What follows belongs to an exercise in optimizing a design on an open flow for small area and a short achievable clock period; a production flow would make more cautious choices. RTL that was checked went through simulation tests only; none was proved equivalent to the original. Not every run is shown, and edits may drop behaviour that the tests do not exercise. Only the layout flow was run in runs 9 and 10; the RTL was not checked for function there. No activity file was given, so power comes from the tool's default toggle rates.

**flow/config.mk**
```make
export PLATFORM = sky130hd
export DESIGN_NAME = ternary_sum_nine
export DESIGN_NICKNAME = ternary_sum_nine
export VERILOG_FILES = /design/flow/design.v
export SDC_FILE = /design/flow/constraint.sdc
export NUM_CORES = 4
export LEC_CHECK = 0
export CAP_MARGIN = 20
export CORE_MARGIN = 2
export CORE_UTILIZATION = 40
export SLEW_MARGIN = 20
```
**flow/constraint.sdc**
```tcl
create_clock -name core_clock -period 5.5 [get_ports {clk}]
set_input_delay 1.1000 -clock core_clock [delete_from_list [all_inputs] [get_ports {clk}]]
set_output_delay 1.1000 -clock core_clock [all_outputs]
set_load 0.01 [all_outputs]
```
**flow/design.v**
```verilog
module ternary_sum_nine #(
    parameter WIDTH = 32
) (
    input clk,
    input [WIDTH-1:0] i0,
    input [WIDTH-1:0] i1,
    input [WIDTH-1:0] i2,
    input [WIDTH-1:0] i3,
    input [WIDTH-1:0] i4,
    input [WIDTH-1:0] i5,
    input [WIDTH-1:0] i6,
    input [WIDTH-1:0] i7,
    input [WIDTH-1:0] i8,
    output [WIDTH+4-1:0] o
);
wire [WIDTH+2-1:0] level0_sum0, level0_sum1, level0_sum2;
ternary_node #(.WIDTH(WIDTH)) tenary_adder_l0_a(.clk(clk), .a(i0), .b(i1), .c(i2), .o(level0_sum0));
ternary_node #(.WIDTH(WIDTH)) tenary_adder_l0_b(.clk(clk), .a(i3), .b(i4), .c(i5), .o(level0_sum1));
ternary_node #(.WIDTH(WIDTH)) tenary_adder_l0_c(.clk(clk), .a(i6), .b(i7), .c(i8), .o(level0_sum2));
ternary_node #(.WIDTH(WIDTH+2)) tenary_adder_l1(.clk(clk), .a(level0_sum0), .b(level0_sum1), .c(level0_sum2), .o(o));
endmodule
module ternary_node #(
    parameter WIDTH = 32
) (
    input clk,
    input [WIDTH-1:0] a,
    input [WIDTH-1:0] b,
    input [WIDTH-1:0] c,
    output reg [WIDTH+2-1:0] o
);
always @(posedge clk) begin
    o <= a + b + c;
end
endmodule
```
**flow/run.sh**
```bash
#!/bin/bash
# synth_recipe.tcl (not shown) runs the flow's synth.tcl, then flattens the netlist and writes it again
# the make line also repeats each setting of config.mk as NAME=value (left out here)
make -C /OpenROAD-flow-scripts/flow DESIGN_CONFIG=/design/flow/config.mk WORK_HOME=/design/flow/orfs CLKGATE_MAP_FILE= SYNTH_SCRIPT=/design/flow/synth_recipe.tcl finish
```
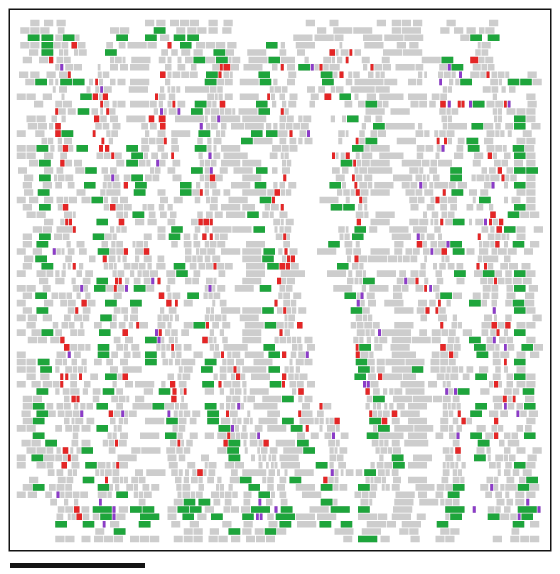
Run 1: gate-type map
Bar = 50 um.
inverters: marked purple, cells 71, where widely spread. adder and majority cells: marked green, cells 269, where widely spread. NAND gates: marked red, cells 195.
fraction of area in multi-input gates: 58.40%
commonest non-fill, non-tap cell in the layout: clkdlybuf4s50_1
Non-Filler Instances: 2882

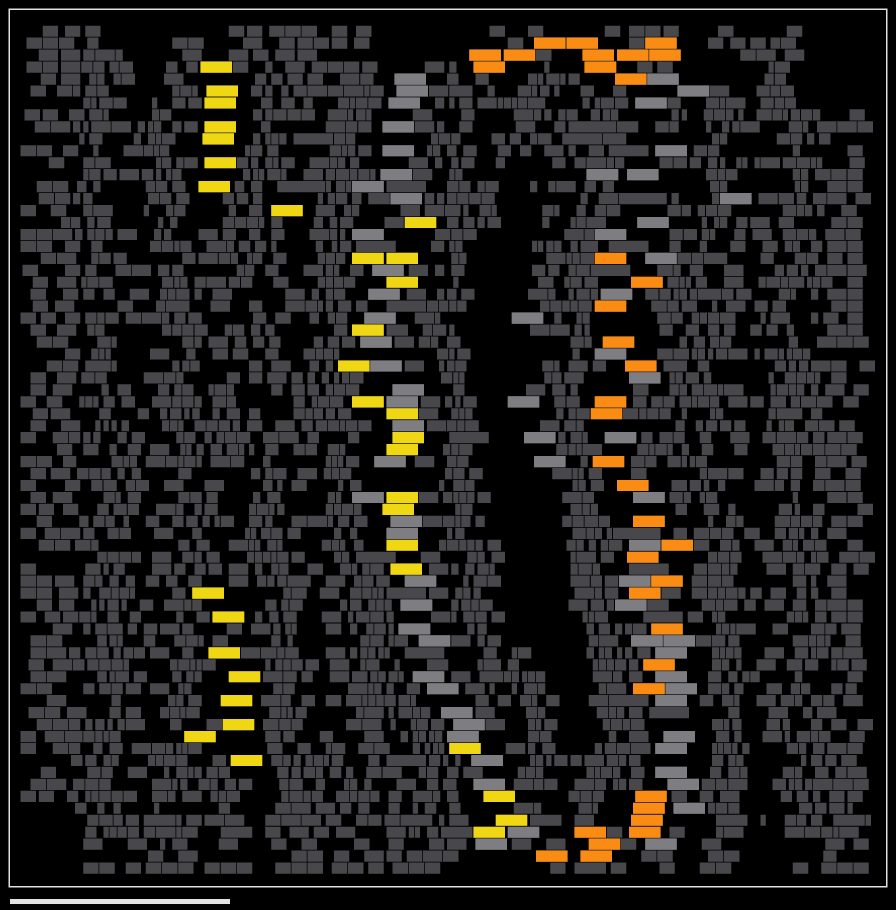
Run 1: sequential cells grouped by signal name
Bar = 50 um. Other sequential cells in the stronger gray, the rest of the logic in the fainter gray.
tenary_adder_l0_b.o: marked yellow, flops 34. tenary_adder_l1.o: marked orange, flops 36.
Flop+latch power: 1860 uW
Seq area share: 13.20%
sequential cell area: 0.002763 mm^2
final core occ: 55.70%

==> results.ini, run 1 <==
[outcome]
status = finished clean

[route]
firstDrtPassIters = 4
drt_iter0_drc = 547
wl_um = 43560

[logic_synthesis]
dominantRegCellSynth = dfxtp_1
yosys.cell_types.count = 70
synth-seq-cells = 138
ys.warnings.count = 2
syn_inst = 1873
post-synth-top-area-cell = ha_1
syn_area_per_cell_um2 = 8.146

[critical_path]
cp.arrival_ns = 5.55
timing.rr.end = tenary_adder_l1.o[30]

[global_routing]
grt_pass1_wl_um = 68890
grt_use_total_pct = 21.39

[sta]
fin_worst_skew_ns = 0.006216
relSlewSlack_pct = 58.23
finalCritPeriodShare_pct = 94.57
hold_violations = 0

[cts]
clkLatencyLatePin_ns = 0.43
clockBufferDepth = 2

[floorplanning]
num_rows = 71

[placement]
numPortBuffers = 324

[flow_run]
cap_violations = 0

[power]
intPower_uw = 7295

[cells_and_area]
drive_above_1_share_pct = 9.129

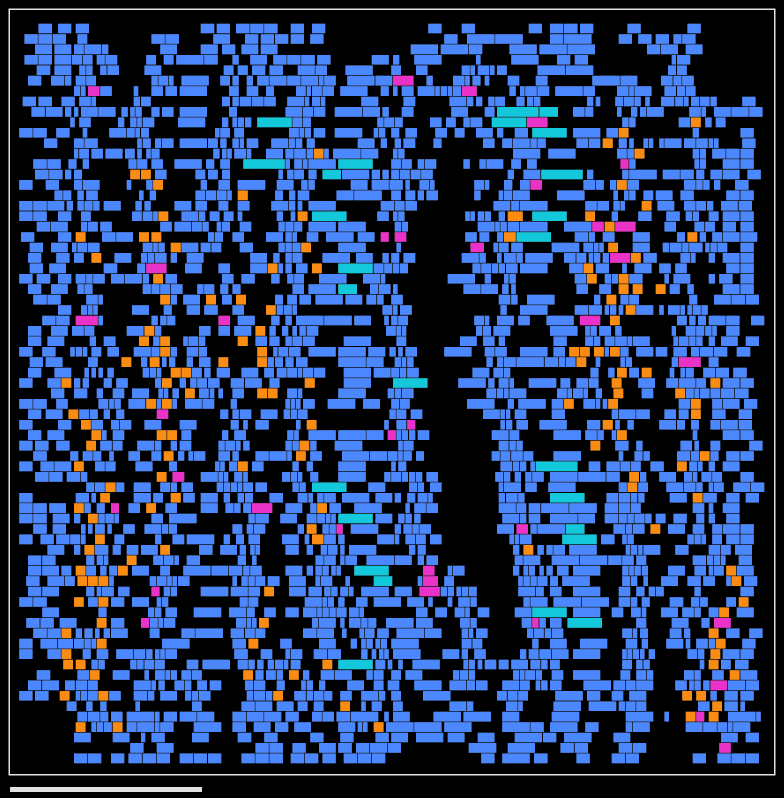
Run 1: sizing map
Bar = 50 um.
drive 6 and up: marked cyan, cells 26. drive 1 or less: marked blue, cells 2150. drive 2: marked magenta, cells 35. drive 3 to 4: marked orange, cells 155.
Design Area, Final: 0.02093 mm^2
min setup slack post-route: 0.2988 ns

-- run 1: sequential cells by signal, summed over array words and instances (netlist names) --
name	count
tenary_adder_l0_c.o	34
tenary_adder_l1.o	36
tenary_adder_l0_b.o	34
tenary_adder_l0_a.o	34
-- run 1: metrics by stage --
step / std cells / total power [uW] / hold slack (ns) / TNS (ns)
2_1_floorplan: 1873 / 9519 / 0.4324 / 0
3_3_place_gp: 2845 / 12060 / 0.4897 / -2.431
3_5_place_dp: 2845 / 12170 / 0.4690 / -3.425
4_1_cts: 2877 / 13510 / 0.4917 / 0
5_1_grt: 2878 / 14790 / 0.4989 / -0.008405
6_report: 2882 / 13480 / 0.4862 / 0
-- run 1: power by group through the flow --
stage | sequential (uW) | clock (uW) | combinational (uW)
after CTS | 1860 | 1270 | 10400
after floorplan | 1860 | 0 | 7650
final | 1860 | 1240 | 10400
after detailed placement | 1870 | 0 | 10300
after global routing | 1900 | 1310 | 11600
after global placement | 1870 | 0 | 10200
-- run 1: cell type report --
class / instances / share of cell area (%)
Antenna cell: 5 / 0.05978
Clock buffer: 22 / 2.361
Clock inverter: 10 / 0.7771
Inverter: 71 / 1.273
Multi-Input combinational cell: 1651 / 58.40
Sequential cell: 138 / 13.20
Tap cell: 511 / 3.055
Timing Repair Buffer: 474 / 20.87
-- run 1: cell usage in the layout (no fill, tap or decap), types with 6 or more instances in the layout --
cell,count
clkdlybuf4s50_1,324
ha_1,261
a21oi_1,208
xnor2_1,164
buf_4,150
dfxtp_1,138
o21ai_0,120
nor2_1,115
a21o_1,111
nand2_1,100
inv_1,71
xor2_1,61
o21bai_1,43
nand3_1,42
nor3_1,38
a211oi_1,36
a31oi_1,35
o21a_1,31
and3_1,28
nand4_1,25
nor2b_1,25
nand2b_1,24
o211ai_1,17
clkbuf_16,17
and2_1,15
o31ai_1,9
a31o_2,9
or2_2,8
a21boi_0,8
fa_1,8
or3_1,7
a41oi_1,7
o22ai_1,6
o31a_1,6
o21ai_1,6
-- run 1: cells in the mapped netlist, types with 35 or more instances --
library cell / count
a31oi_1: 35
inv_1: 71
dfxtp_1: 138
nand3_1: 42
nor2_1: 115
a211oi_1: 37
nand2_1: 100
a21oi_1: 208
ha_1: 261
nor3_1: 38
o21bai_1: 43
xnor2_1: 164
xor2_1: 61
o21ai_0: 123
a21o_1: 111
-- run 1: logic make-up after synthesis --
kind of cell    share of synthesized area (%)
simple gates                            14.38
fa+ha+maj                               22.45
mux                                    0.2050
xor+xnor                                12.92
flops                                   18.11
compound gates                          29.86
buf+inv                                 2.075
-- run 1: worst max path at each step --
| stage | from | end | slack [ns] | cells after the start |
|---|---|---|---|---|
| global route | i6[2] | tenary_adder_l0_c.o[30] | -0.008 | 22 |
| global placement | i6[0] | tenary_adder_l0_c.o[33] | -0.29 | 23 |
| detailed placement | i6[0] | tenary_adder_l0_c.o[30] | -0.42 | 23 |
| CTS | i6[0] | tenary_adder_l0_c.o[30] | 0.04 | 23 |
| finish | i6[5] | tenary_adder_l0_c.o[30] | 0.30 | 21 |
| floorplan | i3[1] | tenary_adder_l0_b.o[32] | 0.39 | 21 |
-- run 1: layer usage --
layer | routed length, um | GRT usage [%]
met5 | 24 | 0
met2 | 19780 | 36.93
met3 | 2430 | 3.612
met4 | 818 | 6.689
met1 | 20510 | 27.06
-- run 1: timing repair --
action | in CTS | in global routing
pin swaps | 0 | 1
buffers inserted | 0 | 0
gates resized for setup | 1 | 11
endpoints found under the setup margin | 1 | 14
hold endpoints to repair | 0 | 0
cloned | 0 | 0
Run 1, placed standard cells:
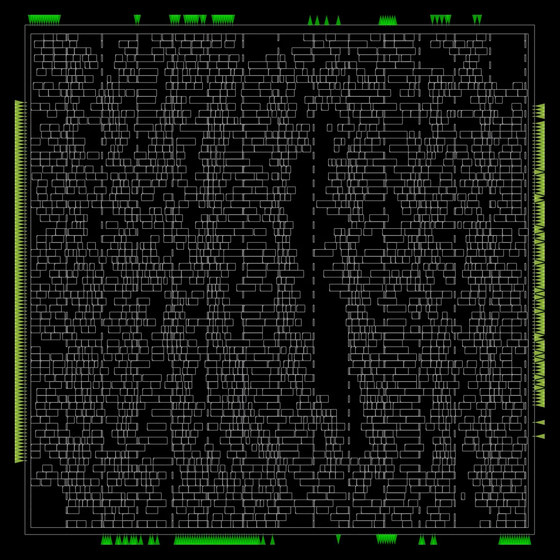

==> run 2: a larger rewrite; changed files in full <==
removed: flow/run.sh
==> flow/design.v <==
module ternary_sum_nine #(
    parameter WIDTH = 32
) (
    input clk,
    input [WIDTH-1:0] i0,
    input [WIDTH-1:0] i1,
    input [WIDTH-1:0] i2,
    input [WIDTH-1:0] i3,
    input [WIDTH-1:0] i4,
    input [WIDTH-1:0] i5,
    input [WIDTH-1:0] i6,
    input [WIDTH-1:0] i7,
    input [WIDTH-1:0] i8,
    output [WIDTH+4-1:0] o
);
wire fs0, fc0;
wire hs0, hc0;
wire fs1, fc1;
wire fs2, fc2;
wire hs1, hc1;
wire fs3, fc3;
wire fs4, fc4;
wire fs5, fc5;
wire fs6, fc6;
wire fs7, fc7;
wire fs8, fc8;
wire fs9, fc9;
wire fs10, fc10;
wire fs11, fc11;
wire fs12, fc12;
wire fs13, fc13;
wire fs14, fc14;
wire fs15, fc15;
wire fs16, fc16;
wire fs17, fc17;
wire fs18, fc18;
wire fs19, fc19;
wire fs20, fc20;
wire fs21, fc21;
wire fs22, fc22;
wire fs23, fc23;
wire fs24, fc24;
wire fs25, fc25;
wire fs26, fc26;
wire fs27, fc27;
wire fs28, fc28;
wire fs29, fc29;
wire fs30, fc30;
wire fs31, fc31;
wire fs32, fc32;
wire fs33, fc33;
wire fs34, fc34;
wire fs35, fc35;
wire fs36, fc36;
wire fs37, fc37;
wire fs38, fc38;
wire fs39, fc39;
wire fs40, fc40;
wire fs41, fc41;
wire fs42, fc42;
wire fs43, fc43;
wire fs44, fc44;
wire fs45, fc45;
wire fs46, fc46;
wire fs47, fc47;
wire fs48, fc48;
wire fs49, fc49;
wire fs50, fc50;
wire fs51, fc51;
wire fs52, fc52;
wire fs53, fc53;
wire fs54, fc54;
wire fs55, fc55;
wire fs56, fc56;
wire fs57, fc57;
wire fs58, fc58;
wire fs59, fc59;
wire fs60, fc60;
wire fs61, fc61;
wire fs62, fc62;
wire fs63, fc63;
wire fs64, fc64;
wire fs65, fc65;
wire fs66, fc66;
wire fs67, fc67;
wire fs68, fc68;
wire fs69, fc69;
wire fs70, fc70;
wire fs71, fc71;
wire fs72, fc72;
wire fs73, fc73;
wire fs74, fc74;
wire fs75, fc75;
wire fs76, fc76;
wire fs77, fc77;
wire fs78, fc78;
wire fs79, fc79;
wire fs80, fc80;
wire fs81, fc81;
wire fs82, fc82;
wire fs83, fc83;
wire fs84, fc84;
wire fs85, fc85;
wire fs86, fc86;
wire fs87, fc87;
wire fs88, fc88;
wire fs89, fc89;
wire fs90, fc90;
wire fs91, fc91;
wire fs92, fc92;
wire fs93, fc93;
wire fs94, fc94;
wire hs2, hc2;
wire fs95, fc95;
wire fs96, fc96;
wire fs97, fc97;
wire fs98, fc98;
wire fs99, fc99;
wire fs100, fc100;
wire fs101, fc101;
wire fs102, fc102;
wire fs103, fc103;
wire fs104, fc104;
wire fs105, fc105;
wire fs106, fc106;
wire fs107, fc107;
wire fs108, fc108;
wire fs109, fc109;
wire fs110, fc110;
wire fs111, fc111;
wire fs112, fc112;
wire fs113, fc113;
wire fs114, fc114;
wire fs115, fc115;
wire fs116, fc116;
wire fs117, fc117;
wire fs118, fc118;
wire fs119, fc119;
wire fs120, fc120;
wire fs121, fc121;
wire fs122, fc122;
wire fs123, fc123;
wire fs124, fc124;
wire fs125, fc125;
wire fs126, fc126;
wire fs127, fc127;
wire fs128, fc128;
wire fs129, fc129;
wire fs130, fc130;
wire fs131, fc131;
wire fs132, fc132;
wire fs133, fc133;
wire fs134, fc134;
wire fs135, fc135;
wire fs136, fc136;
wire fs137, fc137;
wire fs138, fc138;
wire fs139, fc139;
wire fs140, fc140;
wire fs141, fc141;
wire fs142, fc142;
wire fs143, fc143;
wire fs144, fc144;
wire fs145, fc145;
wire fs146, fc146;
wire fs147, fc147;
wire fs148, fc148;
wire fs149, fc149;
wire fs150, fc150;
wire fs151, fc151;
wire fs152, fc152;
wire fs153, fc153;
wire fs154, fc154;
wire hs3, hc3;
wire hs4, hc4;
wire fs155, fc155;
wire fs156, fc156;
wire fs157, fc157;
wire fs158, fc158;
wire fs159, fc159;
wire fs160, fc160;
wire fs161, fc161;
wire fs162, fc162;
wire fs163, fc163;
wire fs164, fc164;
wire fs165, fc165;
wire fs166, fc166;
wire fs167, fc167;
wire fs168, fc168;
wire fs169, fc169;
wire fs170, fc170;
wire fs171, fc171;
wire fs172, fc172;
wire fs173, fc173;
wire fs174, fc174;
wire fs175, fc175;
wire fs176, fc176;
wire fs177, fc177;
wire fs178, fc178;
wire fs179, fc179;
wire fs180, fc180;
wire fs181, fc181;
wire fs182, fc182;
wire fs183, fc183;
wire fs184, fc184;
wire fs185, fc185;
wire fs186, fc186;
reg r1_c0_0;
reg r1_c0_1;
reg r1_c0_2;
reg r1_c1_0;
reg r1_c1_1;
reg r1_c1_2;
reg r1_c2_0;
reg r1_c2_1;
reg r1_c2_2;
reg r1_c3_0;
reg r1_c3_1;
reg r1_c3_2;
reg r1_c4_0;
reg r1_c4_1;
reg r1_c4_2;
reg r1_c5_0;
reg r1_c5_1;
reg r1_c5_2;
reg r1_c6_0;
reg r1_c6_1;
reg r1_c6_2;
reg r1_c7_0;
reg r1_c7_1;
reg r1_c7_2;
reg r1_c8_0;
reg r1_c8_1;
reg r1_c8_2;
reg r1_c9_0;
reg r1_c9_1;
reg r1_c9_2;
reg r1_c10_0;
reg r1_c10_1;
reg r1_c10_2;
reg r1_c11_0;
reg r1_c11_1;
reg r1_c11_2;
reg r1_c12_0;
reg r1_c12_1;
reg r1_c12_2;
reg r1_c13_0;
reg r1_c13_1;
reg r1_c13_2;
reg r1_c14_0;
reg r1_c14_1;
reg r1_c14_2;
reg r1_c15_0;
reg r1_c15_1;
reg r1_c15_2;
reg r1_c16_0;
reg r1_c16_1;
reg r1_c16_2;
reg r1_c17_0;
reg r1_c17_1;
reg r1_c17_2;
reg r1_c18_0;
reg r1_c18_1;
reg r1_c18_2;
reg r1_c19_0;
reg r1_c19_1;
reg r1_c19_2;
reg r1_c20_0;
reg r1_c20_1;
reg r1_c20_2;
reg r1_c21_0;
reg r1_c21_1;
reg r1_c21_2;
reg r1_c22_0;
reg r1_c22_1;
reg r1_c22_2;
reg r1_c23_0;
reg r1_c23_1;
reg r1_c23_2;
reg r1_c24_0;
reg r1_c24_1;
reg r1_c24_2;
reg r1_c25_0;
reg r1_c25_1;
reg r1_c25_2;
reg r1_c26_0;
reg r1_c26_1;
reg r1_c26_2;
reg r1_c27_0;
reg r1_c27_1;
reg r1_c27_2;
reg r1_c28_0;
reg r1_c28_1;
reg r1_c28_2;
reg r1_c29_0;
reg r1_c29_1;
reg r1_c29_2;
reg r1_c30_0;
reg r1_c30_1;
reg r1_c30_2;
reg r1_c31_0;
reg r1_c31_1;
reg r1_c31_2;
reg r1_c32_0;
reg r1_c32_1;
reg r1_c32_2;
reg r1_c33_0;
reg r1_c33_1;
wire hs5, hc5;
wire fs187, fc187;
wire fs188, fc188;
wire fs189, fc189;
wire fs190, fc190;
wire fs191, fc191;
wire fs192, fc192;
wire fs193, fc193;
wire fs194, fc194;
wire fs195, fc195;
wire fs196, fc196;
wire fs197, fc197;
wire fs198, fc198;
wire fs199, fc199;
wire fs200, fc200;
wire fs201, fc201;
wire fs202, fc202;
wire fs203, fc203;
wire fs204, fc204;
wire fs205, fc205;
wire fs206, fc206;
wire fs207, fc207;
wire fs208, fc208;
wire fs209, fc209;
wire fs210, fc210;
wire fs211, fc211;
wire fs212, fc212;
wire fs213, fc213;
wire fs214, fc214;
wire fs215, fc215;
wire fs216, fc216;
wire fs217, fc217;
wire fs218, fc218;
wire hs6, hc6;
wire [35:0] row_a, row_b;
reg [35:0] o_r;
assign {fc0, fs0} = i0[0] + i1[0] + i2[0];
assign hs0 = i3[0] ^ i4[0];
assign hc0 = i3[0] & i4[0];
assign {fc1, fs1} = i0[1] + i1[1] + i2[1];
assign {fc2, fs2} = i3[1] + i4[1] + i5[1];
assign hs1 = i6[1] ^ i7[1];
assign hc1 = i6[1] & i7[1];
assign {fc3, fs3} = i0[2] + i1[2] + i2[2];
assign {fc4, fs4} = i3[2] + i4[2] + i5[2];
assign {fc5, fs5} = i6[2] + i7[2] + i8[2];
assign {fc6, fs6} = i0[3] + i1[3] + i2[3];
assign {fc7, fs7} = i3[3] + i4[3] + i5[3];
assign {fc8, fs8} = i6[3] + i7[3] + i8[3];
assign {fc9, fs9} = i0[4] + i1[4] + i2[4];
assign {fc10, fs10} = i3[4] + i4[4] + i5[4];
assign {fc11, fs11} = i6[4] + i7[4] + i8[4];
assign {fc12, fs12} = i0[5] + i1[5] + i2[5];
assign {fc13, fs13} = i3[5] + i4[5] + i5[5];
assign {fc14, fs14} = i6[5] + i7[5] + i8[5];
assign {fc15, fs15} = i0[6] + i1[6] + i2[6];
assign {fc16, fs16} = i3[6] + i4[6] + i5[6];
assign {fc17, fs17} = i6[6] + i7[6] + i8[6];
assign {fc18, fs18} = i0[7] + i1[7] + i2[7];
assign {fc19, fs19} = i3[7] + i4[7] + i5[7];
assign {fc20, fs20} = i6[7] + i7[7] + i8[7];
assign {fc21, fs21} = i0[8] + i1[8] + i2[8];
assign {fc22, fs22} = i3[8] + i4[8] + i5[8];
assign {fc23, fs23} = i6[8] + i7[8] + i8[8];
assign {fc24, fs24} = i0[9] + i1[9] + i2[9];
assign {fc25, fs25} = i3[9] + i4[9] + i5[9];
assign {fc26, fs26} = i6[9] + i7[9] + i8[9];
assign {fc27, fs27} = i0[10] + i1[10] + i2[10];
assign {fc28, fs28} = i3[10] + i4[10] + i5[10];
assign {fc29, fs29} = i6[10] + i7[10] + i8[10];
assign {fc30, fs30} = i0[11] + i1[11] + i2[11];
assign {fc31, fs31} = i3[11] + i4[11] + i5[11];
assign {fc32, fs32} = i6[11] + i7[11] + i8[11];
assign {fc33, fs33} = i0[12] + i1[12] + i2[12];
assign {fc34, fs34} = i3[12] + i4[12] + i5[12];
assign {fc35, fs35} = i6[12] + i7[12] + i8[12];
assign {fc36, fs36} = i0[13] + i1[13] + i2[13];
assign {fc37, fs37} = i3[13] + i4[13] + i5[13];
assign {fc38, fs38} = i6[13] + i7[13] + i8[13];
assign {fc39, fs39} = i0[14] + i1[14] + i2[14];
assign {fc40, fs40} = i3[14] + i4[14] + i5[14];
assign {fc41, fs41} = i6[14] + i7[14] + i8[14];
assign {fc42, fs42} = i0[15] + i1[15] + i2[15];
assign {fc43, fs43} = i3[15] + i4[15] + i5[15];
assign {fc44, fs44} = i6[15] + i7[15] + i8[15];
assign {fc45, fs45} = i0[16] + i1[16] + i2[16];
assign {fc46, fs46} = i3[16] + i4[16] + i5[16];
assign {fc47, fs47} = i6[16] + i7[16] + i8[16];
assign {fc48, fs48} = i0[17] + i1[17] + i2[17];
assign {fc49, fs49} = i3[17] + i4[17] + i5[17];
assign {fc50, fs50} = i6[17] + i7[17] + i8[17];
assign {fc51, fs51} = i0[18] + i1[18] + i2[18];
assign {fc52, fs52} = i3[18] + i4[18] + i5[18];
assign {fc53, fs53} = i6[18] + i7[18] + i8[18];
assign {fc54, fs54} = i0[19] + i1[19] + i2[19];
assign {fc55, fs55} = i3[19] + i4[19] + i5[19];
assign {fc56, fs56} = i6[19] + i7[19] + i8[19];
assign {fc57, fs57} = i0[20] + i1[20] + i2[20];
assign {fc58, fs58} = i3[20] + i4[20] + i5[20];
assign {fc59, fs59} = i6[20] + i7[20] + i8[20];
assign {fc60, fs60} = i0[21] + i1[21] + i2[21];
assign {fc61, fs61} = i3[21] + i4[21] + i5[21];
assign {fc62, fs62} = i6[21] + i7[21] + i8[21];
assign {fc63, fs63} = i0[22] + i1[22] + i2[22];
assign {fc64, fs64} = i3[22] + i4[22] + i5[22];
assign {fc65, fs65} = i6[22] + i7[22] + i8[22];
assign {fc66, fs66} = i0[23] + i1[23] + i2[23];
assign {fc67, fs67} = i3[23] + i4[23] + i5[23];
assign {fc68, fs68} = i6[23] + i7[23] + i8[23];
assign {fc69, fs69} = i0[24] + i1[24] + i2[24];
assign {fc70, fs70} = i3[24] + i4[24] + i5[24];
assign {fc71, fs71} = i6[24] + i7[24] + i8[24];
assign {fc72, fs72} = i0[25] + i1[25] + i2[25];
assign {fc73, fs73} = i3[25] + i4[25] + i5[25];
assign {fc74, fs74} = i6[25] + i7[25] + i8[25];
assign {fc75, fs75} = i0[26] + i1[26] + i2[26];
assign {fc76, fs76} = i3[26] + i4[26] + i5[26];
assign {fc77, fs77} = i6[26] + i7[26] + i8[26];
assign {fc78, fs78} = i0[27] + i1[27] + i2[27];
assign {fc79, fs79} = i3[27] + i4[27] + i5[27];
assign {fc80, fs80} = i6[27] + i7[27] + i8[27];
assign {fc81, fs81} = i0[28] + i1[28] + i2[28];
assign {fc82, fs82} = i3[28] + i4[28] + i5[28];
assign {fc83, fs83} = i6[28] + i7[28] + i8[28];
assign {fc84, fs84} = i0[29] + i1[29] + i2[29];
assign {fc85, fs85} = i3[29] + i4[29] + i5[29];
assign {fc86, fs86} = i6[29] + i7[29] + i8[29];
assign {fc87, fs87} = i0[30] + i1[30] + i2[30];
assign {fc88, fs88} = i3[30] + i4[30] + i5[30];
assign {fc89, fs89} = i6[30] + i7[30] + i8[30];
assign {fc90, fs90} = i0[31] + i1[31] + i2[31];
assign {fc91, fs91} = i3[31] + i4[31] + i5[31];
assign {fc92, fs92} = i6[31] + i7[31] + i8[31];
assign {fc93, fs93} = fs0 + hs0 + i5[0];
assign {fc94, fs94} = fs1 + fs2 + hs1;
assign hs2 = i8[1] ^ fc0;
assign hc2 = i8[1] & fc0;
assign {fc95, fs95} = fs3 + fs4 + fs5;
assign {fc96, fs96} = fc1 + fc2 + hc1;
assign {fc97, fs97} = fs6 + fs7 + fs8;
assign {fc98, fs98} = fc3 + fc4 + fc5;
assign {fc99, fs99} = fs9 + fs10 + fs11;
assign {fc100, fs100} = fc6 + fc7 + fc8;
assign {fc101, fs101} = fs12 + fs13 + fs14;
assign {fc102, fs102} = fc9 + fc10 + fc11;
assign {fc103, fs103} = fs15 + fs16 + fs17;
assign {fc104, fs104} = fc12 + fc13 + fc14;
assign {fc105, fs105} = fs18 + fs19 + fs20;
assign {fc106, fs106} = fc15 + fc16 + fc17;
assign {fc107, fs107} = fs21 + fs22 + fs23;
assign {fc108, fs108} = fc18 + fc19 + fc20;
assign {fc109, fs109} = fs24 + fs25 + fs26;
assign {fc110, fs110} = fc21 + fc22 + fc23;
assign {fc111, fs111} = fs27 + fs28 + fs29;
assign {fc112, fs112} = fc24 + fc25 + fc26;
assign {fc113, fs113} = fs30 + fs31 + fs32;
assign {fc114, fs114} = fc27 + fc28 + fc29;
assign {fc115, fs115} = fs33 + fs34 + fs35;
assign {fc116, fs116} = fc30 + fc31 + fc32;
assign {fc117, fs117} = fs36 + fs37 + fs38;
assign {fc118, fs118} = fc33 + fc34 + fc35;
assign {fc119, fs119} = fs39 + fs40 + fs41;
assign {fc120, fs120} = fc36 + fc37 + fc38;
assign {fc121, fs121} = fs42 + fs43 + fs44;
assign {fc122, fs122} = fc39 + fc40 + fc41;
assign {fc123, fs123} = fs45 + fs46 + fs47;
assign {fc124, fs124} = fc42 + fc43 + fc44;
assign {fc125, fs125} = fs48 + fs49 + fs50;
assign {fc126, fs126} = fc45 + fc46 + fc47;
assign {fc127, fs127} = fs51 + fs52 + fs53;
assign {fc128, fs128} = fc48 + fc49 + fc50;
assign {fc129, fs129} = fs54 + fs55 + fs56;
assign {fc130, fs130} = fc51 + fc52 + fc53;
assign {fc131, fs131} = fs57 + fs58 + fs59;
assign {fc132, fs132} = fc54 + fc55 + fc56;
assign {fc133, fs133} = fs60 + fs61 + fs62;
assign {fc134, fs134} = fc57 + fc58 + fc59;
assign {fc135, fs135} = fs63 + fs64 + fs65;
assign {fc136, fs136} = fc60 + fc61 + fc62;
assign {fc137, fs137} = fs66 + fs67 + fs68;
assign {fc138, fs138} = fc63 + fc64 + fc65;
assign {fc139, fs139} = fs69 + fs70 + fs71;
assign {fc140, fs140} = fc66 + fc67 + fc68;
assign {fc141, fs141} = fs72 + fs73 + fs74;
assign {fc142, fs142} = fc69 + fc70 + fc71;
assign {fc143, fs143} = fs75 + fs76 + fs77;
assign {fc144, fs144} = fc72 + fc73 + fc74;
assign {fc145, fs145} = fs78 + fs79 + fs80;
assign {fc146, fs146} = fc75 + fc76 + fc77;
assign {fc147, fs147} = fs81 + fs82 + fs83;
assign {fc148, fs148} = fc78 + fc79 + fc80;
assign {fc149, fs149} = fs84 + fs85 + fs86;
assign {fc150, fs150} = fc81 + fc82 + fc83;
assign {fc151, fs151} = fs87 + fs88 + fs89;
assign {fc152, fs152} = fc84 + fc85 + fc86;
assign {fc153, fs153} = fs90 + fs91 + fs92;
assign {fc154, fs154} = fc87 + fc88 + fc89;
assign hs3 = fc90 ^ fc91;
assign hc3 = fc90 & fc91;
assign hs4 = fs93 ^ i6[0];
assign hc4 = fs93 & i6[0];
assign {fc155, fs155} = fs94 + hs2 + hc0;
assign {fc156, fs156} = fs95 + fs96 + fc94;
assign {fc157, fs157} = fs97 + fs98 + fc95;
assign {fc158, fs158} = fs99 + fs100 + fc97;
assign {fc159, fs159} = fs101 + fs102 + fc99;
assign {fc160, fs160} = fs103 + fs104 + fc101;
assign {fc161, fs161} = fs105 + fs106 + fc103;
assign {fc162, fs162} = fs107 + fs108 + fc105;
assign {fc163, fs163} = fs109 + fs110 + fc107;
assign {fc164, fs164} = fs111 + fs112 + fc109;
assign {fc165, fs165} = fs113 + fs114 + fc111;
assign {fc166, fs166} = fs115 + fs116 + fc113;
assign {fc167, fs167} = fs117 + fs118 + fc115;
assign {fc168, fs168} = fs119 + fs120 + fc117;
assign {fc169, fs169} = fs121 + fs122 + fc119;
assign {fc170, fs170} = fs123 + fs124 + fc121;
assign {fc171, fs171} = fs125 + fs126 + fc123;
assign {fc172, fs172} = fs127 + fs128 + fc125;
assign {fc173, fs173} = fs129 + fs130 + fc127;
assign {fc174, fs174} = fs131 + fs132 + fc129;
assign {fc175, fs175} = fs133 + fs134 + fc131;
assign {fc176, fs176} = fs135 + fs136 + fc133;
assign {fc177, fs177} = fs137 + fs138 + fc135;
assign {fc178, fs178} = fs139 + fs140 + fc137;
assign {fc179, fs179} = fs141 + fs142 + fc139;
assign {fc180, fs180} = fs143 + fs144 + fc141;
assign {fc181, fs181} = fs145 + fs146 + fc143;
assign {fc182, fs182} = fs147 + fs148 + fc145;
assign {fc183, fs183} = fs149 + fs150 + fc147;
assign {fc184, fs184} = fs151 + fs152 + fc149;
assign {fc185, fs185} = fs153 + fs154 + fc151;
assign {fc186, fs186} = hs3 + fc92 + fc153;
assign hs5 = r1_c0_0 ^ r1_c0_1;
assign hc5 = r1_c0_0 & r1_c0_1;
assign {fc187, fs187} = r1_c1_0 + r1_c1_1 + r1_c1_2;
assign {fc188, fs188} = r1_c2_0 + r1_c2_1 + r1_c2_2;
assign {fc189, fs189} = r1_c3_0 + r1_c3_1 + r1_c3_2;
assign {fc190, fs190} = r1_c4_0 + r1_c4_1 + r1_c4_2;
assign {fc191, fs191} = r1_c5_0 + r1_c5_1 + r1_c5_2;
assign {fc192, fs192} = r1_c6_0 + r1_c6_1 + r1_c6_2;
assign {fc193, fs193} = r1_c7_0 + r1_c7_1 + r1_c7_2;
assign {fc194, fs194} = r1_c8_0 + r1_c8_1 + r1_c8_2;
assign {fc195, fs195} = r1_c9_0 + r1_c9_1 + r1_c9_2;
assign {fc196, fs196} = r1_c10_0 + r1_c10_1 + r1_c10_2;
assign {fc197, fs197} = r1_c11_0 + r1_c11_1 + r1_c11_2;
assign {fc198, fs198} = r1_c12_0 + r1_c12_1 + r1_c12_2;
assign {fc199, fs199} = r1_c13_0 + r1_c13_1 + r1_c13_2;
assign {fc200, fs200} = r1_c14_0 + r1_c14_1 + r1_c14_2;
assign {fc201, fs201} = r1_c15_0 + r1_c15_1 + r1_c15_2;
assign {fc202, fs202} = r1_c16_0 + r1_c16_1 + r1_c16_2;
assign {fc203, fs203} = r1_c17_0 + r1_c17_1 + r1_c17_2;
assign {fc204, fs204} = r1_c18_0 + r1_c18_1 + r1_c18_2;
assign {fc205, fs205} = r1_c19_0 + r1_c19_1 + r1_c19_2;
assign {fc206, fs206} = r1_c20_0 + r1_c20_1 + r1_c20_2;
assign {fc207, fs207} = r1_c21_0 + r1_c21_1 + r1_c21_2;
assign {fc208, fs208} = r1_c22_0 + r1_c22_1 + r1_c22_2;
assign {fc209, fs209} = r1_c23_0 + r1_c23_1 + r1_c23_2;
assign {fc210, fs210} = r1_c24_0 + r1_c24_1 + r1_c24_2;
assign {fc211, fs211} = r1_c25_0 + r1_c25_1 + r1_c25_2;
assign {fc212, fs212} = r1_c26_0 + r1_c26_1 + r1_c26_2;
assign {fc213, fs213} = r1_c27_0 + r1_c27_1 + r1_c27_2;
assign {fc214, fs214} = r1_c28_0 + r1_c28_1 + r1_c28_2;
assign {fc215, fs215} = r1_c29_0 + r1_c29_1 + r1_c29_2;
assign {fc216, fs216} = r1_c30_0 + r1_c30_1 + r1_c30_2;
assign {fc217, fs217} = r1_c31_0 + r1_c31_1 + r1_c31_2;
assign {fc218, fs218} = r1_c32_0 + r1_c32_1 + r1_c32_2;
assign hs6 = r1_c33_0 ^ r1_c33_1;
assign hc6 = r1_c33_0 & r1_c33_1;
assign row_a = {1'b0, hc6, hs6, fs218, fs217, fs216, fs215, fs214, fs213, fs212, fs211, fs210, fs209, fs208, fs207, fs206, fs205, fs204, fs203, fs202, fs201, fs200, fs199, fs198, fs197, fs196, fs195, fs194, fs193, fs192, fs191, fs190, fs189, fs188, fs187, hs5};
assign row_b = {1'b0, 1'b0, fc218, fc217, fc216, fc215, fc214, fc213, fc212, fc211, fc210, fc209, fc208, fc207, fc206, fc205, fc204, fc203, fc202, fc201, fc200, fc199, fc198, fc197, fc196, fc195, fc194, fc193, fc192, fc191, fc190, fc189, fc188, fc187, hc5, r1_c0_2};
always @(posedge clk) begin
    r1_c0_0 <= hs4;
    r1_c0_1 <= i7[0];
    r1_c0_2 <= i8[0];
    r1_c1_0 <= fs155;
    r1_c1_1 <= fc93;
    r1_c1_2 <= hc4;
    r1_c2_0 <= fs156;
    r1_c2_1 <= hc2;
    r1_c2_2 <= fc155;
    r1_c3_0 <= fs157;
    r1_c3_1 <= fc96;
    r1_c3_2 <= fc156;
    r1_c4_0 <= fs158;
    r1_c4_1 <= fc98;
    r1_c4_2 <= fc157;
    r1_c5_0 <= fs159;
    r1_c5_1 <= fc100;
    r1_c5_2 <= fc158;
    r1_c6_0 <= fs160;
    r1_c6_1 <= fc102;
    r1_c6_2 <= fc159;
    r1_c7_0 <= fs161;
    r1_c7_1 <= fc104;
    r1_c7_2 <= fc160;
    r1_c8_0 <= fs162;
    r1_c8_1 <= fc106;
    r1_c8_2 <= fc161;
    r1_c9_0 <= fs163;
    r1_c9_1 <= fc108;
    r1_c9_2 <= fc162;
    r1_c10_0 <= fs164;
    r1_c10_1 <= fc110;
    r1_c10_2 <= fc163;
    r1_c11_0 <= fs165;
    r1_c11_1 <= fc112;
    r1_c11_2 <= fc164;
    r1_c12_0 <= fs166;
    r1_c12_1 <= fc114;
    r1_c12_2 <= fc165;
    r1_c13_0 <= fs167;
    r1_c13_1 <= fc116;
    r1_c13_2 <= fc166;
    r1_c14_0 <= fs168;
    r1_c14_1 <= fc118;
    r1_c14_2 <= fc167;
    r1_c15_0 <= fs169;
    r1_c15_1 <= fc120;
    r1_c15_2 <= fc168;
    r1_c16_0 <= fs170;
    r1_c16_1 <= fc122;
    r1_c16_2 <= fc169;
    r1_c17_0 <= fs171;
    r1_c17_1 <= fc124;
    r1_c17_2 <= fc170;
    r1_c18_0 <= fs172;
    r1_c18_1 <= fc126;
    r1_c18_2 <= fc171;
    r1_c19_0 <= fs173;
    r1_c19_1 <= fc128;
    r1_c19_2 <= fc172;
    r1_c20_0 <= fs174;
    r1_c20_1 <= fc130;
    r1_c20_2 <= fc173;
    r1_c21_0 <= fs175;
    r1_c21_1 <= fc132;
    r1_c21_2 <= fc174;
    r1_c22_0 <= fs176;
    r1_c22_1 <= fc134;
    r1_c22_2 <= fc175;
    r1_c23_0 <= fs177;
    r1_c23_1 <= fc136;
    r1_c23_2 <= fc176;
    r1_c24_0 <= fs178;
    r1_c24_1 <= fc138;
    r1_c24_2 <= fc177;
    r1_c25_0 <= fs179;
    r1_c25_1 <= fc140;
    r1_c25_2 <= fc178;
    r1_c26_0 <= fs180;
    r1_c26_1 <= fc142;
    r1_c26_2 <= fc179;
    r1_c27_0 <= fs181;
    r1_c27_1 <= fc144;
    r1_c27_2 <= fc180;
    r1_c28_0 <= fs182;
    r1_c28_1 <= fc146;
    r1_c28_2 <= fc181;
    r1_c29_0 <= fs183;
    r1_c29_1 <= fc148;
    r1_c29_2 <= fc182;
    r1_c30_0 <= fs184;
    r1_c30_1 <= fc150;
    r1_c30_2 <= fc183;
    r1_c31_0 <= fs185;
    r1_c31_1 <= fc152;
    r1_c31_2 <= fc184;
    r1_c32_0 <= fs186;
    r1_c32_1 <= fc154;
    r1_c32_2 <= fc185;
    r1_c33_0 <= hc3;
    r1_c33_1 <= fc186;
    o_r <= row_a + row_b;
end
assign o = o_r;
endmodule
==> flow/flow/run.sh <==
#!/bin/bash
set -e
export BUFFER_PORTS_ARGS="-buffer_cell sky130_fd_sc_hd__buf_1"
bash standard.sh > standard.log 2>&1
==> flow/standard.sh <==
#!/bin/bash
# synth_recipe.tcl (not shown) runs the flow's synth.tcl, then flattens the netlist and writes it again
# the make line also repeats each setting of config.mk as NAME=value (left out here)
make -C /OpenROAD-flow-scripts/flow DESIGN_CONFIG=/design/flow/config.mk WORK_HOME=/design/flow/orfs CLKGATE_MAP_FILE= SYNTH_SCRIPT=/design/flow/synth_recipe.tcl "${@:-finish}"
==> flow/config.mk <==
export PLATFORM = sky130hd
export DESIGN_NAME = ternary_sum_nine
export DESIGN_NICKNAME = ternary_sum_nine
export VERILOG_FILES = /design/flow/design.v
export SDC_FILE = /design/flow/constraint.sdc
export NUM_CORES = 4
export LEC_CHECK = 0
export ABC_CLOCK_PERIOD_IN_PS = 2000
export CAP_MARGIN = 20
export CORE_MARGIN = 2
export CORE_UTILIZATION = 40
export SETUP_SLACK_MARGIN = 3.3
export SLEW_MARGIN = 20
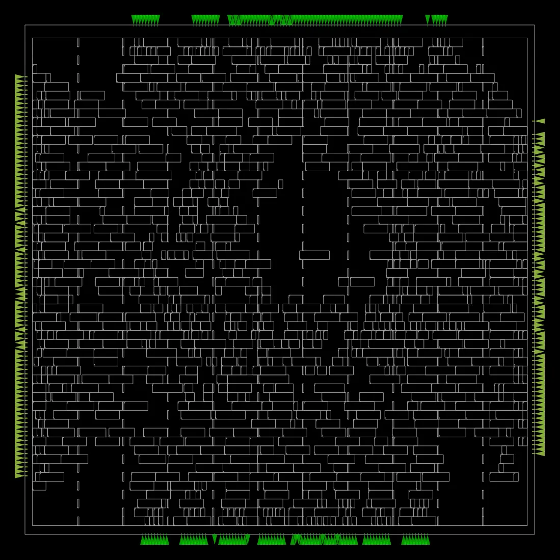
Run 2: placed standard cells
Non-Filler Instances: 1319
Std-Cell Rows: 55
core box area: 0.02271 mm^2
# Taps: 285

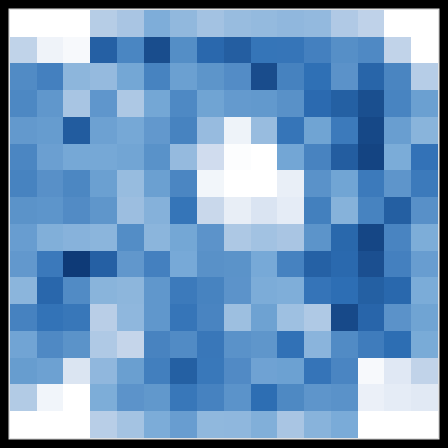
Run 2: cell density map
The die is cut into 16 by 16 equal tiles; white is low, dark blue is high, 0 to 100% covered.
The mean over all tiles is 51%. 11% of the tiles are over 75% full. 6.6% of the tiles are nearly empty. The densest ninth of the die: east. The fullest tile reaches 96%.
Initial Util: 40.86%
final core occ: 56.68%

==> results.ini, run 2 <==
[global_routing]
grt_use_met2_pct = 29.64
grt.busiest_layer = met2
gr-usage-met3_pct = 4.846
grt_pass1_wl_um = 32290
grt_use_total_pct = 16.93

[cells_and_area]
mostFrequentLayoutCell = buf_1
largest-register = o_r
synthToLayoutAreaGrowth_pct = 38.71
num_antenna_cells = 0
drive_above_1_share_pct = 26.98
largest_reg_flops = 36

[sta]
finalCritPeriodShare_pct = 49.98
relSlewSlack_pct = 72.07
fin_worst_skew_ns = 0.01646
hold_violations = 0
finalSetupTns_ns = 0
max_slew.worst_pin.slew_ns = 0.4190

[logic_synthesis]
ys.warnings.count = 1
post-synth-top-area-cell = fa_1
synth-seq-cells = 137
syn_inst = 661
syn_area_per_cell_um2 = 14.04
synth_most_common_cell = fa_1

[placement]
numPortBuffers = 324
dpl.cell_count = 1258

[flow_run]
cap_violations = 0

[route]
wl_um = 19700
drt_iter0_drc = 139

[outcome]
status = finished clean

[power]
intPower_uw = 5714
total_power_uw = 10030

[critical_path]
cp.arrival_ns = 3.04

[cts]
clockBufferDepth = 2

-- run 2: cell types whose count changed in the layout (fill, tap and decap cells not counted), moves of 57 or more --
| cell | previous run | this run |
|---|---|---|
| a21o_1 | 111 | 24 |
| a21oi_1 | 208 | 21 |
| buf_1 | 0 | 266 |
| buf_4 | 150 | 26 |
| buf_6 | 0 | 57 |
| clkdlybuf4s50_1 | 324 | 0 |
| fa_1 | 8 | 157 |
| fa_2 | 0 | 63 |
| ha_1 | 261 | 16 |
| nand2_1 | 100 | 22 |
| nor2_1 | 115 | 14 |
| o21ai_0 | 120 | 2 |
| xnor2_1 | 164 | 17 |
-- run 2: through the flow --
| stage | hold slack [ns] | instance area, um^2 | utilization (%) | setup slack (ns) |
|---|---|---|---|---|
| after global routing | 0.5082 | 12870 | 56.68 | 2.637 |
| after global placement | 0.4556 | 10960 | 48.26 | 2.444 |
| after floorplan | 0.4324 | 9475 | - | 2.808 |
| final | 0.4737 | 12870 | 56.68 | 2.751 |
| after detailed placement | 0.4750 | 10960 | 48.26 | 2.439 |
| after CTS | 0.4901 | 12360 | 54.43 | 2.727 |
-- run 2: layout make-up --
| cell class | count | area, um^2 |
|---|---|---|
| repair buffers | 355 | 1876 |
| well taps | 285 | 356.6 |
| multi-input cells | 489 | 7231 |
| clock inverters | 12 | 127.6 |
| clock buffers | 18 | 439.2 |
| flip-flops and latches | 137 | 2748 |
| fillers | 1932 | 9838 |
| inverters | 23 | 93.84 |
-- run 2: repair_timing --
action | 4_1_cts | 5_1_grt
cloned | 0 | 0
setup endpoints to repair | 92 | 94
pin swaps | 133 | 91
setup buffers | 21 | 10
resized for setup | 158 | 123
-- run 2: kinds of logic (layout without fill, tap and decap cells) --
logic type      Yosys count  count (layout)  share of synthesized area [%]
flops                   137             137                          29.56
mux                       1               1                         0.1079
xor+xnor                 31              31                          2.926
simple gates             84              84                          4.612
fa+ha+maj               261             261                          52.99
buf+inv                  35             408                          1.456
compound gates          112             112                          8.347
-- run 2: worst paths after layout --
check             cells after the start      end  slack (ns)  startpoint
setup / recovery                      9  o_r[28]        2.75     r1_c1_0
hold / removal                        1   o_r[0]        0.47     r1_c0_2
setup reg to reg                      9  o_r[28]        2.75     r1_c1_0
hold reg to reg                       1   o_r[0]        0.47     r1_c0_2
-- run 2: metal layers --
| metal | vias to the layer above | routed length [um] |
|---|---|---|
| li1 | 2944 | - |
| met1 | 3071 | 7653 |
| met2 | 206 | 10450 |
| met3 | 18 | 1329 |
| met4 | 0 | 265 |
| met5 | - | 0 |
-- run 2: worst reg2reg max path, stage by stage, from the launching register on --
cell	delay, ns
dfxtp_2	0.32
fa_1	0.52
fa_2	0.36
a21o_1	0.21
a221oi_4	0.33
o21ai_4	0.11
and3_4	0.18
o31ai_4	0.33
o31ai_2	0.11
xor2_1	0.16
-- run 2: power groups by stage --
stage / Clock [uW] / Combinational, uW / Sequential (uW)
after floorplan: 0 / 4190 / 1740
after global placement: 0 / 5410 / 1690
after detailed placement: 0 / 5470 / 1700
after CTS: 1130 / 6840 / 1680
after global routing: 1180 / 8050 / 1730
final: 1100 / 7250 / 1670
Run 2, met3 routing:
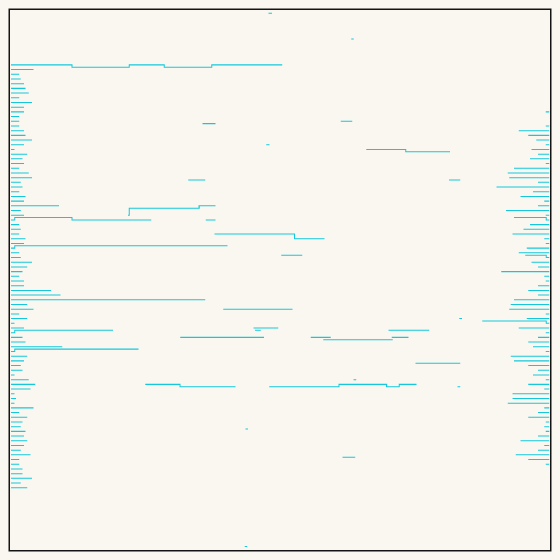

==> run 2 -> run 3 <==
--- a/flow/config.mk
+++ b/flow/config.mk
@@ -7,3 +7,2 @@
 export LEC_CHECK = 0
-export ABC_CLOCK_PERIOD_IN_PS = 2000
 export CAP_MARGIN = 20
@@ -11,3 +10,2 @@
 export CORE_UTILIZATION = 40
-export SETUP_SLACK_MARGIN = 3.3
 export SLEW_MARGIN = 20
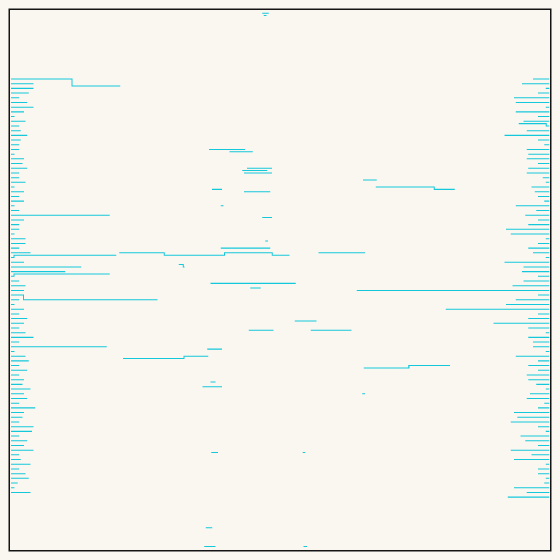
Run 3: met3 routing
The layer carries 1340 um of wire. The wires run mostly horizontal.
DRT Wirelength: 18890 um
grt met3 use: 3.739%
Via Count: 6056

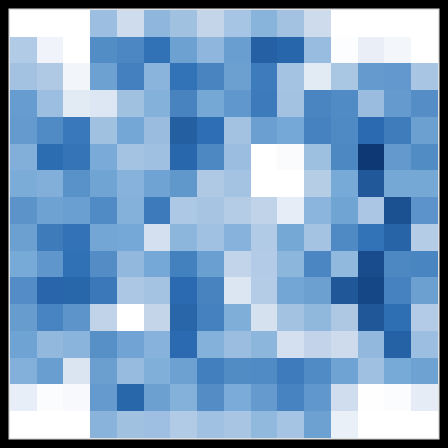
Run 3: cell density map
The die is cut into 16 by 16 equal tiles; white is low, dark blue is high, 0 to 100% covered.
final core occ: 50.17%

==> results.ini, run 3 <==
[cells_and_area]
largest-register = o_r
fillCellCount = 2080
mostFrequentLayoutCell = buf_1
largest_reg_flops = 36
layout_common_cells = 324 x buf_1, 220 x fa_1, 137 x dfxtp_1
num_antenna_cells = 0
synthToLayoutAreaGrowth_pct = 22.79
drive_above_1_share_pct = 4.179

[sta]
relSlewSlack_pct = 69.74
hold_violations = 0
finalCritPeriodShare_pct = 53.83
finalSetupTns_ns = 0
fin_worst_skew_ns = 0.009488
max_slew.worst_pin.slew_ns = 0.4529

[floorplanning]
coreArea_mm2 = 0.02271
start_util_pct = 40.86
num_rows = 55

[route]
drt_iter0_drc = 165
top_layer = met4
wl_met2_um = 9519
wl_met1_um = 7638

[cts]
clockBufferDepth = 2
cts_resized = 0
clkLatencyLatePin_ns = 0.41

[logic_synthesis]
dominantRegCellSynth = dfxtp_1
syn_area_per_cell_um2 = 14.04
post-synth-top-area-cell = fa_1
synth_most_common_cell = fa_1
synth-seq-cells = 137
synthTopCellsByCount = 220 x fa_1, 137 x dfxtp_1, 41 x ha_1
ys.warnings.count = 1
yosys.cell_types.count = 50
syn_inst = 661
async_flop_share_pct = 0

[critical_path]
reg2reg_depth = 9
timing.rr.end = o_r[28]
r2r_start = r1_c1_0
crit_end = o_r[28]
critPathLaunch = r1_c1_0
crit_type = register to register
reg2reg_slack_ns = 2.54
cp.arrival_ns = 3.24

[global_routing]
grt_use_total_pct = 16.57

[power]
intPower_uw = 4375

[placement]
place_area_mm2 = 0.01080
numPortBuffers = 324

[outcome]
status = finished clean

[flow_run]
cap_violations = 0

[min_path]
hold_path_depth = 1

[run 3: how the worst min path moves through the flow]
stage	start	to	slack, ns
2_1_floorplan	r1_c0_2	o_r[0]	0.43
6_report	r1_c0_2	o_r[0]	0.48
4_1_cts	r1_c0_2	o_r[0]	0.48
3_5_place_dp	r1_c0_2	o_r[0]	0.45
3_3_place_gp	r1_c0_2	o_r[0]	0.47
5_1_grt	r1_c0_2	o_r[0]	0.49
[run 3: kinds of logic after synthesis]
family	Yosys count	synth area share, %
buffers and inverters	35	1.456
xor gates and xnor gates	31	2.926
adders and majority gates	261	52.99
DFF	137	29.56
AOI/OAI and AO/OA	112	8.347
and+or+nand+nor	84	4.612
muxes	1	0.1079
[run 3: area by class of cell]
| cell class | instances | area [um^2] | share of cell area (%) |
|---|---|---|---|
| multi-input cells | 489 | 6401 | 56.18 |
| flip-flops and latches | 137 | 2743 | 24.07 |
| clock buffers | 21 | 470.5 | 4.129 |
| well taps | 285 | 356.6 | 3.130 |
| clock inverters | 11 | 120.1 | 1.054 |
| repair buffers | 324 | 1216 | 10.67 |
| inverters | 23 | 86.33 | 0.7577 |
[run 3: power groups by stage]
stage | logic (uW) | clock network (uW) | registers (uW)
2_1_floorplan | 3760 | 0 | 1740
3_3_place_gp | 5110 | 0 | 1700
3_5_place_dp | 5110 | 0 | 1710
4_1_cts | 5170 | 1150 | 1690
5_1_grt | 5830 | 1190 | 1730
6_report | 5100 | 1120 | 1680
[run 3: through the flow]
| stage | instances | power, uW | setup WS [ns] | hold WS [ns] |
|---|---|---|---|---|
| 3_3_place_gp | 1258 | 6812 | 2.527 | 0.4651 |
| 4_1_cts | 1290 | 8015 | 2.507 | 0.4804 |
| 6_report | 1290 | 7903 | 2.539 | 0.4760 |
| 5_1_grt | 1290 | 8756 | 2.321 | 0.4893 |
| 2_1_floorplan | 661 | 5500 | 2.710 | 0.4324 |
| 3_5_place_dp | 1258 | 6823 | 2.523 | 0.4526 |
[run 3: worst max-delay path: cells and delay by family, from the launching register on]
family                     cells  cell delay (ns)
adders and majority gates      2             0.97
DFF                            1             0.31
xor gates and xnor gates       1             0.16
and+or+nand+nor                1             0.21
AOI/OAI and AO/OA              5             1.18
[run 3: layer usage]
| metal | up-vias | global-route usage [%] |
|---|---|---|
| li1 | 2886 | - |
| met1 | 2920 | 20.68 |
| met2 | 229 | 28.70 |
| met3 | 21 | 3.739 |
| met4 | 0 | 5.199 |
| met5 | - | 0 |
Run 3, placed standard cells:
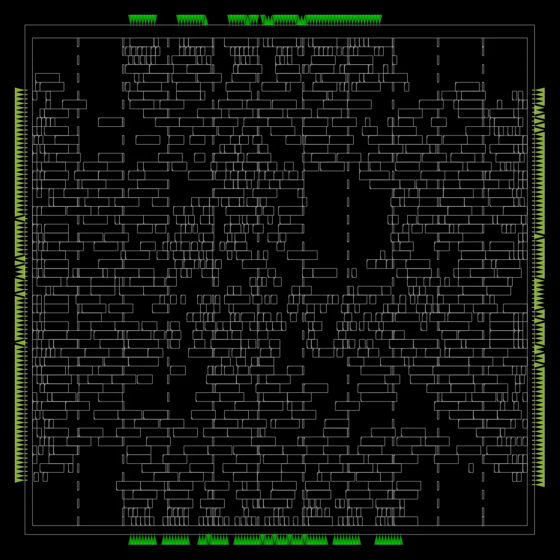

==> run 3 -> run 4 <==
--- a/flow/config.mk
+++ b/flow/config.mk
@@ -7,5 +7,6 @@
 export LEC_CHECK = 0
+export ABC_AREA = 1
 export CAP_MARGIN = 20
 export CORE_MARGIN = 2
-export CORE_UTILIZATION = 40
+export CORE_UTILIZATION = 60
 export SLEW_MARGIN = 20
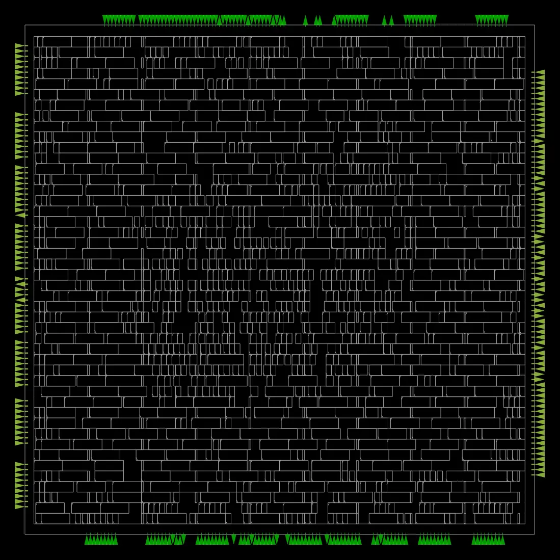
Run 4: placed standard cells
sequential cell count: 137
Non-Filler Instances: 1420
core box area: 0.01577 mm^2

==> results.ini, run 4 <==
[outcome]
status = finished clean

[logic_synthesis]
async_flop_share_pct = 0
syn_area_per_cell_um2 = 11.34
dominantRegCellSynth = dfxtp_1
synth_edf_count = 0
synth_most_common_cell = fa_1
yosys.cell_types.count = 23
post-synth-top-area-cell = fa_1
syn_inst = 850
synthTopCellsByCount = 220 x fa_1, 178 x nand2_1, 137 x dfxtp_1
synth-seq-cells = 137

[flow_run]
cap_violations = 0

[cells_and_area]
largest-register = o_r
num_antenna_cells = 0
largest_reg_flops = 36
synthToLayoutAreaGrowth_pct = 21.42
mostFrequentLayoutCell = buf_1

[critical_path]
critPathLaunch = i0[1]
path_buf_inv = 3
cp_top_family = adder cells
cp.arrival_ns = 2.77
crit_type = input port to register
crit_path_max_incr_delay_ns = 0.55
r2r_start = r1_c1_0

[cts]
cts_sinks = 137
htree_levels = 4
cts_resized = 0
cts_root_buf = clkbuf_16
clockBufferDepth = 2
cts_setup_buffers = 0
clkLatencyLatePin_ns = 0.42

[sta]
finalSetupTns_ns = 0
fmax_mhz = 403.9
hold_violations = 0
fin_worst_skew_ns = 0.009348
relSlewSlack_pct = 74.04
finalCritPeriodShare_pct = 45.01
max_slew.worst_pin.slew_ns = 0.3853

[route]
drt_iter0_drc = 162
wl_per_cell_um = 13.36
firstDrtPassIters = 4

[placement]
numPortBuffers = 324
place_area_mm2 = 0.01113
dpl.cell_count = 1390

[power]
ir_drop_uv = 363.4

[floorplanning]
start_util_pct = 61.15
die_h_um = 130.8

[global_routing]
overflow = 0
grt_use_total_pct = 24.10
grt_pass1_wl_um = 31500

[min_path]
min_from = r1_c0_2

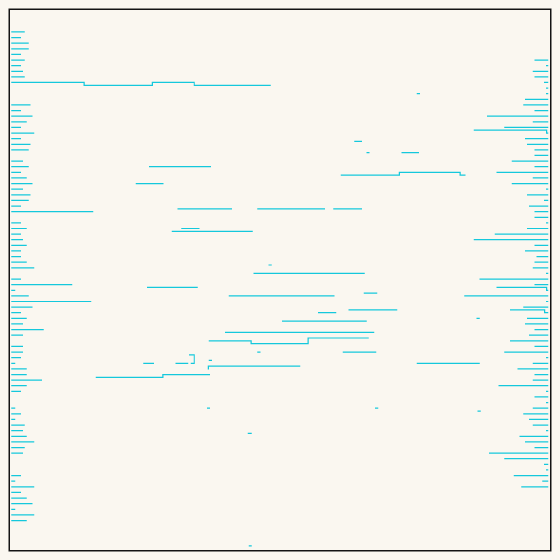
Run 4: met3 routing
The layer holds 5.9% of the routed length. The longest straight run is 35.9 um.
grt met3 use: 5.334%
Via Count: 6789
DRT Wirelength: 18980 um

==> run 4: power by group <==
group | internal (uW) | switching, uW
clock network | 706 | 395
registers | 1490 | 188
logic | 1900 | 3230
==> run 4: kinds of logic (layout without fill, tap and decap cells) <==
| kind of cell | after synthesis | count (layout) | share of synthesized area (%) |
|---|---|---|---|
| DFF | 137 | 137 | 28.44 |
| xor gates and xnor gates | 17 | 17 | 1.544 |
| AOI/OAI and AO/OA | 66 | 66 | 3.581 |
| adders and majority gates | 261 | 261 | 50.99 |
| buffers and inverters | 101 | 455 | 3.931 |
| and+or+nand+nor | 268 | 268 | 11.51 |
==> run 4: per-layer routing <==
layer	wire length (um)	global-route usage, %
met1	7323	28.82
met2	10340	44.33
met3	1126	5.334
met4	192	6.133
met5	0	0
==> run 4: path summary, 6_finish.rpt <==
| check | depth (start not counted) | to | slack, ns |
|---|---|---|---|
| setup / recovery | 6 | r1_c1_0 | 3.02 |
| hold / removal | 1 | o_r[0] | 0.46 |
| setup reg to reg | 12 | o_r[30] | 3.09 |
| hold reg to reg | 1 | o_r[0] | 0.46 |
==> run 4: final cells by class <==
| type | count | area, um^2 |
|---|---|---|
| clock buffers | 22 | 484.2 |
| flip-flops and latches | 137 | 2743 |
| fillers | 1173 | 4061 |
| multi-input cells | 612 | 6521 |
| well taps | 216 | 270.3 |
| repair buffers | 324 | 1216 |
| clock inverters | 8 | 95.09 |
| inverters | 101 | 379.1 |
==> run 4: through the flow <==
stage	hold slack [ns]	total power, uW	util [%]	setup slack, ns
detailed placement	0.4557	6805	70.57	2.581
global route	0.4819	8830	74.25	2.862
global placement	0.4420	6725	70.57	2.607
floorplan	0.4324	5431	-	2.710
CTS	0.4719	7980	74.25	3.032
finish	0.4641	7902	74.25	3.024
Run 4, gate-type map:
Bar = 50 um.
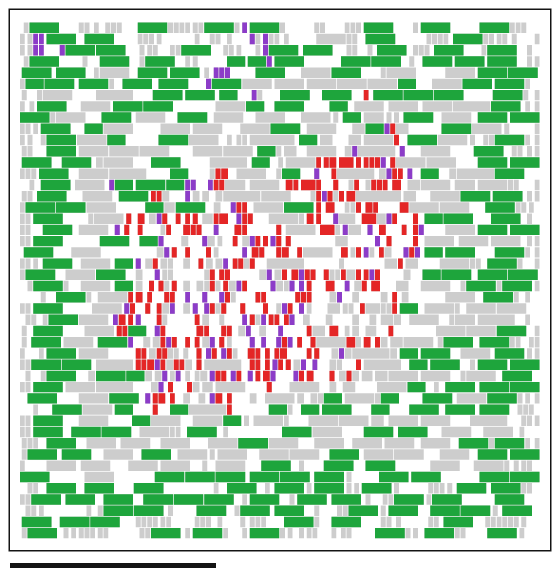

==> run 4 -> run 5 <==
--- a/flow/config.mk
+++ b/flow/config.mk
@@ -11,2 +11,3 @@
 export CORE_UTILIZATION = 60
+export SETUP_SLACK_MARGIN = 3.0
 export SLEW_MARGIN = 20
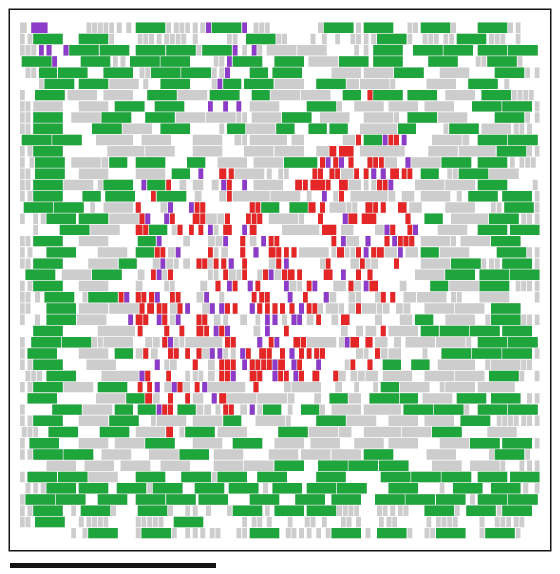
Run 5: gate-type map
Bar = 50 um.
Non-Filler Instances: 1421
fraction of area in multi-input gates: 55.95%
commonest non-fill, non-tap cell in the layout: buf_1

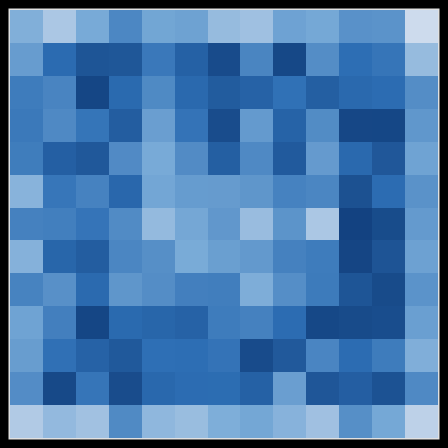
Run 5: cell density map
The die is cut into 13 by 13 equal tiles; white is low, dark blue is high, 0 to 100% covered.
Initial Util: 61.15%
final core occ: 73.98%

==> results.ini, run 5 <==
[outcome]
status = finished clean

[global_routing]
grt_pass1_wl_um = 31040

[min_path]
hold_path_depth = 1

[cts]
cts_root_buf = clkbuf_16
cts_setup_buffers = 0
clockBufferDepth = 2
htree_levels = 4
clkLatencyLatePin_ns = 0.42

[critical_path]
crit_path_max_incr_delay_ns = 0.60
critPathLaunch = i0[12]
crit_end = r1_c12_0
r2r_start = r1_c1_0
reg2reg_slack_ns = 3.16
reg2reg_depth = 12
cp.depth = 4

[cells_and_area]
post-route-cell-area_mm2 = 0.01167
drive_above_1_share_pct = 3.900
largest_reg_flops = 36
largest-register = o_r
register_area_mm2 = 0.002743
num_antenna_cells = 0
fillCellCount = 1170
synthToLayoutAreaGrowth_pct = 20.99

[placement]
dp_slack_ns = 2.567
numPortBuffers = 324

[sta]
hold_violations = 0
setup_slack_ns = 3.059
finalCritPeriodShare_pct = 44.39
max_slew.worst_pin.slew_ns = 0.3661
fin_worst_skew_ns = 0.008148

[flow_run]
cap_violations = 0

[floorplanning]
num_rows = 46
coreArea_mm2 = 0.01577

[power]
intPower_uw = 4007
p_sw_share_pct = 48.77
p_sw_uw = 3814

[logic_synthesis]
yosys.cell_types.count = 23
post-synth-top-area-cell = fa_1
syn_area_per_cell_um2 = 11.34
async_flop_share_pct = 0
syn_inst = 850
synth_most_common_cell = fa_1
synthTopCellsByCount = 220 x fa_1, 178 x nand2_1, 137 x dfxtp_1

[route]
vias = 6798
wl_per_cell_um = 13.11
wl_um = 18630

## run 5: cell counts after synthesis
No cell type changed its count.
## run 5: logic make-up after synthesis
logic type	after synthesis	share of synthesized area, %
xor+xnor	17	1.544
compound gates	66	3.581
fa+ha+maj	261	50.99
buf+inv	101	3.931
simple gates	268	11.51
flops	137	28.44
## run 5: worst reg2reg max path: stages, from the launching register on
cell	delay, ns
dfxtp_1	0.32
fa_1	0.54
fa_2	0.43
nand3_1	0.11
nand3_2	0.11
nand2_1	0.09
nand2_1	0.09
nand3_1	0.08
nand2_1	0.16
nand2_1	0.14
nand2_1	0.06
nand2_1	0.06
nand2_1	0.05
## run 5: layout make-up
class,count,share of cell area [%]
Timing Repair Buffer,324,10.43
Inverter,101,3.314
Tap cell,216,2.316
Multi-Input combinational cell,612,55.95
Clock inverter,8,0.6434
Clock buffer,23,3.839
Sequential cell,137,23.51
## run 5: metal layers
layer	routed length [um]	vias up	GRT usage [%]
met4	347	0	7.447
met2	9748	205	42.28
li1	-	3310	-
met1	7368	3256	28.93
met5	0	-	0
met3	1161	27	4.275
## run 5: power by group through the flow
stage	Clock, uW	Combinational [uW]	Sequential [uW]
2_1_floorplan	0	3700	1730
3_3_place_gp	0	5040	1680
3_5_place_dp	0	5120	1690
4_1_cts	1040	5180	1680
5_1_grt	1090	5930	1720
6_report	1020	5130	1670
## run 5: worst min-delay path by stage
stage | start | end | slack [ns]
detailed placement | r1_c0_2 | o_r[0] | 0.47
floorplan | r1_c0_2 | o_r[0] | 0.43
CTS | r1_c0_2 | o_r[0] | 0.49
global placement | r1_c0_2 | o_r[0] | 0.44
finish | r1_c0_2 | o_r[0] | 0.48
global route | r1_c0_2 | o_r[0] | 0.51
## run 5: what timing repair did
| action | CTS | global route |
|---|---|---|
| gates resized for setup | 0 | 3 |
| endpoints found under the setup margin | 0 | 9 |
| hold buffers | 0 | 0 |
## run 5: metrics by stage
step / total power (uW) / hold WS, ns
final: 7822 / 0.4801
after global routing: 8736 / 0.5101
after floorplan: 5426 / 0.4324
after CTS: 7902 / 0.4879
after global placement: 6719 / 0.4386
after detailed placement: 6815 / 0.4721
Run 5, met3 routing:
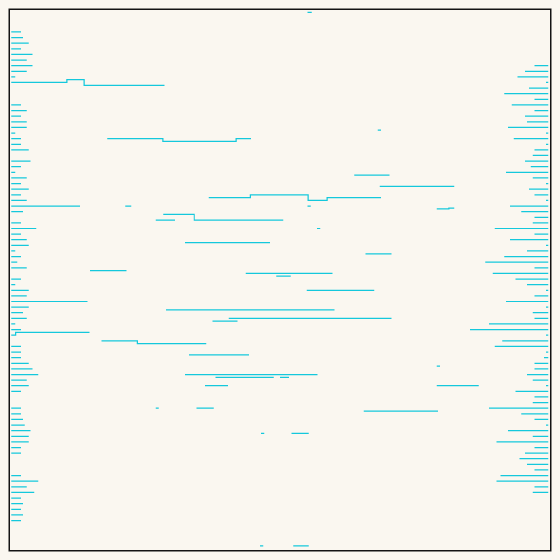

==> run 5 -> run 6 <==
--- a/flow/config.mk
+++ b/flow/config.mk
@@ -11,2 +11,3 @@
 export CORE_UTILIZATION = 60
+export CTS_BUF_LIST = sky130_fd_sc_hd__clkbuf_4
 export SETUP_SLACK_MARGIN = 3.0
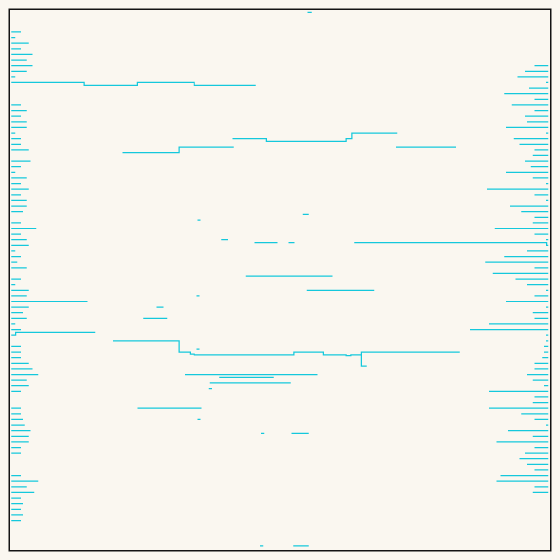
Run 6: met3 routing
The layer carries 1090 um of wire. The longest straight run is 46.5 um. The layer holds 6.0% of the routed length. 168 nets have wire on it. The wires run mostly horizontal.
DRT Wirelength: 18150 um
Via Count: 6736
grt met3 use: 4.682%

==> results.ini, run 6 <==
[floorplanning]
die_h_um = 130.8
coreArea_mm2 = 0.01577
num_rows = 46

[power]
p_sw_uw = 3723
ir_drop_uv = 278.5
intPower_uw = 3631
p_clk_share_pct = 8.0

[critical_path]
crit_type = input port to register
crit_path_max_incr_delay_ns = 0.52
cp.arrival_ns = 2.80
reg2reg_slack_ns = 3.15
path_buf_inv = 3

[cts]
cts_hold_buf = 0
clockBufferDepth = 2
htree_levels = 4

[cells_and_area]
synthToLayoutAreaGrowth_pct = 18.13
largest_reg_flops = 36
register_area_mm2 = 0.002743
num_antenna_cells = 0
layout_common_cells = 324 x buf_1, 219 x fa_1, 178 x nand2_1

[sta]
fin_worst_skew_ns = 0.01779
fmax_mhz = 419.6
max_slew.worst_pin.slew_ns = 0.3674
finalCritPeriodShare_pct = 43.33
relSlewSlack_pct = 75.25

[route]
drt_iter0_drc = 220
firstDrtPassIters = 4
wl_per_cell_um = 12.77

[logic_synthesis]
async_flop_share_pct = 0
synth-seq-cells = 137
synthTopCellsByCount = 220 x fa_1, 178 x nand2_1, 137 x dfxtp_1
syn_area_per_cell_um2 = 11.34
synth_most_common_cell = fa_1
synth_edf_count = 0

[outcome]
status = finished clean

[flow_run]
cap_violations = 0

[placement]
numPortBuffers = 324

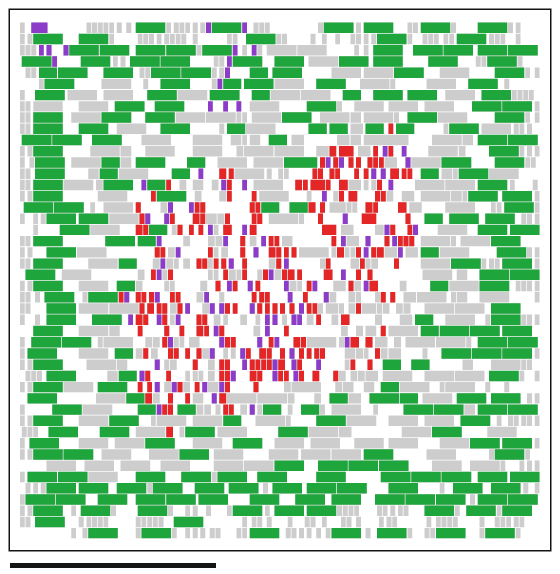
Run 6: gate-type map
Bar = 50 um.
NAND gates: marked red, cells 215, where center. adder and majority cells: marked green, cells 261, where widely spread. inverters: marked purple, cells 101.
fraction of area in multi-input gates: 57.30%

run 6: worst paths after layout:
check | startpoint | to
max | i2[31] | r1_c31_0
min | r1_c0_2 | o_r[0]
max reg2reg | r1_c13_0 | o_r[30]
min reg2reg | r1_c0_2 | o_r[0]
run 6: worst reg2reg max path: cells and delay by family, from the launching register on:
family,cells,cell delay (ns)
flops,1,0.35
fa+ha+maj,2,0.85
simple gates,5,0.50
compound gates,3,0.55
run 6: cell families after synthesis:
| kind of cell | after synthesis | synth area share (%) |
|---|---|---|
| AOI/OAI and AO/OA | 66 | 3.581 |
| buffers and inverters | 101 | 3.931 |
| and+or+nand+nor | 268 | 11.51 |
| DFF | 137 | 28.44 |
| adders and majority gates | 261 | 50.99 |
| xor gates and xnor gates | 17 | 1.544 |
run 6: timing repair:
action                     in CTS  in global routing
setup endpoints to repair       0                  8
resized for setup               0                  2
buffers inserted                0                  0
run 6: stage by stage:
step / setup WS [ns] / power, uW / std cells / area (um^2) / hold WS (ns)
finish: 3.117 / 7354 / 1421 / 11390 / 0.4956
floorplan: 2.808 / 5426 / 850 / 9651 / 0.4324
CTS: 3.106 / 7437 / 1421 / 11380 / 0.5037
global placement: 2.580 / 6719 / 1390 / 11140 / 0.4386
detailed placement: 2.567 / 6815 / 1390 / 11140 / 0.4721
global route: 2.975 / 8279 / 1421 / 11390 / 0.5308
run 6: cell type report:
type,count,share of cell area [%]
Timing Repair Buffer,324,10.68
Clock buffer,23,1.516
Sequential cell,137,24.08
Inverter,101,3.394
Clock inverter,8,0.6591
Tap cell,216,2.373
Multi-Input combinational cell,612,57.30
run 6: power groups by stage:
stage	sequential (uW)	clock, uW	combinational [uW]
2_1_floorplan	1730	0	3700
3_3_place_gp	1680	0	5040
3_5_place_dp	1690	0	5120
4_1_cts	1670	611	5150
5_1_grt	1710	656	5910
6_report	1660	591	5100
run 6: routing by layer:
layer	track usage [%]	vias to the layer above	wire, um	part of all wire (%)
met5	0	-	0	0
met4	5.820	0	236	1.3
met3	4.682	17	1091	6.0
met2	41.61	199	9504	52
met1	28.44	3211	7316	40
li1	-	3309	-	-
Run 6, sizing map:
Bar = 50 um.
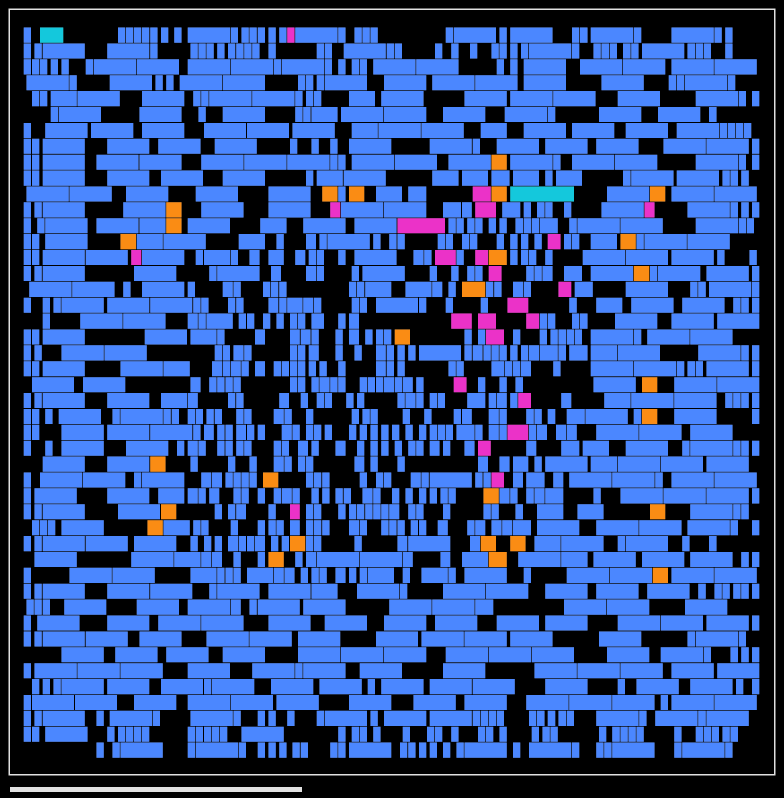

==> run 6 -> run 7 <==
--- a/flow/config.mk
+++ b/flow/config.mk
@@ -7,3 +7,2 @@
 export LEC_CHECK = 0
-export ABC_AREA = 1
 export CAP_MARGIN = 20
@@ -11,4 +10,4 @@
 export CORE_UTILIZATION = 60
-export CTS_BUF_LIST = sky130_fd_sc_hd__clkbuf_4
-export SETUP_SLACK_MARGIN = 3.0
+export CTS_BUF_LIST = sky130_fd_sc_hd__clkbuf_8
+export SETUP_SLACK_MARGIN = 2.9
 export SLEW_MARGIN = 20
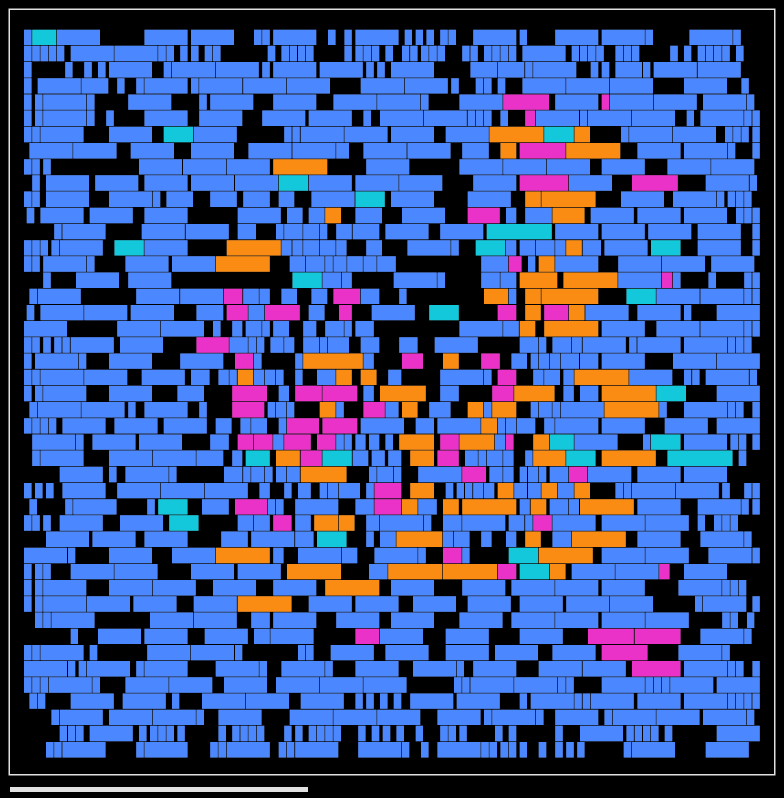
Run 7: sizing map
Bar = 50 um.
drive 2: marked magenta, cells 52. drive 6 and up: marked cyan, cells 24. drive 3 to 4: marked orange, cells 67. drive 1 or less: marked blue, cells 887.
synth-to-layout area growth: 27.71%
min setup slack post-route: 2.764 ns

==> results.ini, run 7 <==
[outcome]
status = finished clean

[logic_synthesis]
syn_inst = 661
syn_area_per_cell_um2 = 14.04
ys.warnings.count = 1
async_flop_share_pct = 0
synth_most_common_cell = fa_1
synth-seq-cells = 137
dominantRegCellSynth = dfxtp_1
synthTopCellsByCount = 220 x fa_1, 137 x dfxtp_1, 41 x ha_1
synth_edf_count = 0

[global_routing]
grt_use_total_pct = 25.40
overflow = 0

[route]
drt_iter0_drc = 250
wl_per_cell_um = 16.58
firstDrtPassIters = 5

[sta]
finalCritPeriodShare_pct = 49.74
fin_worst_skew_ns = 0.01937

[cells_and_area]
largest_reg_flops = 36
num_antenna_cells = 0
fillCellCount = 933

[critical_path]
crit_type = register to register

[placement]
numPortBuffers = 324
dpl.cell_count = 1161

[cts]
clockBufferDepth = 2
clkLatencyLatePin_ns = 0.45
cts_root_buf = clkbuf_8

[floorplanning]
die_h_um = 128.4

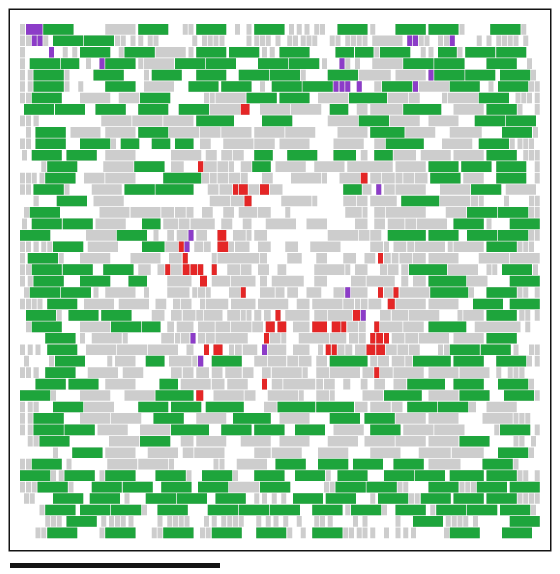
Run 7: gate-type map
Bar = 50 um.
Non-Filler Instances: 1218
fraction of area in multi-input gates: 58.85%

[run 7: changes by cell type after synthesis, sizes merged, moves of 8 or more]
cell,change
nor2,-27
xnor2,+19
clkbuf,+9
nand4,+8
nand3,-18
o21ai,-12
nand2,-164
a21o,+25
inv,-78
[run 7: layout make-up]
| cell class | count | share of cell area, % |
|---|---|---|
| Inverter | 23 | 0.7919 |
| Clock buffer | 19 | 2.207 |
| Sequential cell | 137 | 23.21 |
| Tap cell | 188 | 1.985 |
| Timing Repair Buffer | 351 | 12.04 |
| Multi-Input combinational cell | 489 | 58.85 |
| Clock inverter | 11 | 0.9186 |
[run 7: per-layer routing]
layer  wire length [um]  share of wire [%]  track usage [%]  up-vias
met3               1287                6.4            5.904       43
met1               7412                 37            30.19     3232
li1                   -                  -                -     2935
met2              11050                 55            46.31      279
met4                444                2.2            7.369        0
met5                  0                  0                0        -
[run 7: what timing repair did]
item,4_1_cts,5_1_grt
hold buffers,0,0
setup buffers,13,14
pin swaps,23,33
endpoints found under the setup margin,17,18
resized for setup,54,58
endpoints found under the hold margin,0,0
[run 7: final timing paths]
path | cells past startpoint | startpoint | slack [ns] | endpoint
setup / recovery | 9 | r1_c1_2 | 2.76 | o_r[28]
hold / removal | 1 | r1_c0_2 | 0.49 | o_r[0]
setup reg to reg | 9 | r1_c1_2 | 2.76 | o_r[28]
hold reg to reg | 1 | r1_c0_2 | 0.49 | o_r[0]
[run 7: power breakdown]
| group | leakage, uW | internal, uW | switching [uW] |
|---|---|---|---|
| clock | 0.000193 | 414 | 376 |
| sequential | 0.00116 | 1500 | 209 |
| combinational | 0.00325 | 3360 | 3590 |
[run 7: worst max-delay path: stages, from the launching register on]
cell	delay (ns)
dfxtp_2	0.32
fa_1	0.51
fa_2	0.37
a21o_1	0.24
a221oi_4	0.30
o21ai_2	0.12
and3_4	0.20
o31ai_4	0.28
o31ai_2	0.11
xor2_1	0.16
[run 7: cell families (layout without fill, tap and decap cells)]
family                     count (synthesis)  after routing  share of synthesized area (%)
AOI/OAI and AO/OA                        112            112                          8.347
xor gates and xnor gates                  31             31                          2.926
buffers and inverters                     35            404                          1.456
adders and majority gates                261            261                          52.99
DFF                                      137            137                          29.56
muxes                                      1              1                         0.1079
and+or+nand+nor                           84             84                          4.612
[run 7: stage by stage]
step / total power (uW) / hold WS, ns / util, %
final: 9451 / 0.4873 / 78.24
after global routing: 10210 / 0.4962 / 78.24
after CTS: 8365 / 0.4924 / 75.59
after detailed placement: 6762 / 0.4437 / 70.62
after global placement: 6625 / 0.4383 / 70.62
after floorplan: 5514 / 0.4324 / -
Run 7, placed standard cells:
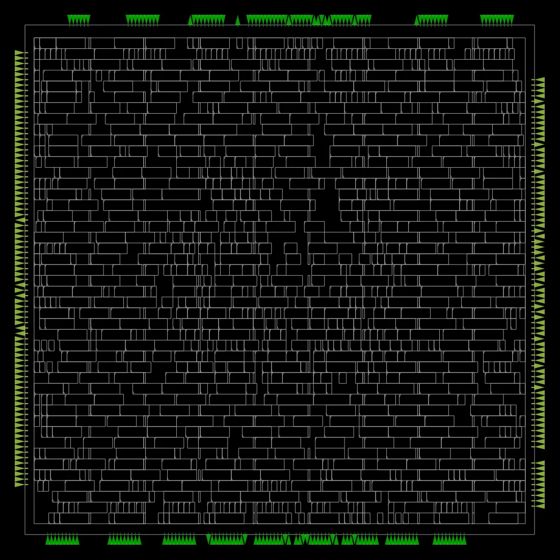

==> run 7 -> run 8 <==
==> flow/flow/run.sh (replaced) <==
#!/bin/bash
set -e
export BUFFER_PORTS_ARGS="-buffer_cell sky130_fd_sc_hd__buf_1"
export CTS_ARGS="-sink_clustering_enable -repair_clock_nets -dont_use_dummy_load -buf_list sky130_fd_sc_hd__clkbuf_8"
bash standard.sh > standard.log 2>&1
--- a/flow/config.mk
+++ b/flow/config.mk
@@ -7,2 +7,3 @@
 export LEC_CHECK = 0
+export ABC_AREA = 1
 export CAP_MARGIN = 20
@@ -10,4 +11,4 @@
 export CORE_UTILIZATION = 60
-export CTS_BUF_LIST = sky130_fd_sc_hd__clkbuf_8
-export SETUP_SLACK_MARGIN = 2.9
+export SETUP_SLACK_MARGIN = 3.2
 export SLEW_MARGIN = 20
+export TNS_END_PERCENT = 10
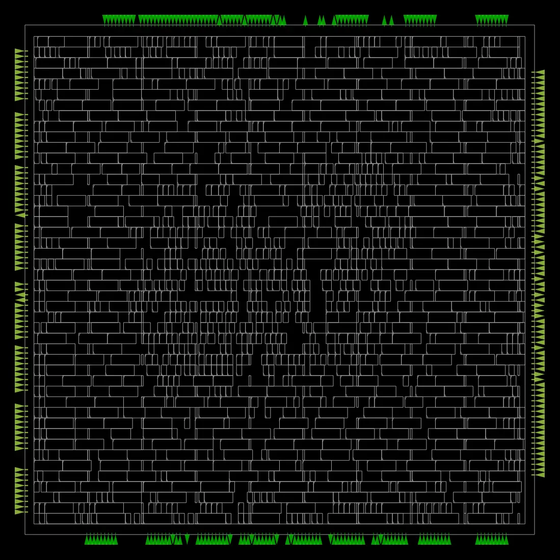
Run 8: placed standard cells
# Taps: 216
Non-Filler Instances: 1411
final core occ: 73.75%
Std-Cell Rows: 46
Seq area share: 23.58%

==> results.ini, run 8 <==
[logic_synthesis]
synth-seq-cells = 137
synthTopCellsByCount = 220 x fa_1, 178 x nand2_1, 137 x dfxtp_1
ys.warnings.count = 1
synth_edf_count = 0
yosys.cell_types.count = 23
async_flop_share_pct = 0
dominantRegCellSynth = dfxtp_1

[global_routing]
overflow = 0
grt_pass1_wl_um = 30590

[cts]
cts_root_buf = clkbuf_8
htree_levels = 4

[cells_and_area]
drive_above_1_share_pct = 6.862
multi_input_area_mm2 = 0.006748
fillCellCount = 1222
synthToLayoutAreaGrowth_pct = 20.62
largest_reg_flops = 36
mostFrequentLayoutCell = buf_1
layout_common_cells = 323 x buf_1, 219 x fa_1, 172 x nand2_1

[sta]
fin_worst_skew_ns = 0.02011
fmax_mhz = 418.5

[route]
wl_per_cell_um = 13.27
drt_iter0_drc = 244
wl_um = 18730
vias = 6793

[floorplanning]
die_h_um = 130.8
start_util_pct = 61.15

[power]
intPower_uw = 3981
p_clk_share_pct = 7.4
power.share.combinational_pct = 71.5
ir_drop_uv = 305.9

[critical_path]
crit_type = input port to register
reg2reg_slack_ns = 3.25

[outcome]
status = finished clean

[placement]
dpl.cell_count = 1390

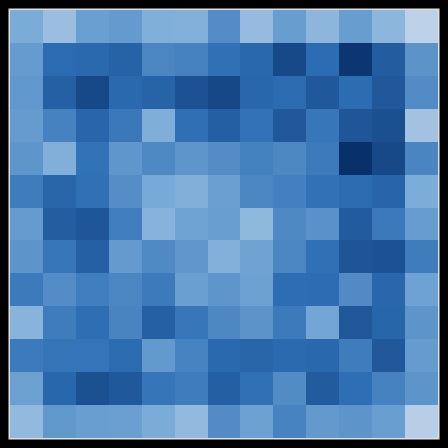
Run 8: cell density map
The die is cut into 13 by 13 equal tiles; white is low, dark blue is high, 0 to 100% covered.
31% of the tiles are over 75% full. The emptiest ninth of the die: center. The mean over all tiles is 66%. The fullest tile reaches 100%.

## run 8: changes by cell type after synthesis, moves of 5 or more
cell      delta
o21bai_1     -6
xor2_1       +5
o21ai_0     +12
nand2_1    +156
inv_1       +78
xnor2_1     -19
a31oi_1      -6
nand3_1     +14
nand4_1      -8
nor2_1      +25
a21o_1      -24
nand2_2      +8
clkbuf_1     -9
and3_1       -6
## run 8: stage by stage
stage	total power [uW]	instance area, um^2	hold WS [ns]	setup WS [ns]
final	7897	11630	0.4887	3.111
after floorplan	5430	9651	0.4324	2.808
after global placement	6718	11140	0.4573	2.583
after detailed placement	6809	11140	0.4666	2.559
after global routing	8846	11630	0.5068	3.077
after CTS	7449	11380	0.4671	3.139
## run 8: area by class of cell
type                       count  area share (%)
multi-input combinational    612           58.01
sequential                   137           23.58
timing repair buffer         328           10.75
inverter                     101           3.324
tap                          216           2.324
clock buffer                  17           2.012
## run 8: what timing repair did
item | in CTS | in global routing
setup buffers | 0 | 4
hold buffers | 0 | 0
pin swaps | 19 | 6
gates resized for setup | 5 | 48
endpoints found under the setup margin | 43 | 80
## run 8: cells by family after synthesis
logic type	share of synthesized area [%]
compound gates	3.581
xor+xnor	1.544
fa+ha+maj	50.99
buf+inv	3.931
flops	28.44
simple gates	11.51
## run 8: final timing paths
| kind | startpoint | to | depth (start not counted) |
|---|---|---|---|
| max | i2[31] | r1_c31_0 | 6 |
| max reg2reg | r1_c13_0 | o_r[30] | 10 |
| min | r1_c0_2 | o_r[0] | 1 |
| min reg2reg | r1_c0_2 | o_r[0] | 1 |
## run 8: power groups by stage
stage / Sequential (uW) / Combinational, uW / Clock (uW)
2_1_floorplan: 1730 / 3700 / 0
3_3_place_gp: 1690 / 5030 / 0
3_5_place_dp: 1690 / 5120 / 0
4_1_cts: 1670 / 5170 / 607
5_1_grt: 1710 / 6490 / 647
6_report: 1670 / 5650 / 583
## run 8: routing by layer
| layer | part of all wire, % | track usage, % | vias to the layer above |
|---|---|---|---|
| met5 | 0 | 0 | - |
| met4 | 1.4 | 7.196 | 0 |
| met3 | 6.1 | 4.967 | 22 |
| met2 | 53 | 41.57 | 206 |
| met1 | 40 | 28.54 | 3269 |
| li1 | - | - | 3296 |
## run 8: worst max-delay path: stages
cell,delay (ns)
buf_4,0.11
inv_8,0.03
fa_1,0.52
inv_1,0.05
fa_1,0.49
fa_1,0.40
Run 8, sizing map:
Bar = 50 um.
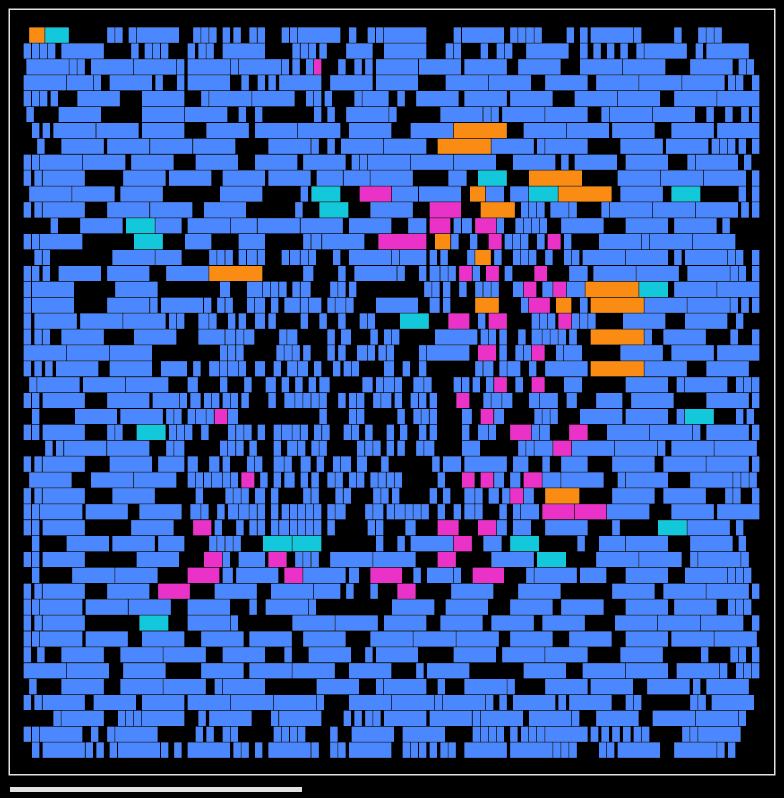

==> run 8 -> run 9 <==
--- a/flow/design.v
+++ b/flow/design.v
@@ -579,2 +579,271 @@
 assign row_b = {1'b0, 1'b0, fc218, fc217, fc216, fc215, fc214, fc213, fc212, fc211, fc210, fc209, fc208, fc207, fc206, fc205, fc204, fc203, fc202, fc201, fc200, fc199, fc198, fc197, fc196, fc195, fc194, fc193, fc192, fc191, fc190, fc189, fc188, fc187, hc5, r1_c0_2};
+wire [35:0] cpa_sum;
+wire [35:0] pg_g0, pg_p0;
+assign pg_g0 = row_a & row_b;
+assign pg_p0 = row_a ^ row_b;
+wire gx1_1, px1_1;
+assign gx1_1 = pg_g0[1] | (pg_p0[1] & pg_g0[0]);
+wire gx1_3, px1_3;
+assign gx1_3 = pg_g0[3] | (pg_p0[3] & pg_g0[2]);
+assign px1_3 = pg_p0[3] & pg_p0[2];
+wire gx1_5, px1_5;
+assign gx1_5 = pg_g0[5] | (pg_p0[5] & pg_g0[4]);
+assign px1_5 = pg_p0[5] & pg_p0[4];
+wire gx1_7, px1_7;
+assign gx1_7 = pg_g0[7] | (pg_p0[7] & pg_g0[6]);
+assign px1_7 = pg_p0[7] & pg_p0[6];
+wire gx1_9, px1_9;
+assign gx1_9 = pg_g0[9] | (pg_p0[9] & pg_g0[8]);
+assign px1_9 = pg_p0[9] & pg_p0[8];
+wire gx1_11, px1_11;
+assign gx1_11 = pg_g0[11] | (pg_p0[11] & pg_g0[10]);
+assign px1_11 = pg_p0[11] & pg_p0[10];
+wire gx1_13, px1_13;
+assign gx1_13 = pg_g0[13] | (pg_p0[13] & pg_g0[12]);
+assign px1_13 = pg_p0[13] & pg_p0[12];
+wire gx1_15, px1_15;
+assign gx1_15 = pg_g0[15] | (pg_p0[15] & pg_g0[14]);
+assign px1_15 = pg_p0[15] & pg_p0[14];
+wire gx1_17, px1_17;
+assign gx1_17 = pg_g0[17] | (pg_p0[17] & pg_g0[16]);
+assign px1_17 = pg_p0[17] & pg_p0[16];
+wire gx1_19, px1_19;
+assign gx1_19 = pg_g0[19] | (pg_p0[19] & pg_g0[18]);
+assign px1_19 = pg_p0[19] & pg_p0[18];
+wire gx1_21, px1_21;
+assign gx1_21 = pg_g0[21] | (pg_p0[21] & pg_g0[20]);
+assign px1_21 = pg_p0[21] & pg_p0[20];
+wire gx1_23, px1_23;
+assign gx1_23 = pg_g0[23] | (pg_p0[23] & pg_g0[22]);
+assign px1_23 = pg_p0[23] & pg_p0[22];
+wire gx1_25, px1_25;
+assign gx1_25 = pg_g0[25] | (pg_p0[25] & pg_g0[24]);
+assign px1_25 = pg_p0[25] & pg_p0[24];
+wire gx1_27, px1_27;
+assign gx1_27 = pg_g0[27] | (pg_p0[27] & pg_g0[26]);
+assign px1_27 = pg_p0[27] & pg_p0[26];
+wire gx1_29, px1_29;
+assign gx1_29 = pg_g0[29] | (pg_p0[29] & pg_g0[28]);
+assign px1_29 = pg_p0[29] & pg_p0[28];
+wire gx1_31, px1_31;
+assign gx1_31 = pg_g0[31] | (pg_p0[31] & pg_g0[30]);
+assign px1_31 = pg_p0[31] & pg_p0[30];
+wire gx1_33, px1_33;
+assign gx1_33 = pg_g0[33] | (pg_p0[33] & pg_g0[32]);
+assign px1_33 = pg_p0[33] & pg_p0[32];
+wire gx1_35, px1_35;
+assign gx1_35 = pg_g0[35] | (pg_p0[35] & pg_g0[34]);
+assign px1_35 = pg_p0[35] & pg_p0[34];
+wire gx2_2, px2_2;
+assign gx2_2 = pg_g0[2] | (pg_p0[2] & gx1_1);
+wire gx2_3, px2_3;
+assign gx2_3 = gx1_3 | (px1_3 & gx1_1);
+wire gx2_6, px2_6;
+assign gx2_6 = pg_g0[6] | (pg_p0[6] & gx1_5);
+assign px2_6 = pg_p0[6] & px1_5;
+wire gx2_7, px2_7;
+assign gx2_7 = gx1_7 | (px1_7 & gx1_5);
+assign px2_7 = px1_7 & px1_5;
+wire gx2_10, px2_10;
+assign gx2_10 = pg_g0[10] | (pg_p0[10] & gx1_9);
+assign px2_10 = pg_p0[10] & px1_9;
+wire gx2_11, px2_11;
+assign gx2_11 = gx1_11 | (px1_11 & gx1_9);
+assign px2_11 = px1_11 & px1_9;
+wire gx2_14, px2_14;
+assign gx2_14 = pg_g0[14] | (pg_p0[14] & gx1_13);
+assign px2_14 = pg_p0[14] & px1_13;
+wire gx2_15, px2_15;
+assign gx2_15 = gx1_15 | (px1_15 & gx1_13);
+assign px2_15 = px1_15 & px1_13;
+wire gx2_18, px2_18;
+assign gx2_18 = pg_g0[18] | (pg_p0[18] & gx1_17);
+assign px2_18 = pg_p0[18] & px1_17;
+wire gx2_19, px2_19;
+assign gx2_19 = gx1_19 | (px1_19 & gx1_17);
+assign px2_19 = px1_19 & px1_17;
+wire gx2_22, px2_22;
+assign gx2_22 = pg_g0[22] | (pg_p0[22] & gx1_21);
+assign px2_22 = pg_p0[22] & px1_21;
+wire gx2_23, px2_23;
+assign gx2_23 = gx1_23 | (px1_23 & gx1_21);
+assign px2_23 = px1_23 & px1_21;
+wire gx2_26, px2_26;
+assign gx2_26 = pg_g0[26] | (pg_p0[26] & gx1_25);
+assign px2_26 = pg_p0[26] & px1_25;
+wire gx2_27, px2_27;
+assign gx2_27 = gx1_27 | (px1_27 & gx1_25);
+assign px2_27 = px1_27 & px1_25;
+wire gx2_30, px2_30;
+assign gx2_30 = pg_g0[30] | (pg_p0[30] & gx1_29);
+assign px2_30 = pg_p0[30] & px1_29;
+wire gx2_31, px2_31;
+assign gx2_31 = gx1_31 | (px1_31 & gx1_29);
+assign px2_31 = px1_31 & px1_29;
+wire gx2_34, px2_34;
+assign gx2_34 = pg_g0[34] | (pg_p0[34] & gx1_33);
+assign px2_34 = pg_p0[34] & px1_33;
+wire gx2_35, px2_35;
+assign gx2_35 = gx1_35 | (px1_35 & gx1_33);
+assign px2_35 = px1_35 & px1_33;
+wire gx3_4, px3_4;
+assign gx3_4 = pg_g0[4] | (pg_p0[4] & gx2_3);
+wire gx3_5, px3_5;
+assign gx3_5 = gx1_5 | (px1_5 & gx2_3);
+wire gx3_6, px3_6;
+assign gx3_6 = gx2_6 | (px2_6 & gx2_3);
+wire gx3_7, px3_7;
+assign gx3_7 = gx2_7 | (px2_7 & gx2_3);
+wire gx3_12, px3_12;
+assign gx3_12 = pg_g0[12] | (pg_p0[12] & gx2_11);
+assign px3_12 = pg_p0[12] & px2_11;
+wire gx3_13, px3_13;
+assign gx3_13 = gx1_13 | (px1_13 & gx2_11);
+assign px3_13 = px1_13 & px2_11;
+wire gx3_14, px3_14;
+assign gx3_14 = gx2_14 | (px2_14 & gx2_11);
+assign px3_14 = px2_14 & px2_11;
+wire gx3_15, px3_15;
+assign gx3_15 = gx2_15 | (px2_15 & gx2_11);
+assign px3_15 = px2_15 & px2_11;
+wire gx3_20, px3_20;
+assign gx3_20 = pg_g0[20] | (pg_p0[20] & gx2_19);
+assign px3_20 = pg_p0[20] & px2_19;
+wire gx3_21, px3_21;
+assign gx3_21 = gx1_21 | (px1_21 & gx2_19);
+assign px3_21 = px1_21 & px2_19;
+wire gx3_22, px3_22;
+assign gx3_22 = gx2_22 | (px2_22 & gx2_19);
+assign px3_22 = px2_22 & px2_19;
+wire gx3_23, px3_23;
+assign gx3_23 = gx2_23 | (px2_23 & gx2_19);
+assign px3_23 = px2_23 & px2_19;
+wire gx3_28, px3_28;
+assign gx3_28 = pg_g0[28] | (pg_p0[28] & gx2_27);
+assign px3_28 = pg_p0[28] & px2_27;
+wire gx3_29, px3_29;
+assign gx3_29 = gx1_29 | (px1_29 & gx2_27);
+assign px3_29 = px1_29 & px2_27;
+wire gx3_30, px3_30;
+assign gx3_30 = gx2_30 | (px2_30 & gx2_27);
+assign px3_30 = px2_30 & px2_27;
+wire gx3_31, px3_31;
+assign gx3_31 = gx2_31 | (px2_31 & gx2_27);
+assign px3_31 = px2_31 & px2_27;
+wire gx4_8, px4_8;
+assign gx4_8 = pg_g0[8] | (pg_p0[8] & gx3_7);
+wire gx4_9, px4_9;
+assign gx4_9 = gx1_9 | (px1_9 & gx3_7);
+wire gx4_10, px4_10;
+assign gx4_10 = gx2_10 | (px2_10 & gx3_7);
+wire gx4_11, px4_11;
+assign gx4_11 = gx2_11 | (px2_11 & gx3_7);
+wire gx4_12, px4_12;
+assign gx4_12 = gx3_12 | (px3_12 & gx3_7);
+wire gx4_13, px4_13;
+assign gx4_13 = gx3_13 | (px3_13 & gx3_7);
+wire gx4_14, px4_14;
+assign gx4_14 = gx3_14 | (px3_14 & gx3_7);
+wire gx4_15, px4_15;
+assign gx4_15 = gx3_15 | (px3_15 & gx3_7);
+wire gx4_24, px4_24;
+assign gx4_24 = pg_g0[24] | (pg_p0[24] & gx3_23);
+assign px4_24 = pg_p0[24] & px3_23;
+wire gx4_25, px4_25;
+assign gx4_25 = gx1_25 | (px1_25 & gx3_23);
+assign px4_25 = px1_25 & px3_23;
+wire gx4_26, px4_26;
+assign gx4_26 = gx2_26 | (px2_26 & gx3_23);
+assign px4_26 = px2_26 & px3_23;
+wire gx4_27, px4_27;
+assign gx4_27 = gx2_27 | (px2_27 & gx3_23);
+assign px4_27 = px2_27 & px3_23;
+wire gx4_28, px4_28;
+assign gx4_28 = gx3_28 | (px3_28 & gx3_23);
+assign px4_28 = px3_28 & px3_23;
+wire gx4_29, px4_29;
+assign gx4_29 = gx3_29 | (px3_29 & gx3_23);
+assign px4_29 = px3_29 & px3_23;
+wire gx4_30, px4_30;
+assign gx4_30 = gx3_30 | (px3_30 & gx3_23);
+assign px4_30 = px3_30 & px3_23;
+wire gx4_31, px4_31;
+assign gx4_31 = gx3_31 | (px3_31 & gx3_23);
+assign px4_31 = px3_31 & px3_23;
+wire gx5_16, px5_16;
+assign gx5_16 = pg_g0[16] | (pg_p0[16] & gx4_15);
+wire gx5_17, px5_17;
+assign gx5_17 = gx1_17 | (px1_17 & gx4_15);
+wire gx5_18, px5_18;
+assign gx5_18 = gx2_18 | (px2_18 & gx4_15);
+wire gx5_19, px5_19;
+assign gx5_19 = gx2_19 | (px2_19 & gx4_15);
+wire gx5_20, px5_20;
+assign gx5_20 = gx3_20 | (px3_20 & gx4_15);
+wire gx5_21, px5_21;
+assign gx5_21 = gx3_21 | (px3_21 & gx4_15);
+wire gx5_22, px5_22;
+assign gx5_22 = gx3_22 | (px3_22 & gx4_15);
+wire gx5_23, px5_23;
+assign gx5_23 = gx3_23 | (px3_23 & gx4_15);
+wire gx5_24, px5_24;
+assign gx5_24 = gx4_24 | (px4_24 & gx4_15);
+wire gx5_25, px5_25;
+assign gx5_25 = gx4_25 | (px4_25 & gx4_15);
+wire gx5_26, px5_26;
+assign gx5_26 = gx4_26 | (px4_26 & gx4_15);
+wire gx5_27, px5_27;
+assign gx5_27 = gx4_27 | (px4_27 & gx4_15);
+wire gx5_28, px5_28;
+assign gx5_28 = gx4_28 | (px4_28 & gx4_15);
+wire gx5_29, px5_29;
+assign gx5_29 = gx4_29 | (px4_29 & gx4_15);
+wire gx5_30, px5_30;
+assign gx5_30 = gx4_30 | (px4_30 & gx4_15);
+wire gx5_31, px5_31;
+assign gx5_31 = gx4_31 | (px4_31 & gx4_15);
+wire gx6_32, px6_32;
+assign gx6_32 = pg_g0[32] | (pg_p0[32] & gx5_31);
+wire gx6_33, px6_33;
+assign gx6_33 = gx1_33 | (px1_33 & gx5_31);
+wire gx6_34, px6_34;
+assign gx6_34 = gx2_34 | (px2_34 & gx5_31);
+wire gx6_35, px6_35;
+assign gx6_35 = gx2_35 | (px2_35 & gx5_31);
+assign cpa_sum[0] = pg_p0[0];
+assign cpa_sum[1] = pg_p0[1] ^ pg_g0[0];
+assign cpa_sum[2] = pg_p0[2] ^ gx1_1;
+assign cpa_sum[3] = pg_p0[3] ^ gx2_2;
+assign cpa_sum[4] = pg_p0[4] ^ gx2_3;
+assign cpa_sum[5] = pg_p0[5] ^ gx3_4;
+assign cpa_sum[6] = pg_p0[6] ^ gx3_5;
+assign cpa_sum[7] = pg_p0[7] ^ gx3_6;
+assign cpa_sum[8] = pg_p0[8] ^ gx3_7;
+assign cpa_sum[9] = pg_p0[9] ^ gx4_8;
+assign cpa_sum[10] = pg_p0[10] ^ gx4_9;
+assign cpa_sum[11] = pg_p0[11] ^ gx4_10;
+assign cpa_sum[12] = pg_p0[12] ^ gx4_11;
+assign cpa_sum[13] = pg_p0[13] ^ gx4_12;
+assign cpa_sum[14] = pg_p0[14] ^ gx4_13;
+assign cpa_sum[15] = pg_p0[15] ^ gx4_14;
+assign cpa_sum[16] = pg_p0[16] ^ gx4_15;
+assign cpa_sum[17] = pg_p0[17] ^ gx5_16;
+assign cpa_sum[18] = pg_p0[18] ^ gx5_17;
+assign cpa_sum[19] = pg_p0[19] ^ gx5_18;
+assign cpa_sum[20] = pg_p0[20] ^ gx5_19;
+assign cpa_sum[21] = pg_p0[21] ^ gx5_20;
+assign cpa_sum[22] = pg_p0[22] ^ gx5_21;
+assign cpa_sum[23] = pg_p0[23] ^ gx5_22;
+assign cpa_sum[24] = pg_p0[24] ^ gx5_23;
+assign cpa_sum[25] = pg_p0[25] ^ gx5_24;
+assign cpa_sum[26] = pg_p0[26] ^ gx5_25;
+assign cpa_sum[27] = pg_p0[27] ^ gx5_26;
+assign cpa_sum[28] = pg_p0[28] ^ gx5_27;
+assign cpa_sum[29] = pg_p0[29] ^ gx5_28;
+assign cpa_sum[30] = pg_p0[30] ^ gx5_29;
+assign cpa_sum[31] = pg_p0[31] ^ gx5_30;
+assign cpa_sum[32] = pg_p0[32] ^ gx5_31;
+assign cpa_sum[33] = pg_p0[33] ^ gx6_32;
+assign cpa_sum[34] = pg_p0[34] ^ gx6_33;
+assign cpa_sum[35] = pg_p0[35] ^ gx6_34;
 always @(posedge clk) begin
@@ -681,3 +950,3 @@
     r1_c33_1 <= fc186;
-    o_r <= row_a + row_b;
+    o_r <= cpa_sum;
 end
==> flow/flow/run.sh (replaced) <==
#!/bin/bash
set -e
export BUFFER_PORTS_ARGS="-buffer_cell sky130_fd_sc_hd__buf_1"
bash standard.sh > standard.log 2>&1
--- a/flow/config.mk
+++ b/flow/config.mk
@@ -7,8 +7,5 @@
 export LEC_CHECK = 0
-export ABC_AREA = 1
 export CAP_MARGIN = 20
 export CORE_MARGIN = 2
-export CORE_UTILIZATION = 60
-export SETUP_SLACK_MARGIN = 3.2
+export CORE_UTILIZATION = 40
 export SLEW_MARGIN = 20
-export TNS_END_PERCENT = 10
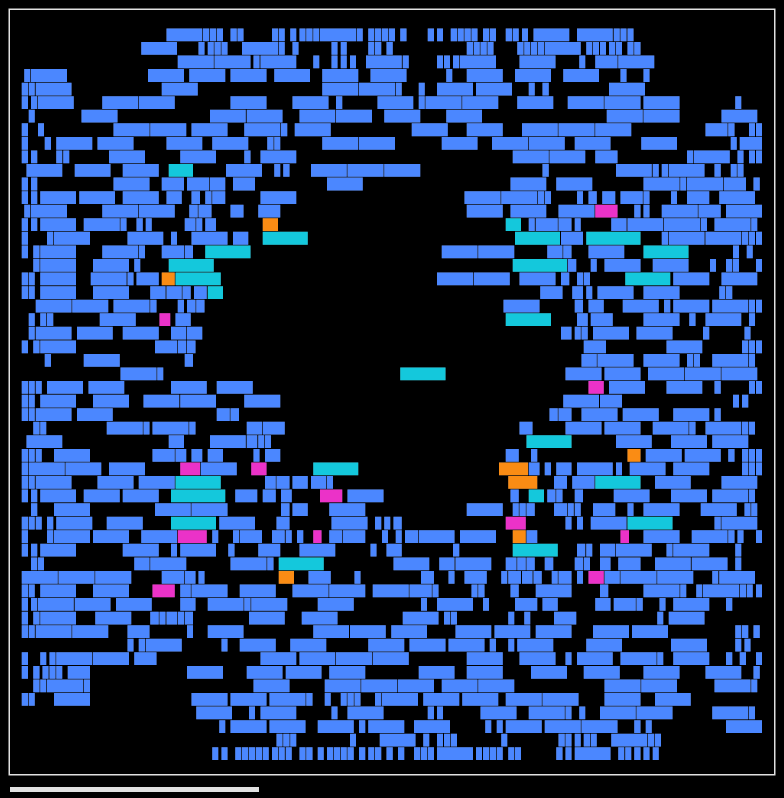
Run 9: sizing map
Bar = 50 um.
drive 3 to 4: marked orange, cells 7. drive 6 and up: marked cyan, cells 24. drive 2: marked magenta, cells 12. drive 1 or less: marked blue, cells 917.
Design Area, Final: 0.01108 mm^2
Non-clock buffers: 324
min setup slack post-route: 2.098 ns
synth-to-layout area growth: 24.43%

==> results.ini, run 9 <==
[outcome]
status = finished clean

[cells_and_area]
num_antenna_cells = 0
mostFrequentLayoutCell = buf_1

[placement]
place_area_mm2 = 0.01047
numPortBuffers = 324
dp_slack_ns = 2.078

[critical_path]
cp_top_family = adder cells
cp.arrival_ns = 3.70
reg2reg_depth = 12
r2r_start = r1_c1_0
crit_path_max_incr_delay_ns = 0.52
cp_cell_sequence = inv_1 > fa_1 > inv_1 > fa_1 > a211oi_2 > nor3_1 > or2_1 > a21oi_4 > o21ai_2 > a221o_2 > fa_1 > xor2_1
reg2reg_slack_ns = 2.10
critical_path.slowest_cell = fa_1
critPathMostFrequentCell = fa_1
crit_type = register to register

[cts]
clkLatencyLatePin_ns = 0.41
cts_sinks = 137
clockBufferDepth = 2
cts_setup_buffers = 0
cts_resized = 0
cts_root_buf = clkbuf_16

[floorplanning]
die_h_um = 153.2
start_util_pct = 40.81

[logic_synthesis]
synth-seq-cells = 137
yosys.cell_types.count = 45
synthTopCellsByCount = 225 x fa_1, 137 x dfxtp_1, 65 x inv_1
ys.warnings.count = 1
synth_edf_count = 0
syn_area_per_cell_um2 = 14.75
post-synth-top-area-cell = fa_1

[min_path]
hold_path_depth = 1
min_from = r1_c0_2

[sta]
hold_violations = 0
relSlewSlack_pct = 68.28
finalCritPeriodShare_pct = 61.85
finalSetupTns_ns = 0

[route]
wl_per_cell_um = 13.09
vias = 5500

[global_routing]
grt_use_total_pct = 15.24
grt_pass1_wl_um = 28270

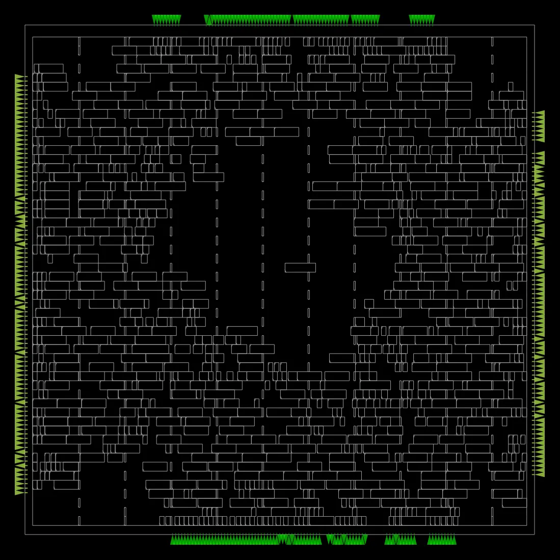
Run 9: placed standard cells
core box area: 0.02182 mm^2
Std-Cell Rows: 54
fillcell total: 1932

-- run 9: cell count changes after synthesis, sizes merged, moves of 4 or more --
cell and delta:
a21o +8, a21oi -24, fa +5, inv -36, nand2 -176, nand3 -22
nand4 +4, nor2 -29, o21ai -15, xnor2 +14, xor2 -8
-- run 9: area by class of cell --
class	instances	area, um^2	share of cell area, %
clock buffers	19	442.9	3.997
clock inverters	13	166.4	1.502
inverters	65	244.0	2.202
multi-input cells	402	5919	53.42
flip-flops and latches	137	2743	24.75
well taps	280	350.3	3.161
repair buffers	324	1216	10.97
-- run 9: worst max-delay path by stage --
stage | cells after the start | start | end
2_1_floorplan | 12 | r1_c1_0 | o_r[33]
3_3_place_gp | 12 | r1_c1_0 | o_r[33]
3_5_place_dp | 12 | r1_c1_0 | o_r[33]
4_1_cts | 12 | r1_c1_0 | o_r[33]
5_1_grt | 12 | r1_c1_0 | o_r[17]
6_report | 12 | r1_c1_0 | o_r[33]
-- run 9: kinds of logic after synthesis --
group,after synthesis,share of synthesized area [%]
compound gates,57,4.748
flops,137,30.80
fa+ha+maj,265,56.20
buf+inv,65,2.739
xor+xnor,23,2.262
simple gates,57,3.260
-- run 9: where the power goes --
group | switching, uW | total [uW] | internal (uW)
Clock | 434 | 1160 | 729
Combinational | 2090 | 3800 | 1710
Sequential | 160 | 1650 | 1490
-- run 9: per-stage QoR --
step | util, % | hold slack [ns] | std cells | power [uW]
after global routing | 50.78 | 0.4782 | 1240 | 7411
after detailed placement | 47.99 | 0.4462 | 1208 | 5547
final | 50.78 | 0.4750 | 1240 | 6612
after floorplan | - | 0.4324 | 604 | 4538
after global placement | 47.99 | 0.4613 | 1208 | 5489
after CTS | 50.78 | 0.4750 | 1240 | 6774
-- run 9: routing by layer --
layer  share of wire [%]  up-vias  global-route usage (%)
met2                  54      195                   27.10
met3                 7.6       19                   4.565
met4                 1.5        0                   4.453
met1                  37     2682                   17.82
li1                    -     2604                       -
met5                   0        -                       0
Run 9, gate-type map:
Bar = 50 um.
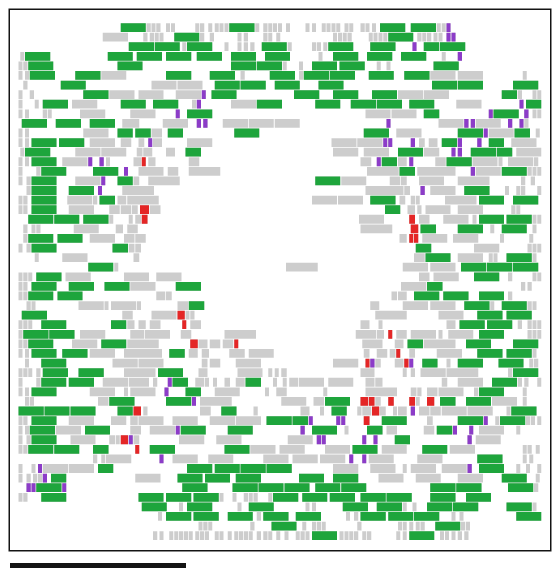

==> run 9 -> run 10 <==
--- a/flow/config.mk
+++ b/flow/config.mk
@@ -7,5 +7,6 @@
 export LEC_CHECK = 0
+export ABC_CLOCK_PERIOD_IN_PS = 1800
 export CAP_MARGIN = 20
 export CORE_MARGIN = 2
-export CORE_UTILIZATION = 40
+export CORE_UTILIZATION = 60
 export SLEW_MARGIN = 20
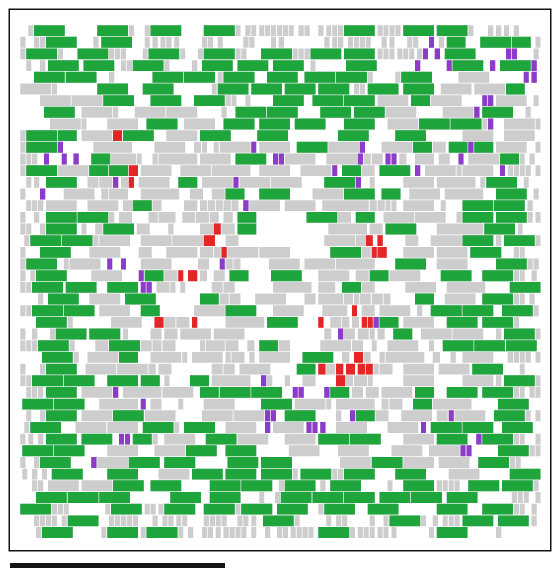
Run 10: gate-type map
Bar = 50 um.
NAND gates: marked red, cells 25. adder and majority cells: marked green, cells 265, where widely spread. inverters: marked purple, cells 65, where widely spread.
Non-Filler Instances: 1144
fraction of area in multi-input gates: 54.16%

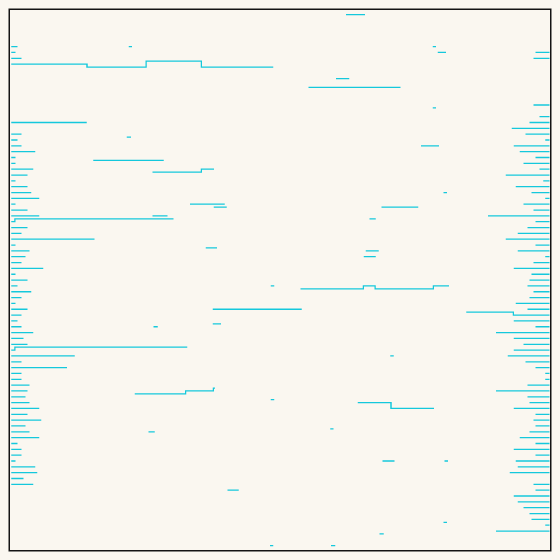
Run 10: met3 routing
The layer carries 996 um of wire. The longest straight run is 40.0 um.
DRT Wirelength: 16860 um
grt met3 use: 5.098%
Via Count: 5599

==> results.ini, run 10 <==
[cells_and_area]
post-route-cell-area_mm2 = 0.01093
synthToLayoutAreaGrowth_pct = 22.73
largest-register = o_r
mostFrequentLayoutCell = buf_1
layout_common_cells = 324 x buf_1, 225 x fa_1, 137 x dfxtp_1
largest_reg_flops = 36
num_antenna_cells = 0
multi_input_area_mm2 = 0.005919
fillCellCount = 994
register_area_mm2 = 0.002743

[sta]
max_slew.worst_pin.slew_ns = 0.3906
setup_slack_ns = 2.073
fin_worst_skew_ns = 0.006485
fmax_mhz = 291.8
finalSetupTns_ns = 0

[cts]
htree_levels = 4
cts_resized = 0
cts_setup_buffers = 0
clockBufferDepth = 2

[placement]
place_area_mm2 = 0.01035
numPortBuffers = 324
dp_slack_ns = 2.043

[logic_synthesis]
synthXorXnorAreaFrac_pct = 2.262
syn_area_per_cell_um2 = 14.75
synth_top_family_by_area = adder cells
post-synth-top-area-cell = fa_1
synth-seq-cells = 137
synthAdderAreaFrac_pct = 56.20
synthTopCellsByCount = 225 x fa_1, 137 x dfxtp_1, 65 x inv_1
ys.warnings.count = 1
synth_most_common_cell = fa_1
async_flop_share_pct = 0

[outcome]
status = finished clean

[power]
seqPwrFrac_pct = 25.0
intPower_uw = 3903
ir_drop_uv = 332.2
p_sw_share_pct = 41.22
power.share.combinational_pct = 58.4
p_sw_uw = 2737

[critical_path]
crit_type = register to register
timing.rr.end = o_r[33]
reg2reg_slack_ns = 2.07
crit_path_max_incr_delay_ns = 0.54
r2r_start = r1_c1_0
critPathMostFrequentCell = fa_1
cp_cell_sequence = inv_1 > fa_1 > inv_1 > fa_1 > a211oi_2 > nor3_1 > or2_1 > a21oi_4 > o21ai_2 > a221o_2 > fa_1 > xor2_1

[min_path]
holdPathEnd = o_r[0]

[route]
firstDrtPassIters = 4
drt_iter0_drc = 156

[floorplanning]
die_h_um = 125.8
start_util_pct = 61.28

[global_routing]
overflow = 0
grt_pass1_wl_um = 29380

==> run 10: cell types whose count changed in the layout (fill, tap and decap cells not counted), sizes merged <==
| cell | delta |
|---|---|
| clkinvlp | +1 |
| clkinv | +1 |
| bufinv | -1 |
| clkbuf | -1 |
==> run 10: final cells by class <==
class                      instances  area share (%)
inverter                          65           2.232
sequential                       137           25.09
clock buffer                      18           3.926
multi-input combinational        402           54.16
clock inverter                    14           1.362
timing repair buffer             324           11.13
tap                              184           2.106
==> run 10: critical path: cells and delay by family, from the launching register on <==
| family | cells | cell delay, ns |
|---|---|---|
| flip-flops | 1 | 0.30 |
| adder cells (fa/ha/maj) | 3 | 1.41 |
| AO/OA/AOI/OAI | 4 | 0.95 |
| buffers and inverters | 2 | 0.11 |
| AND/OR/NAND/NOR | 2 | 0.39 |
| XOR/XNOR | 1 | 0.16 |
==> run 10: how the worst max path moves through the flow <==
stage	startpoint	to	slack [ns]	cells after the start
final	r1_c1_0	o_r[33]	2.07	12
after global placement	r1_c1_0	o_r[33]	2.12	12
after CTS	r1_c1_0	o_r[33]	2.03	12
after floorplan	r1_c1_0	o_r[33]	2.33	12
after global routing	r1_c1_0	o_r[33]	1.89	12
after detailed placement	r1_c1_0	o_r[33]	2.04	12
==> run 10: layer usage <==
metal,track usage [%],vias up,routed length (um)
met1,26.83,2773,6002
met3,5.098,28,996
met2,44.74,194,9541
met4,7.498,0,319
li1,-,2604,-
met5,0,-,0
==> run 10: cells by family (layout without fill, tap and decap cells) <==
logic type / after synthesis / count (layout)
AOI/OAI and AO/OA: 57 / 57
DFF: 137 / 137
buffers and inverters: 65 / 421
and+or+nand+nor: 57 / 57
xor gates and xnor gates: 23 / 23
adders and majority gates: 265 / 265
==> run 10: stage by stage <==
stage | hold slack (ns) | utilization (%)
3_5_place_dp | 0.4471 | 71.23
4_1_cts | 0.4580 | 75.21
3_3_place_gp | 0.4459 | 71.23
5_1_grt | 0.4735 | 75.21
6_report | 0.4519 | 75.21
2_1_floorplan | 0.4324 | -
==> run 10: power by group through the flow <==
| stage | registers [uW] | logic [uW] | clock network, uW |
|---|---|---|---|
| floorplan | 1720 | 2820 | 0 |
| global placement | 1670 | 3730 | 0 |
| detailed placement | 1680 | 3880 | 0 |
| CTS | 1660 | 3940 | 1130 |
| global route | 1700 | 4460 | 1170 |
| finish | 1660 | 3880 | 1100 |

==> screenshots <==
Sizing map.
Bar = 50 um.
(a)
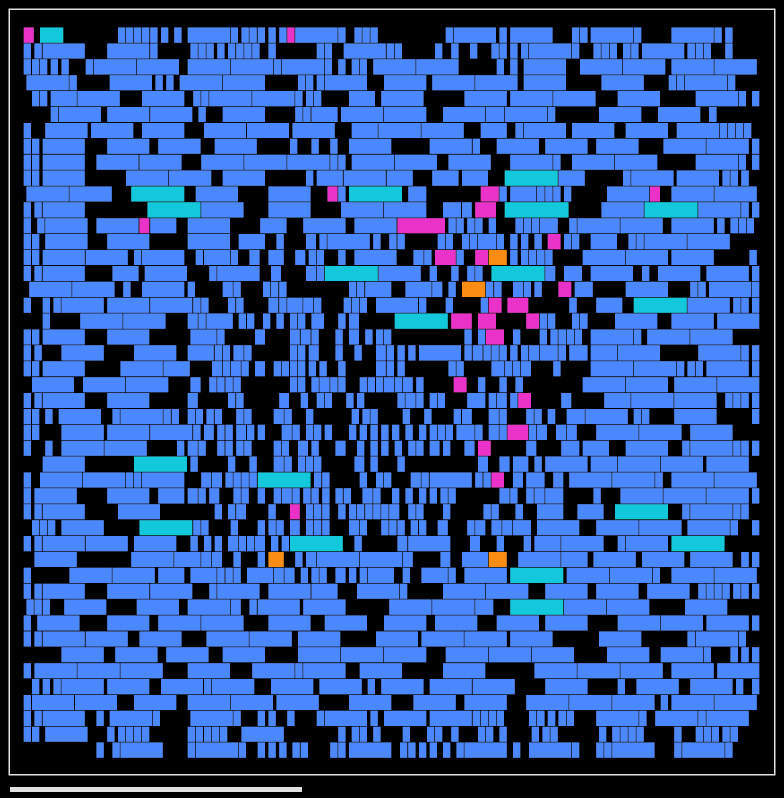
(b)
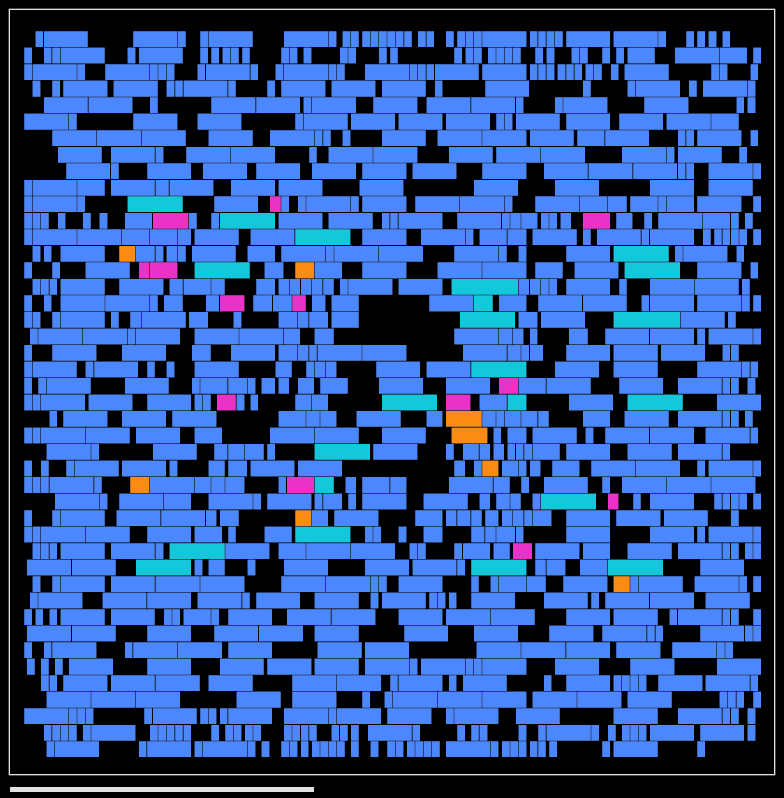
(c)
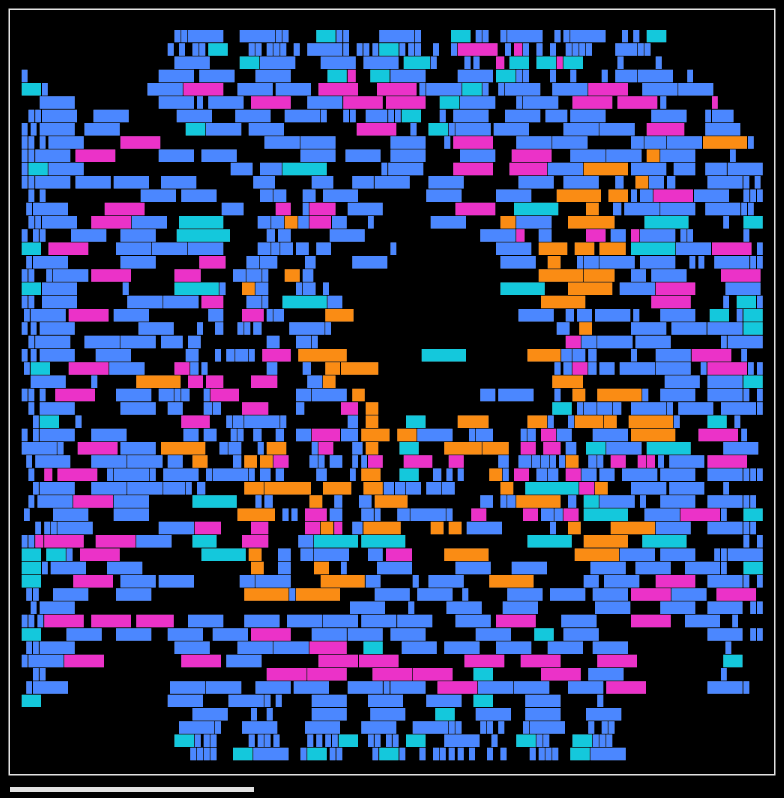
Of these, fewest cells: (b)
Of these, largest die: (c)
run 10 -> (b)
run 5 -> (a)
run 2 -> (c)


==> gallery <==
Gate-type map.
Bar = 50 um.
picture 1
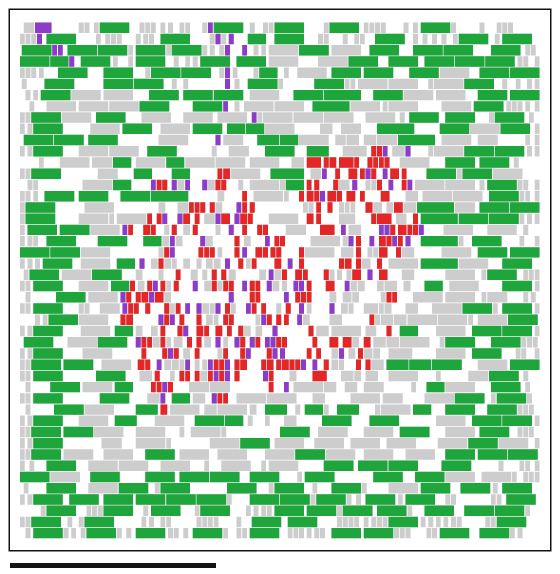
picture 2
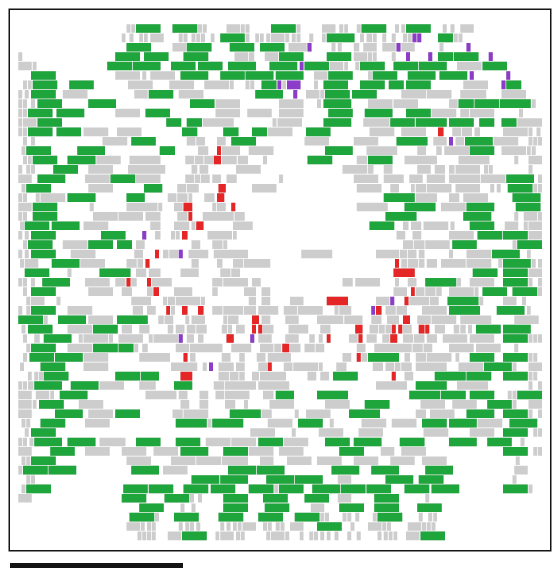
picture 3
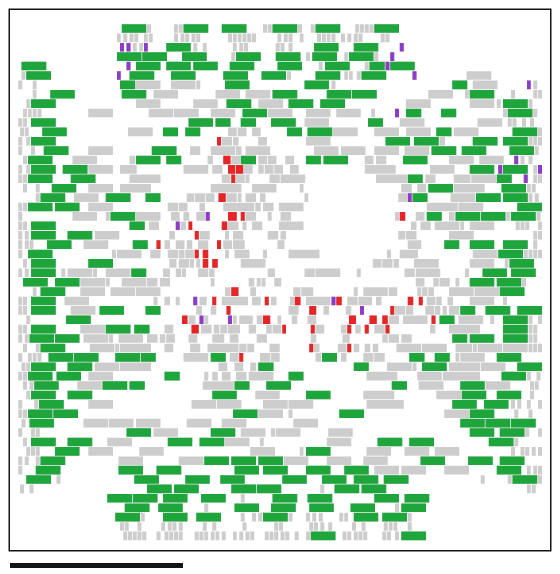
picture 1 -> run 8
picture 3 -> run 3
picture 2 -> run 2

Key to picture 1:
inverters: marked purple, cells 101. NAND gates: marked red, cells 215. adder and majority cells: marked green, cells 261, where widely spread.

## separate check: timing with driven ports
In the flow no input, the clock included, has a driving cell. The finished layouts below were timed again as built, in two steps.
Step 1 assumes that a clkbuf_16 drives the clock port and a buf_2 every other input.
Step 2 adds t to the input delays and takes it off the output delays; t is the mean of the earliest and latest rising clock arrival at the registers after step 1. Input paths then give back, and output paths get back, about the clock's delay inside the block.
Slacks: ideal / step 1 / step 2; pairs: ideal / step 1.
| run | t (ns) | slack for setup (ns) | slew at the worst register clock pin (ns) | worst slew at a driven data input, ns | pins driven straight from the clock port |
|---|---|---|---|---|---|
| run 1 | 0.471 | 0.299 / 0.317 / -0.154 | 0.06 / 0.06 | 0.09 | 1 |
| run 2 | 0.460 | 2.751 / 2.751 / 2.569 | 0.06 / 0.06 | 0.06 | 1 |
| run 3 | 0.451 | 2.539 / 2.539 / 2.529 | 0.06 / 0.06 | 0.06 | 1 |
| run 4 | 0.455 | 3.024 / 3.039 / 2.584 | 0.06 / 0.06 | 0.04 | 1 |
| run 5 | 0.452 | 3.059 / 3.076 / 2.624 | 0.06 / 0.06 | 0.05 | 1 |
| run 6 | 0.557 | 3.117 / 3.129 / 2.572 | 0.12 / 0.12 | 0.05 | 1 |
| run 7 | 0.478 | 2.764 / 2.764 / 2.552 | 0.08 / 0.08 | 0.04 | 1 |
| run 8 | 0.468 | 3.111 / 3.119 / 2.651 | 0.07 / 0.07 | 0.04 | 1 |
| run 9 | 0.455 | 2.098 / 2.098 / 2.098 | 0.06 / 0.06 | 0.04 | 1 |
| run 10 | 0.451 | 2.073 / 2.073 / 2.073 | 0.06 / 0.06 | 0.05 | 1 |
Met with ideal ports but missed after step 2: setup timing in run 1. The setup slack of run 6, which loses most, moves by +0.012 ns with the drivers and by -0.545 ns with both steps.
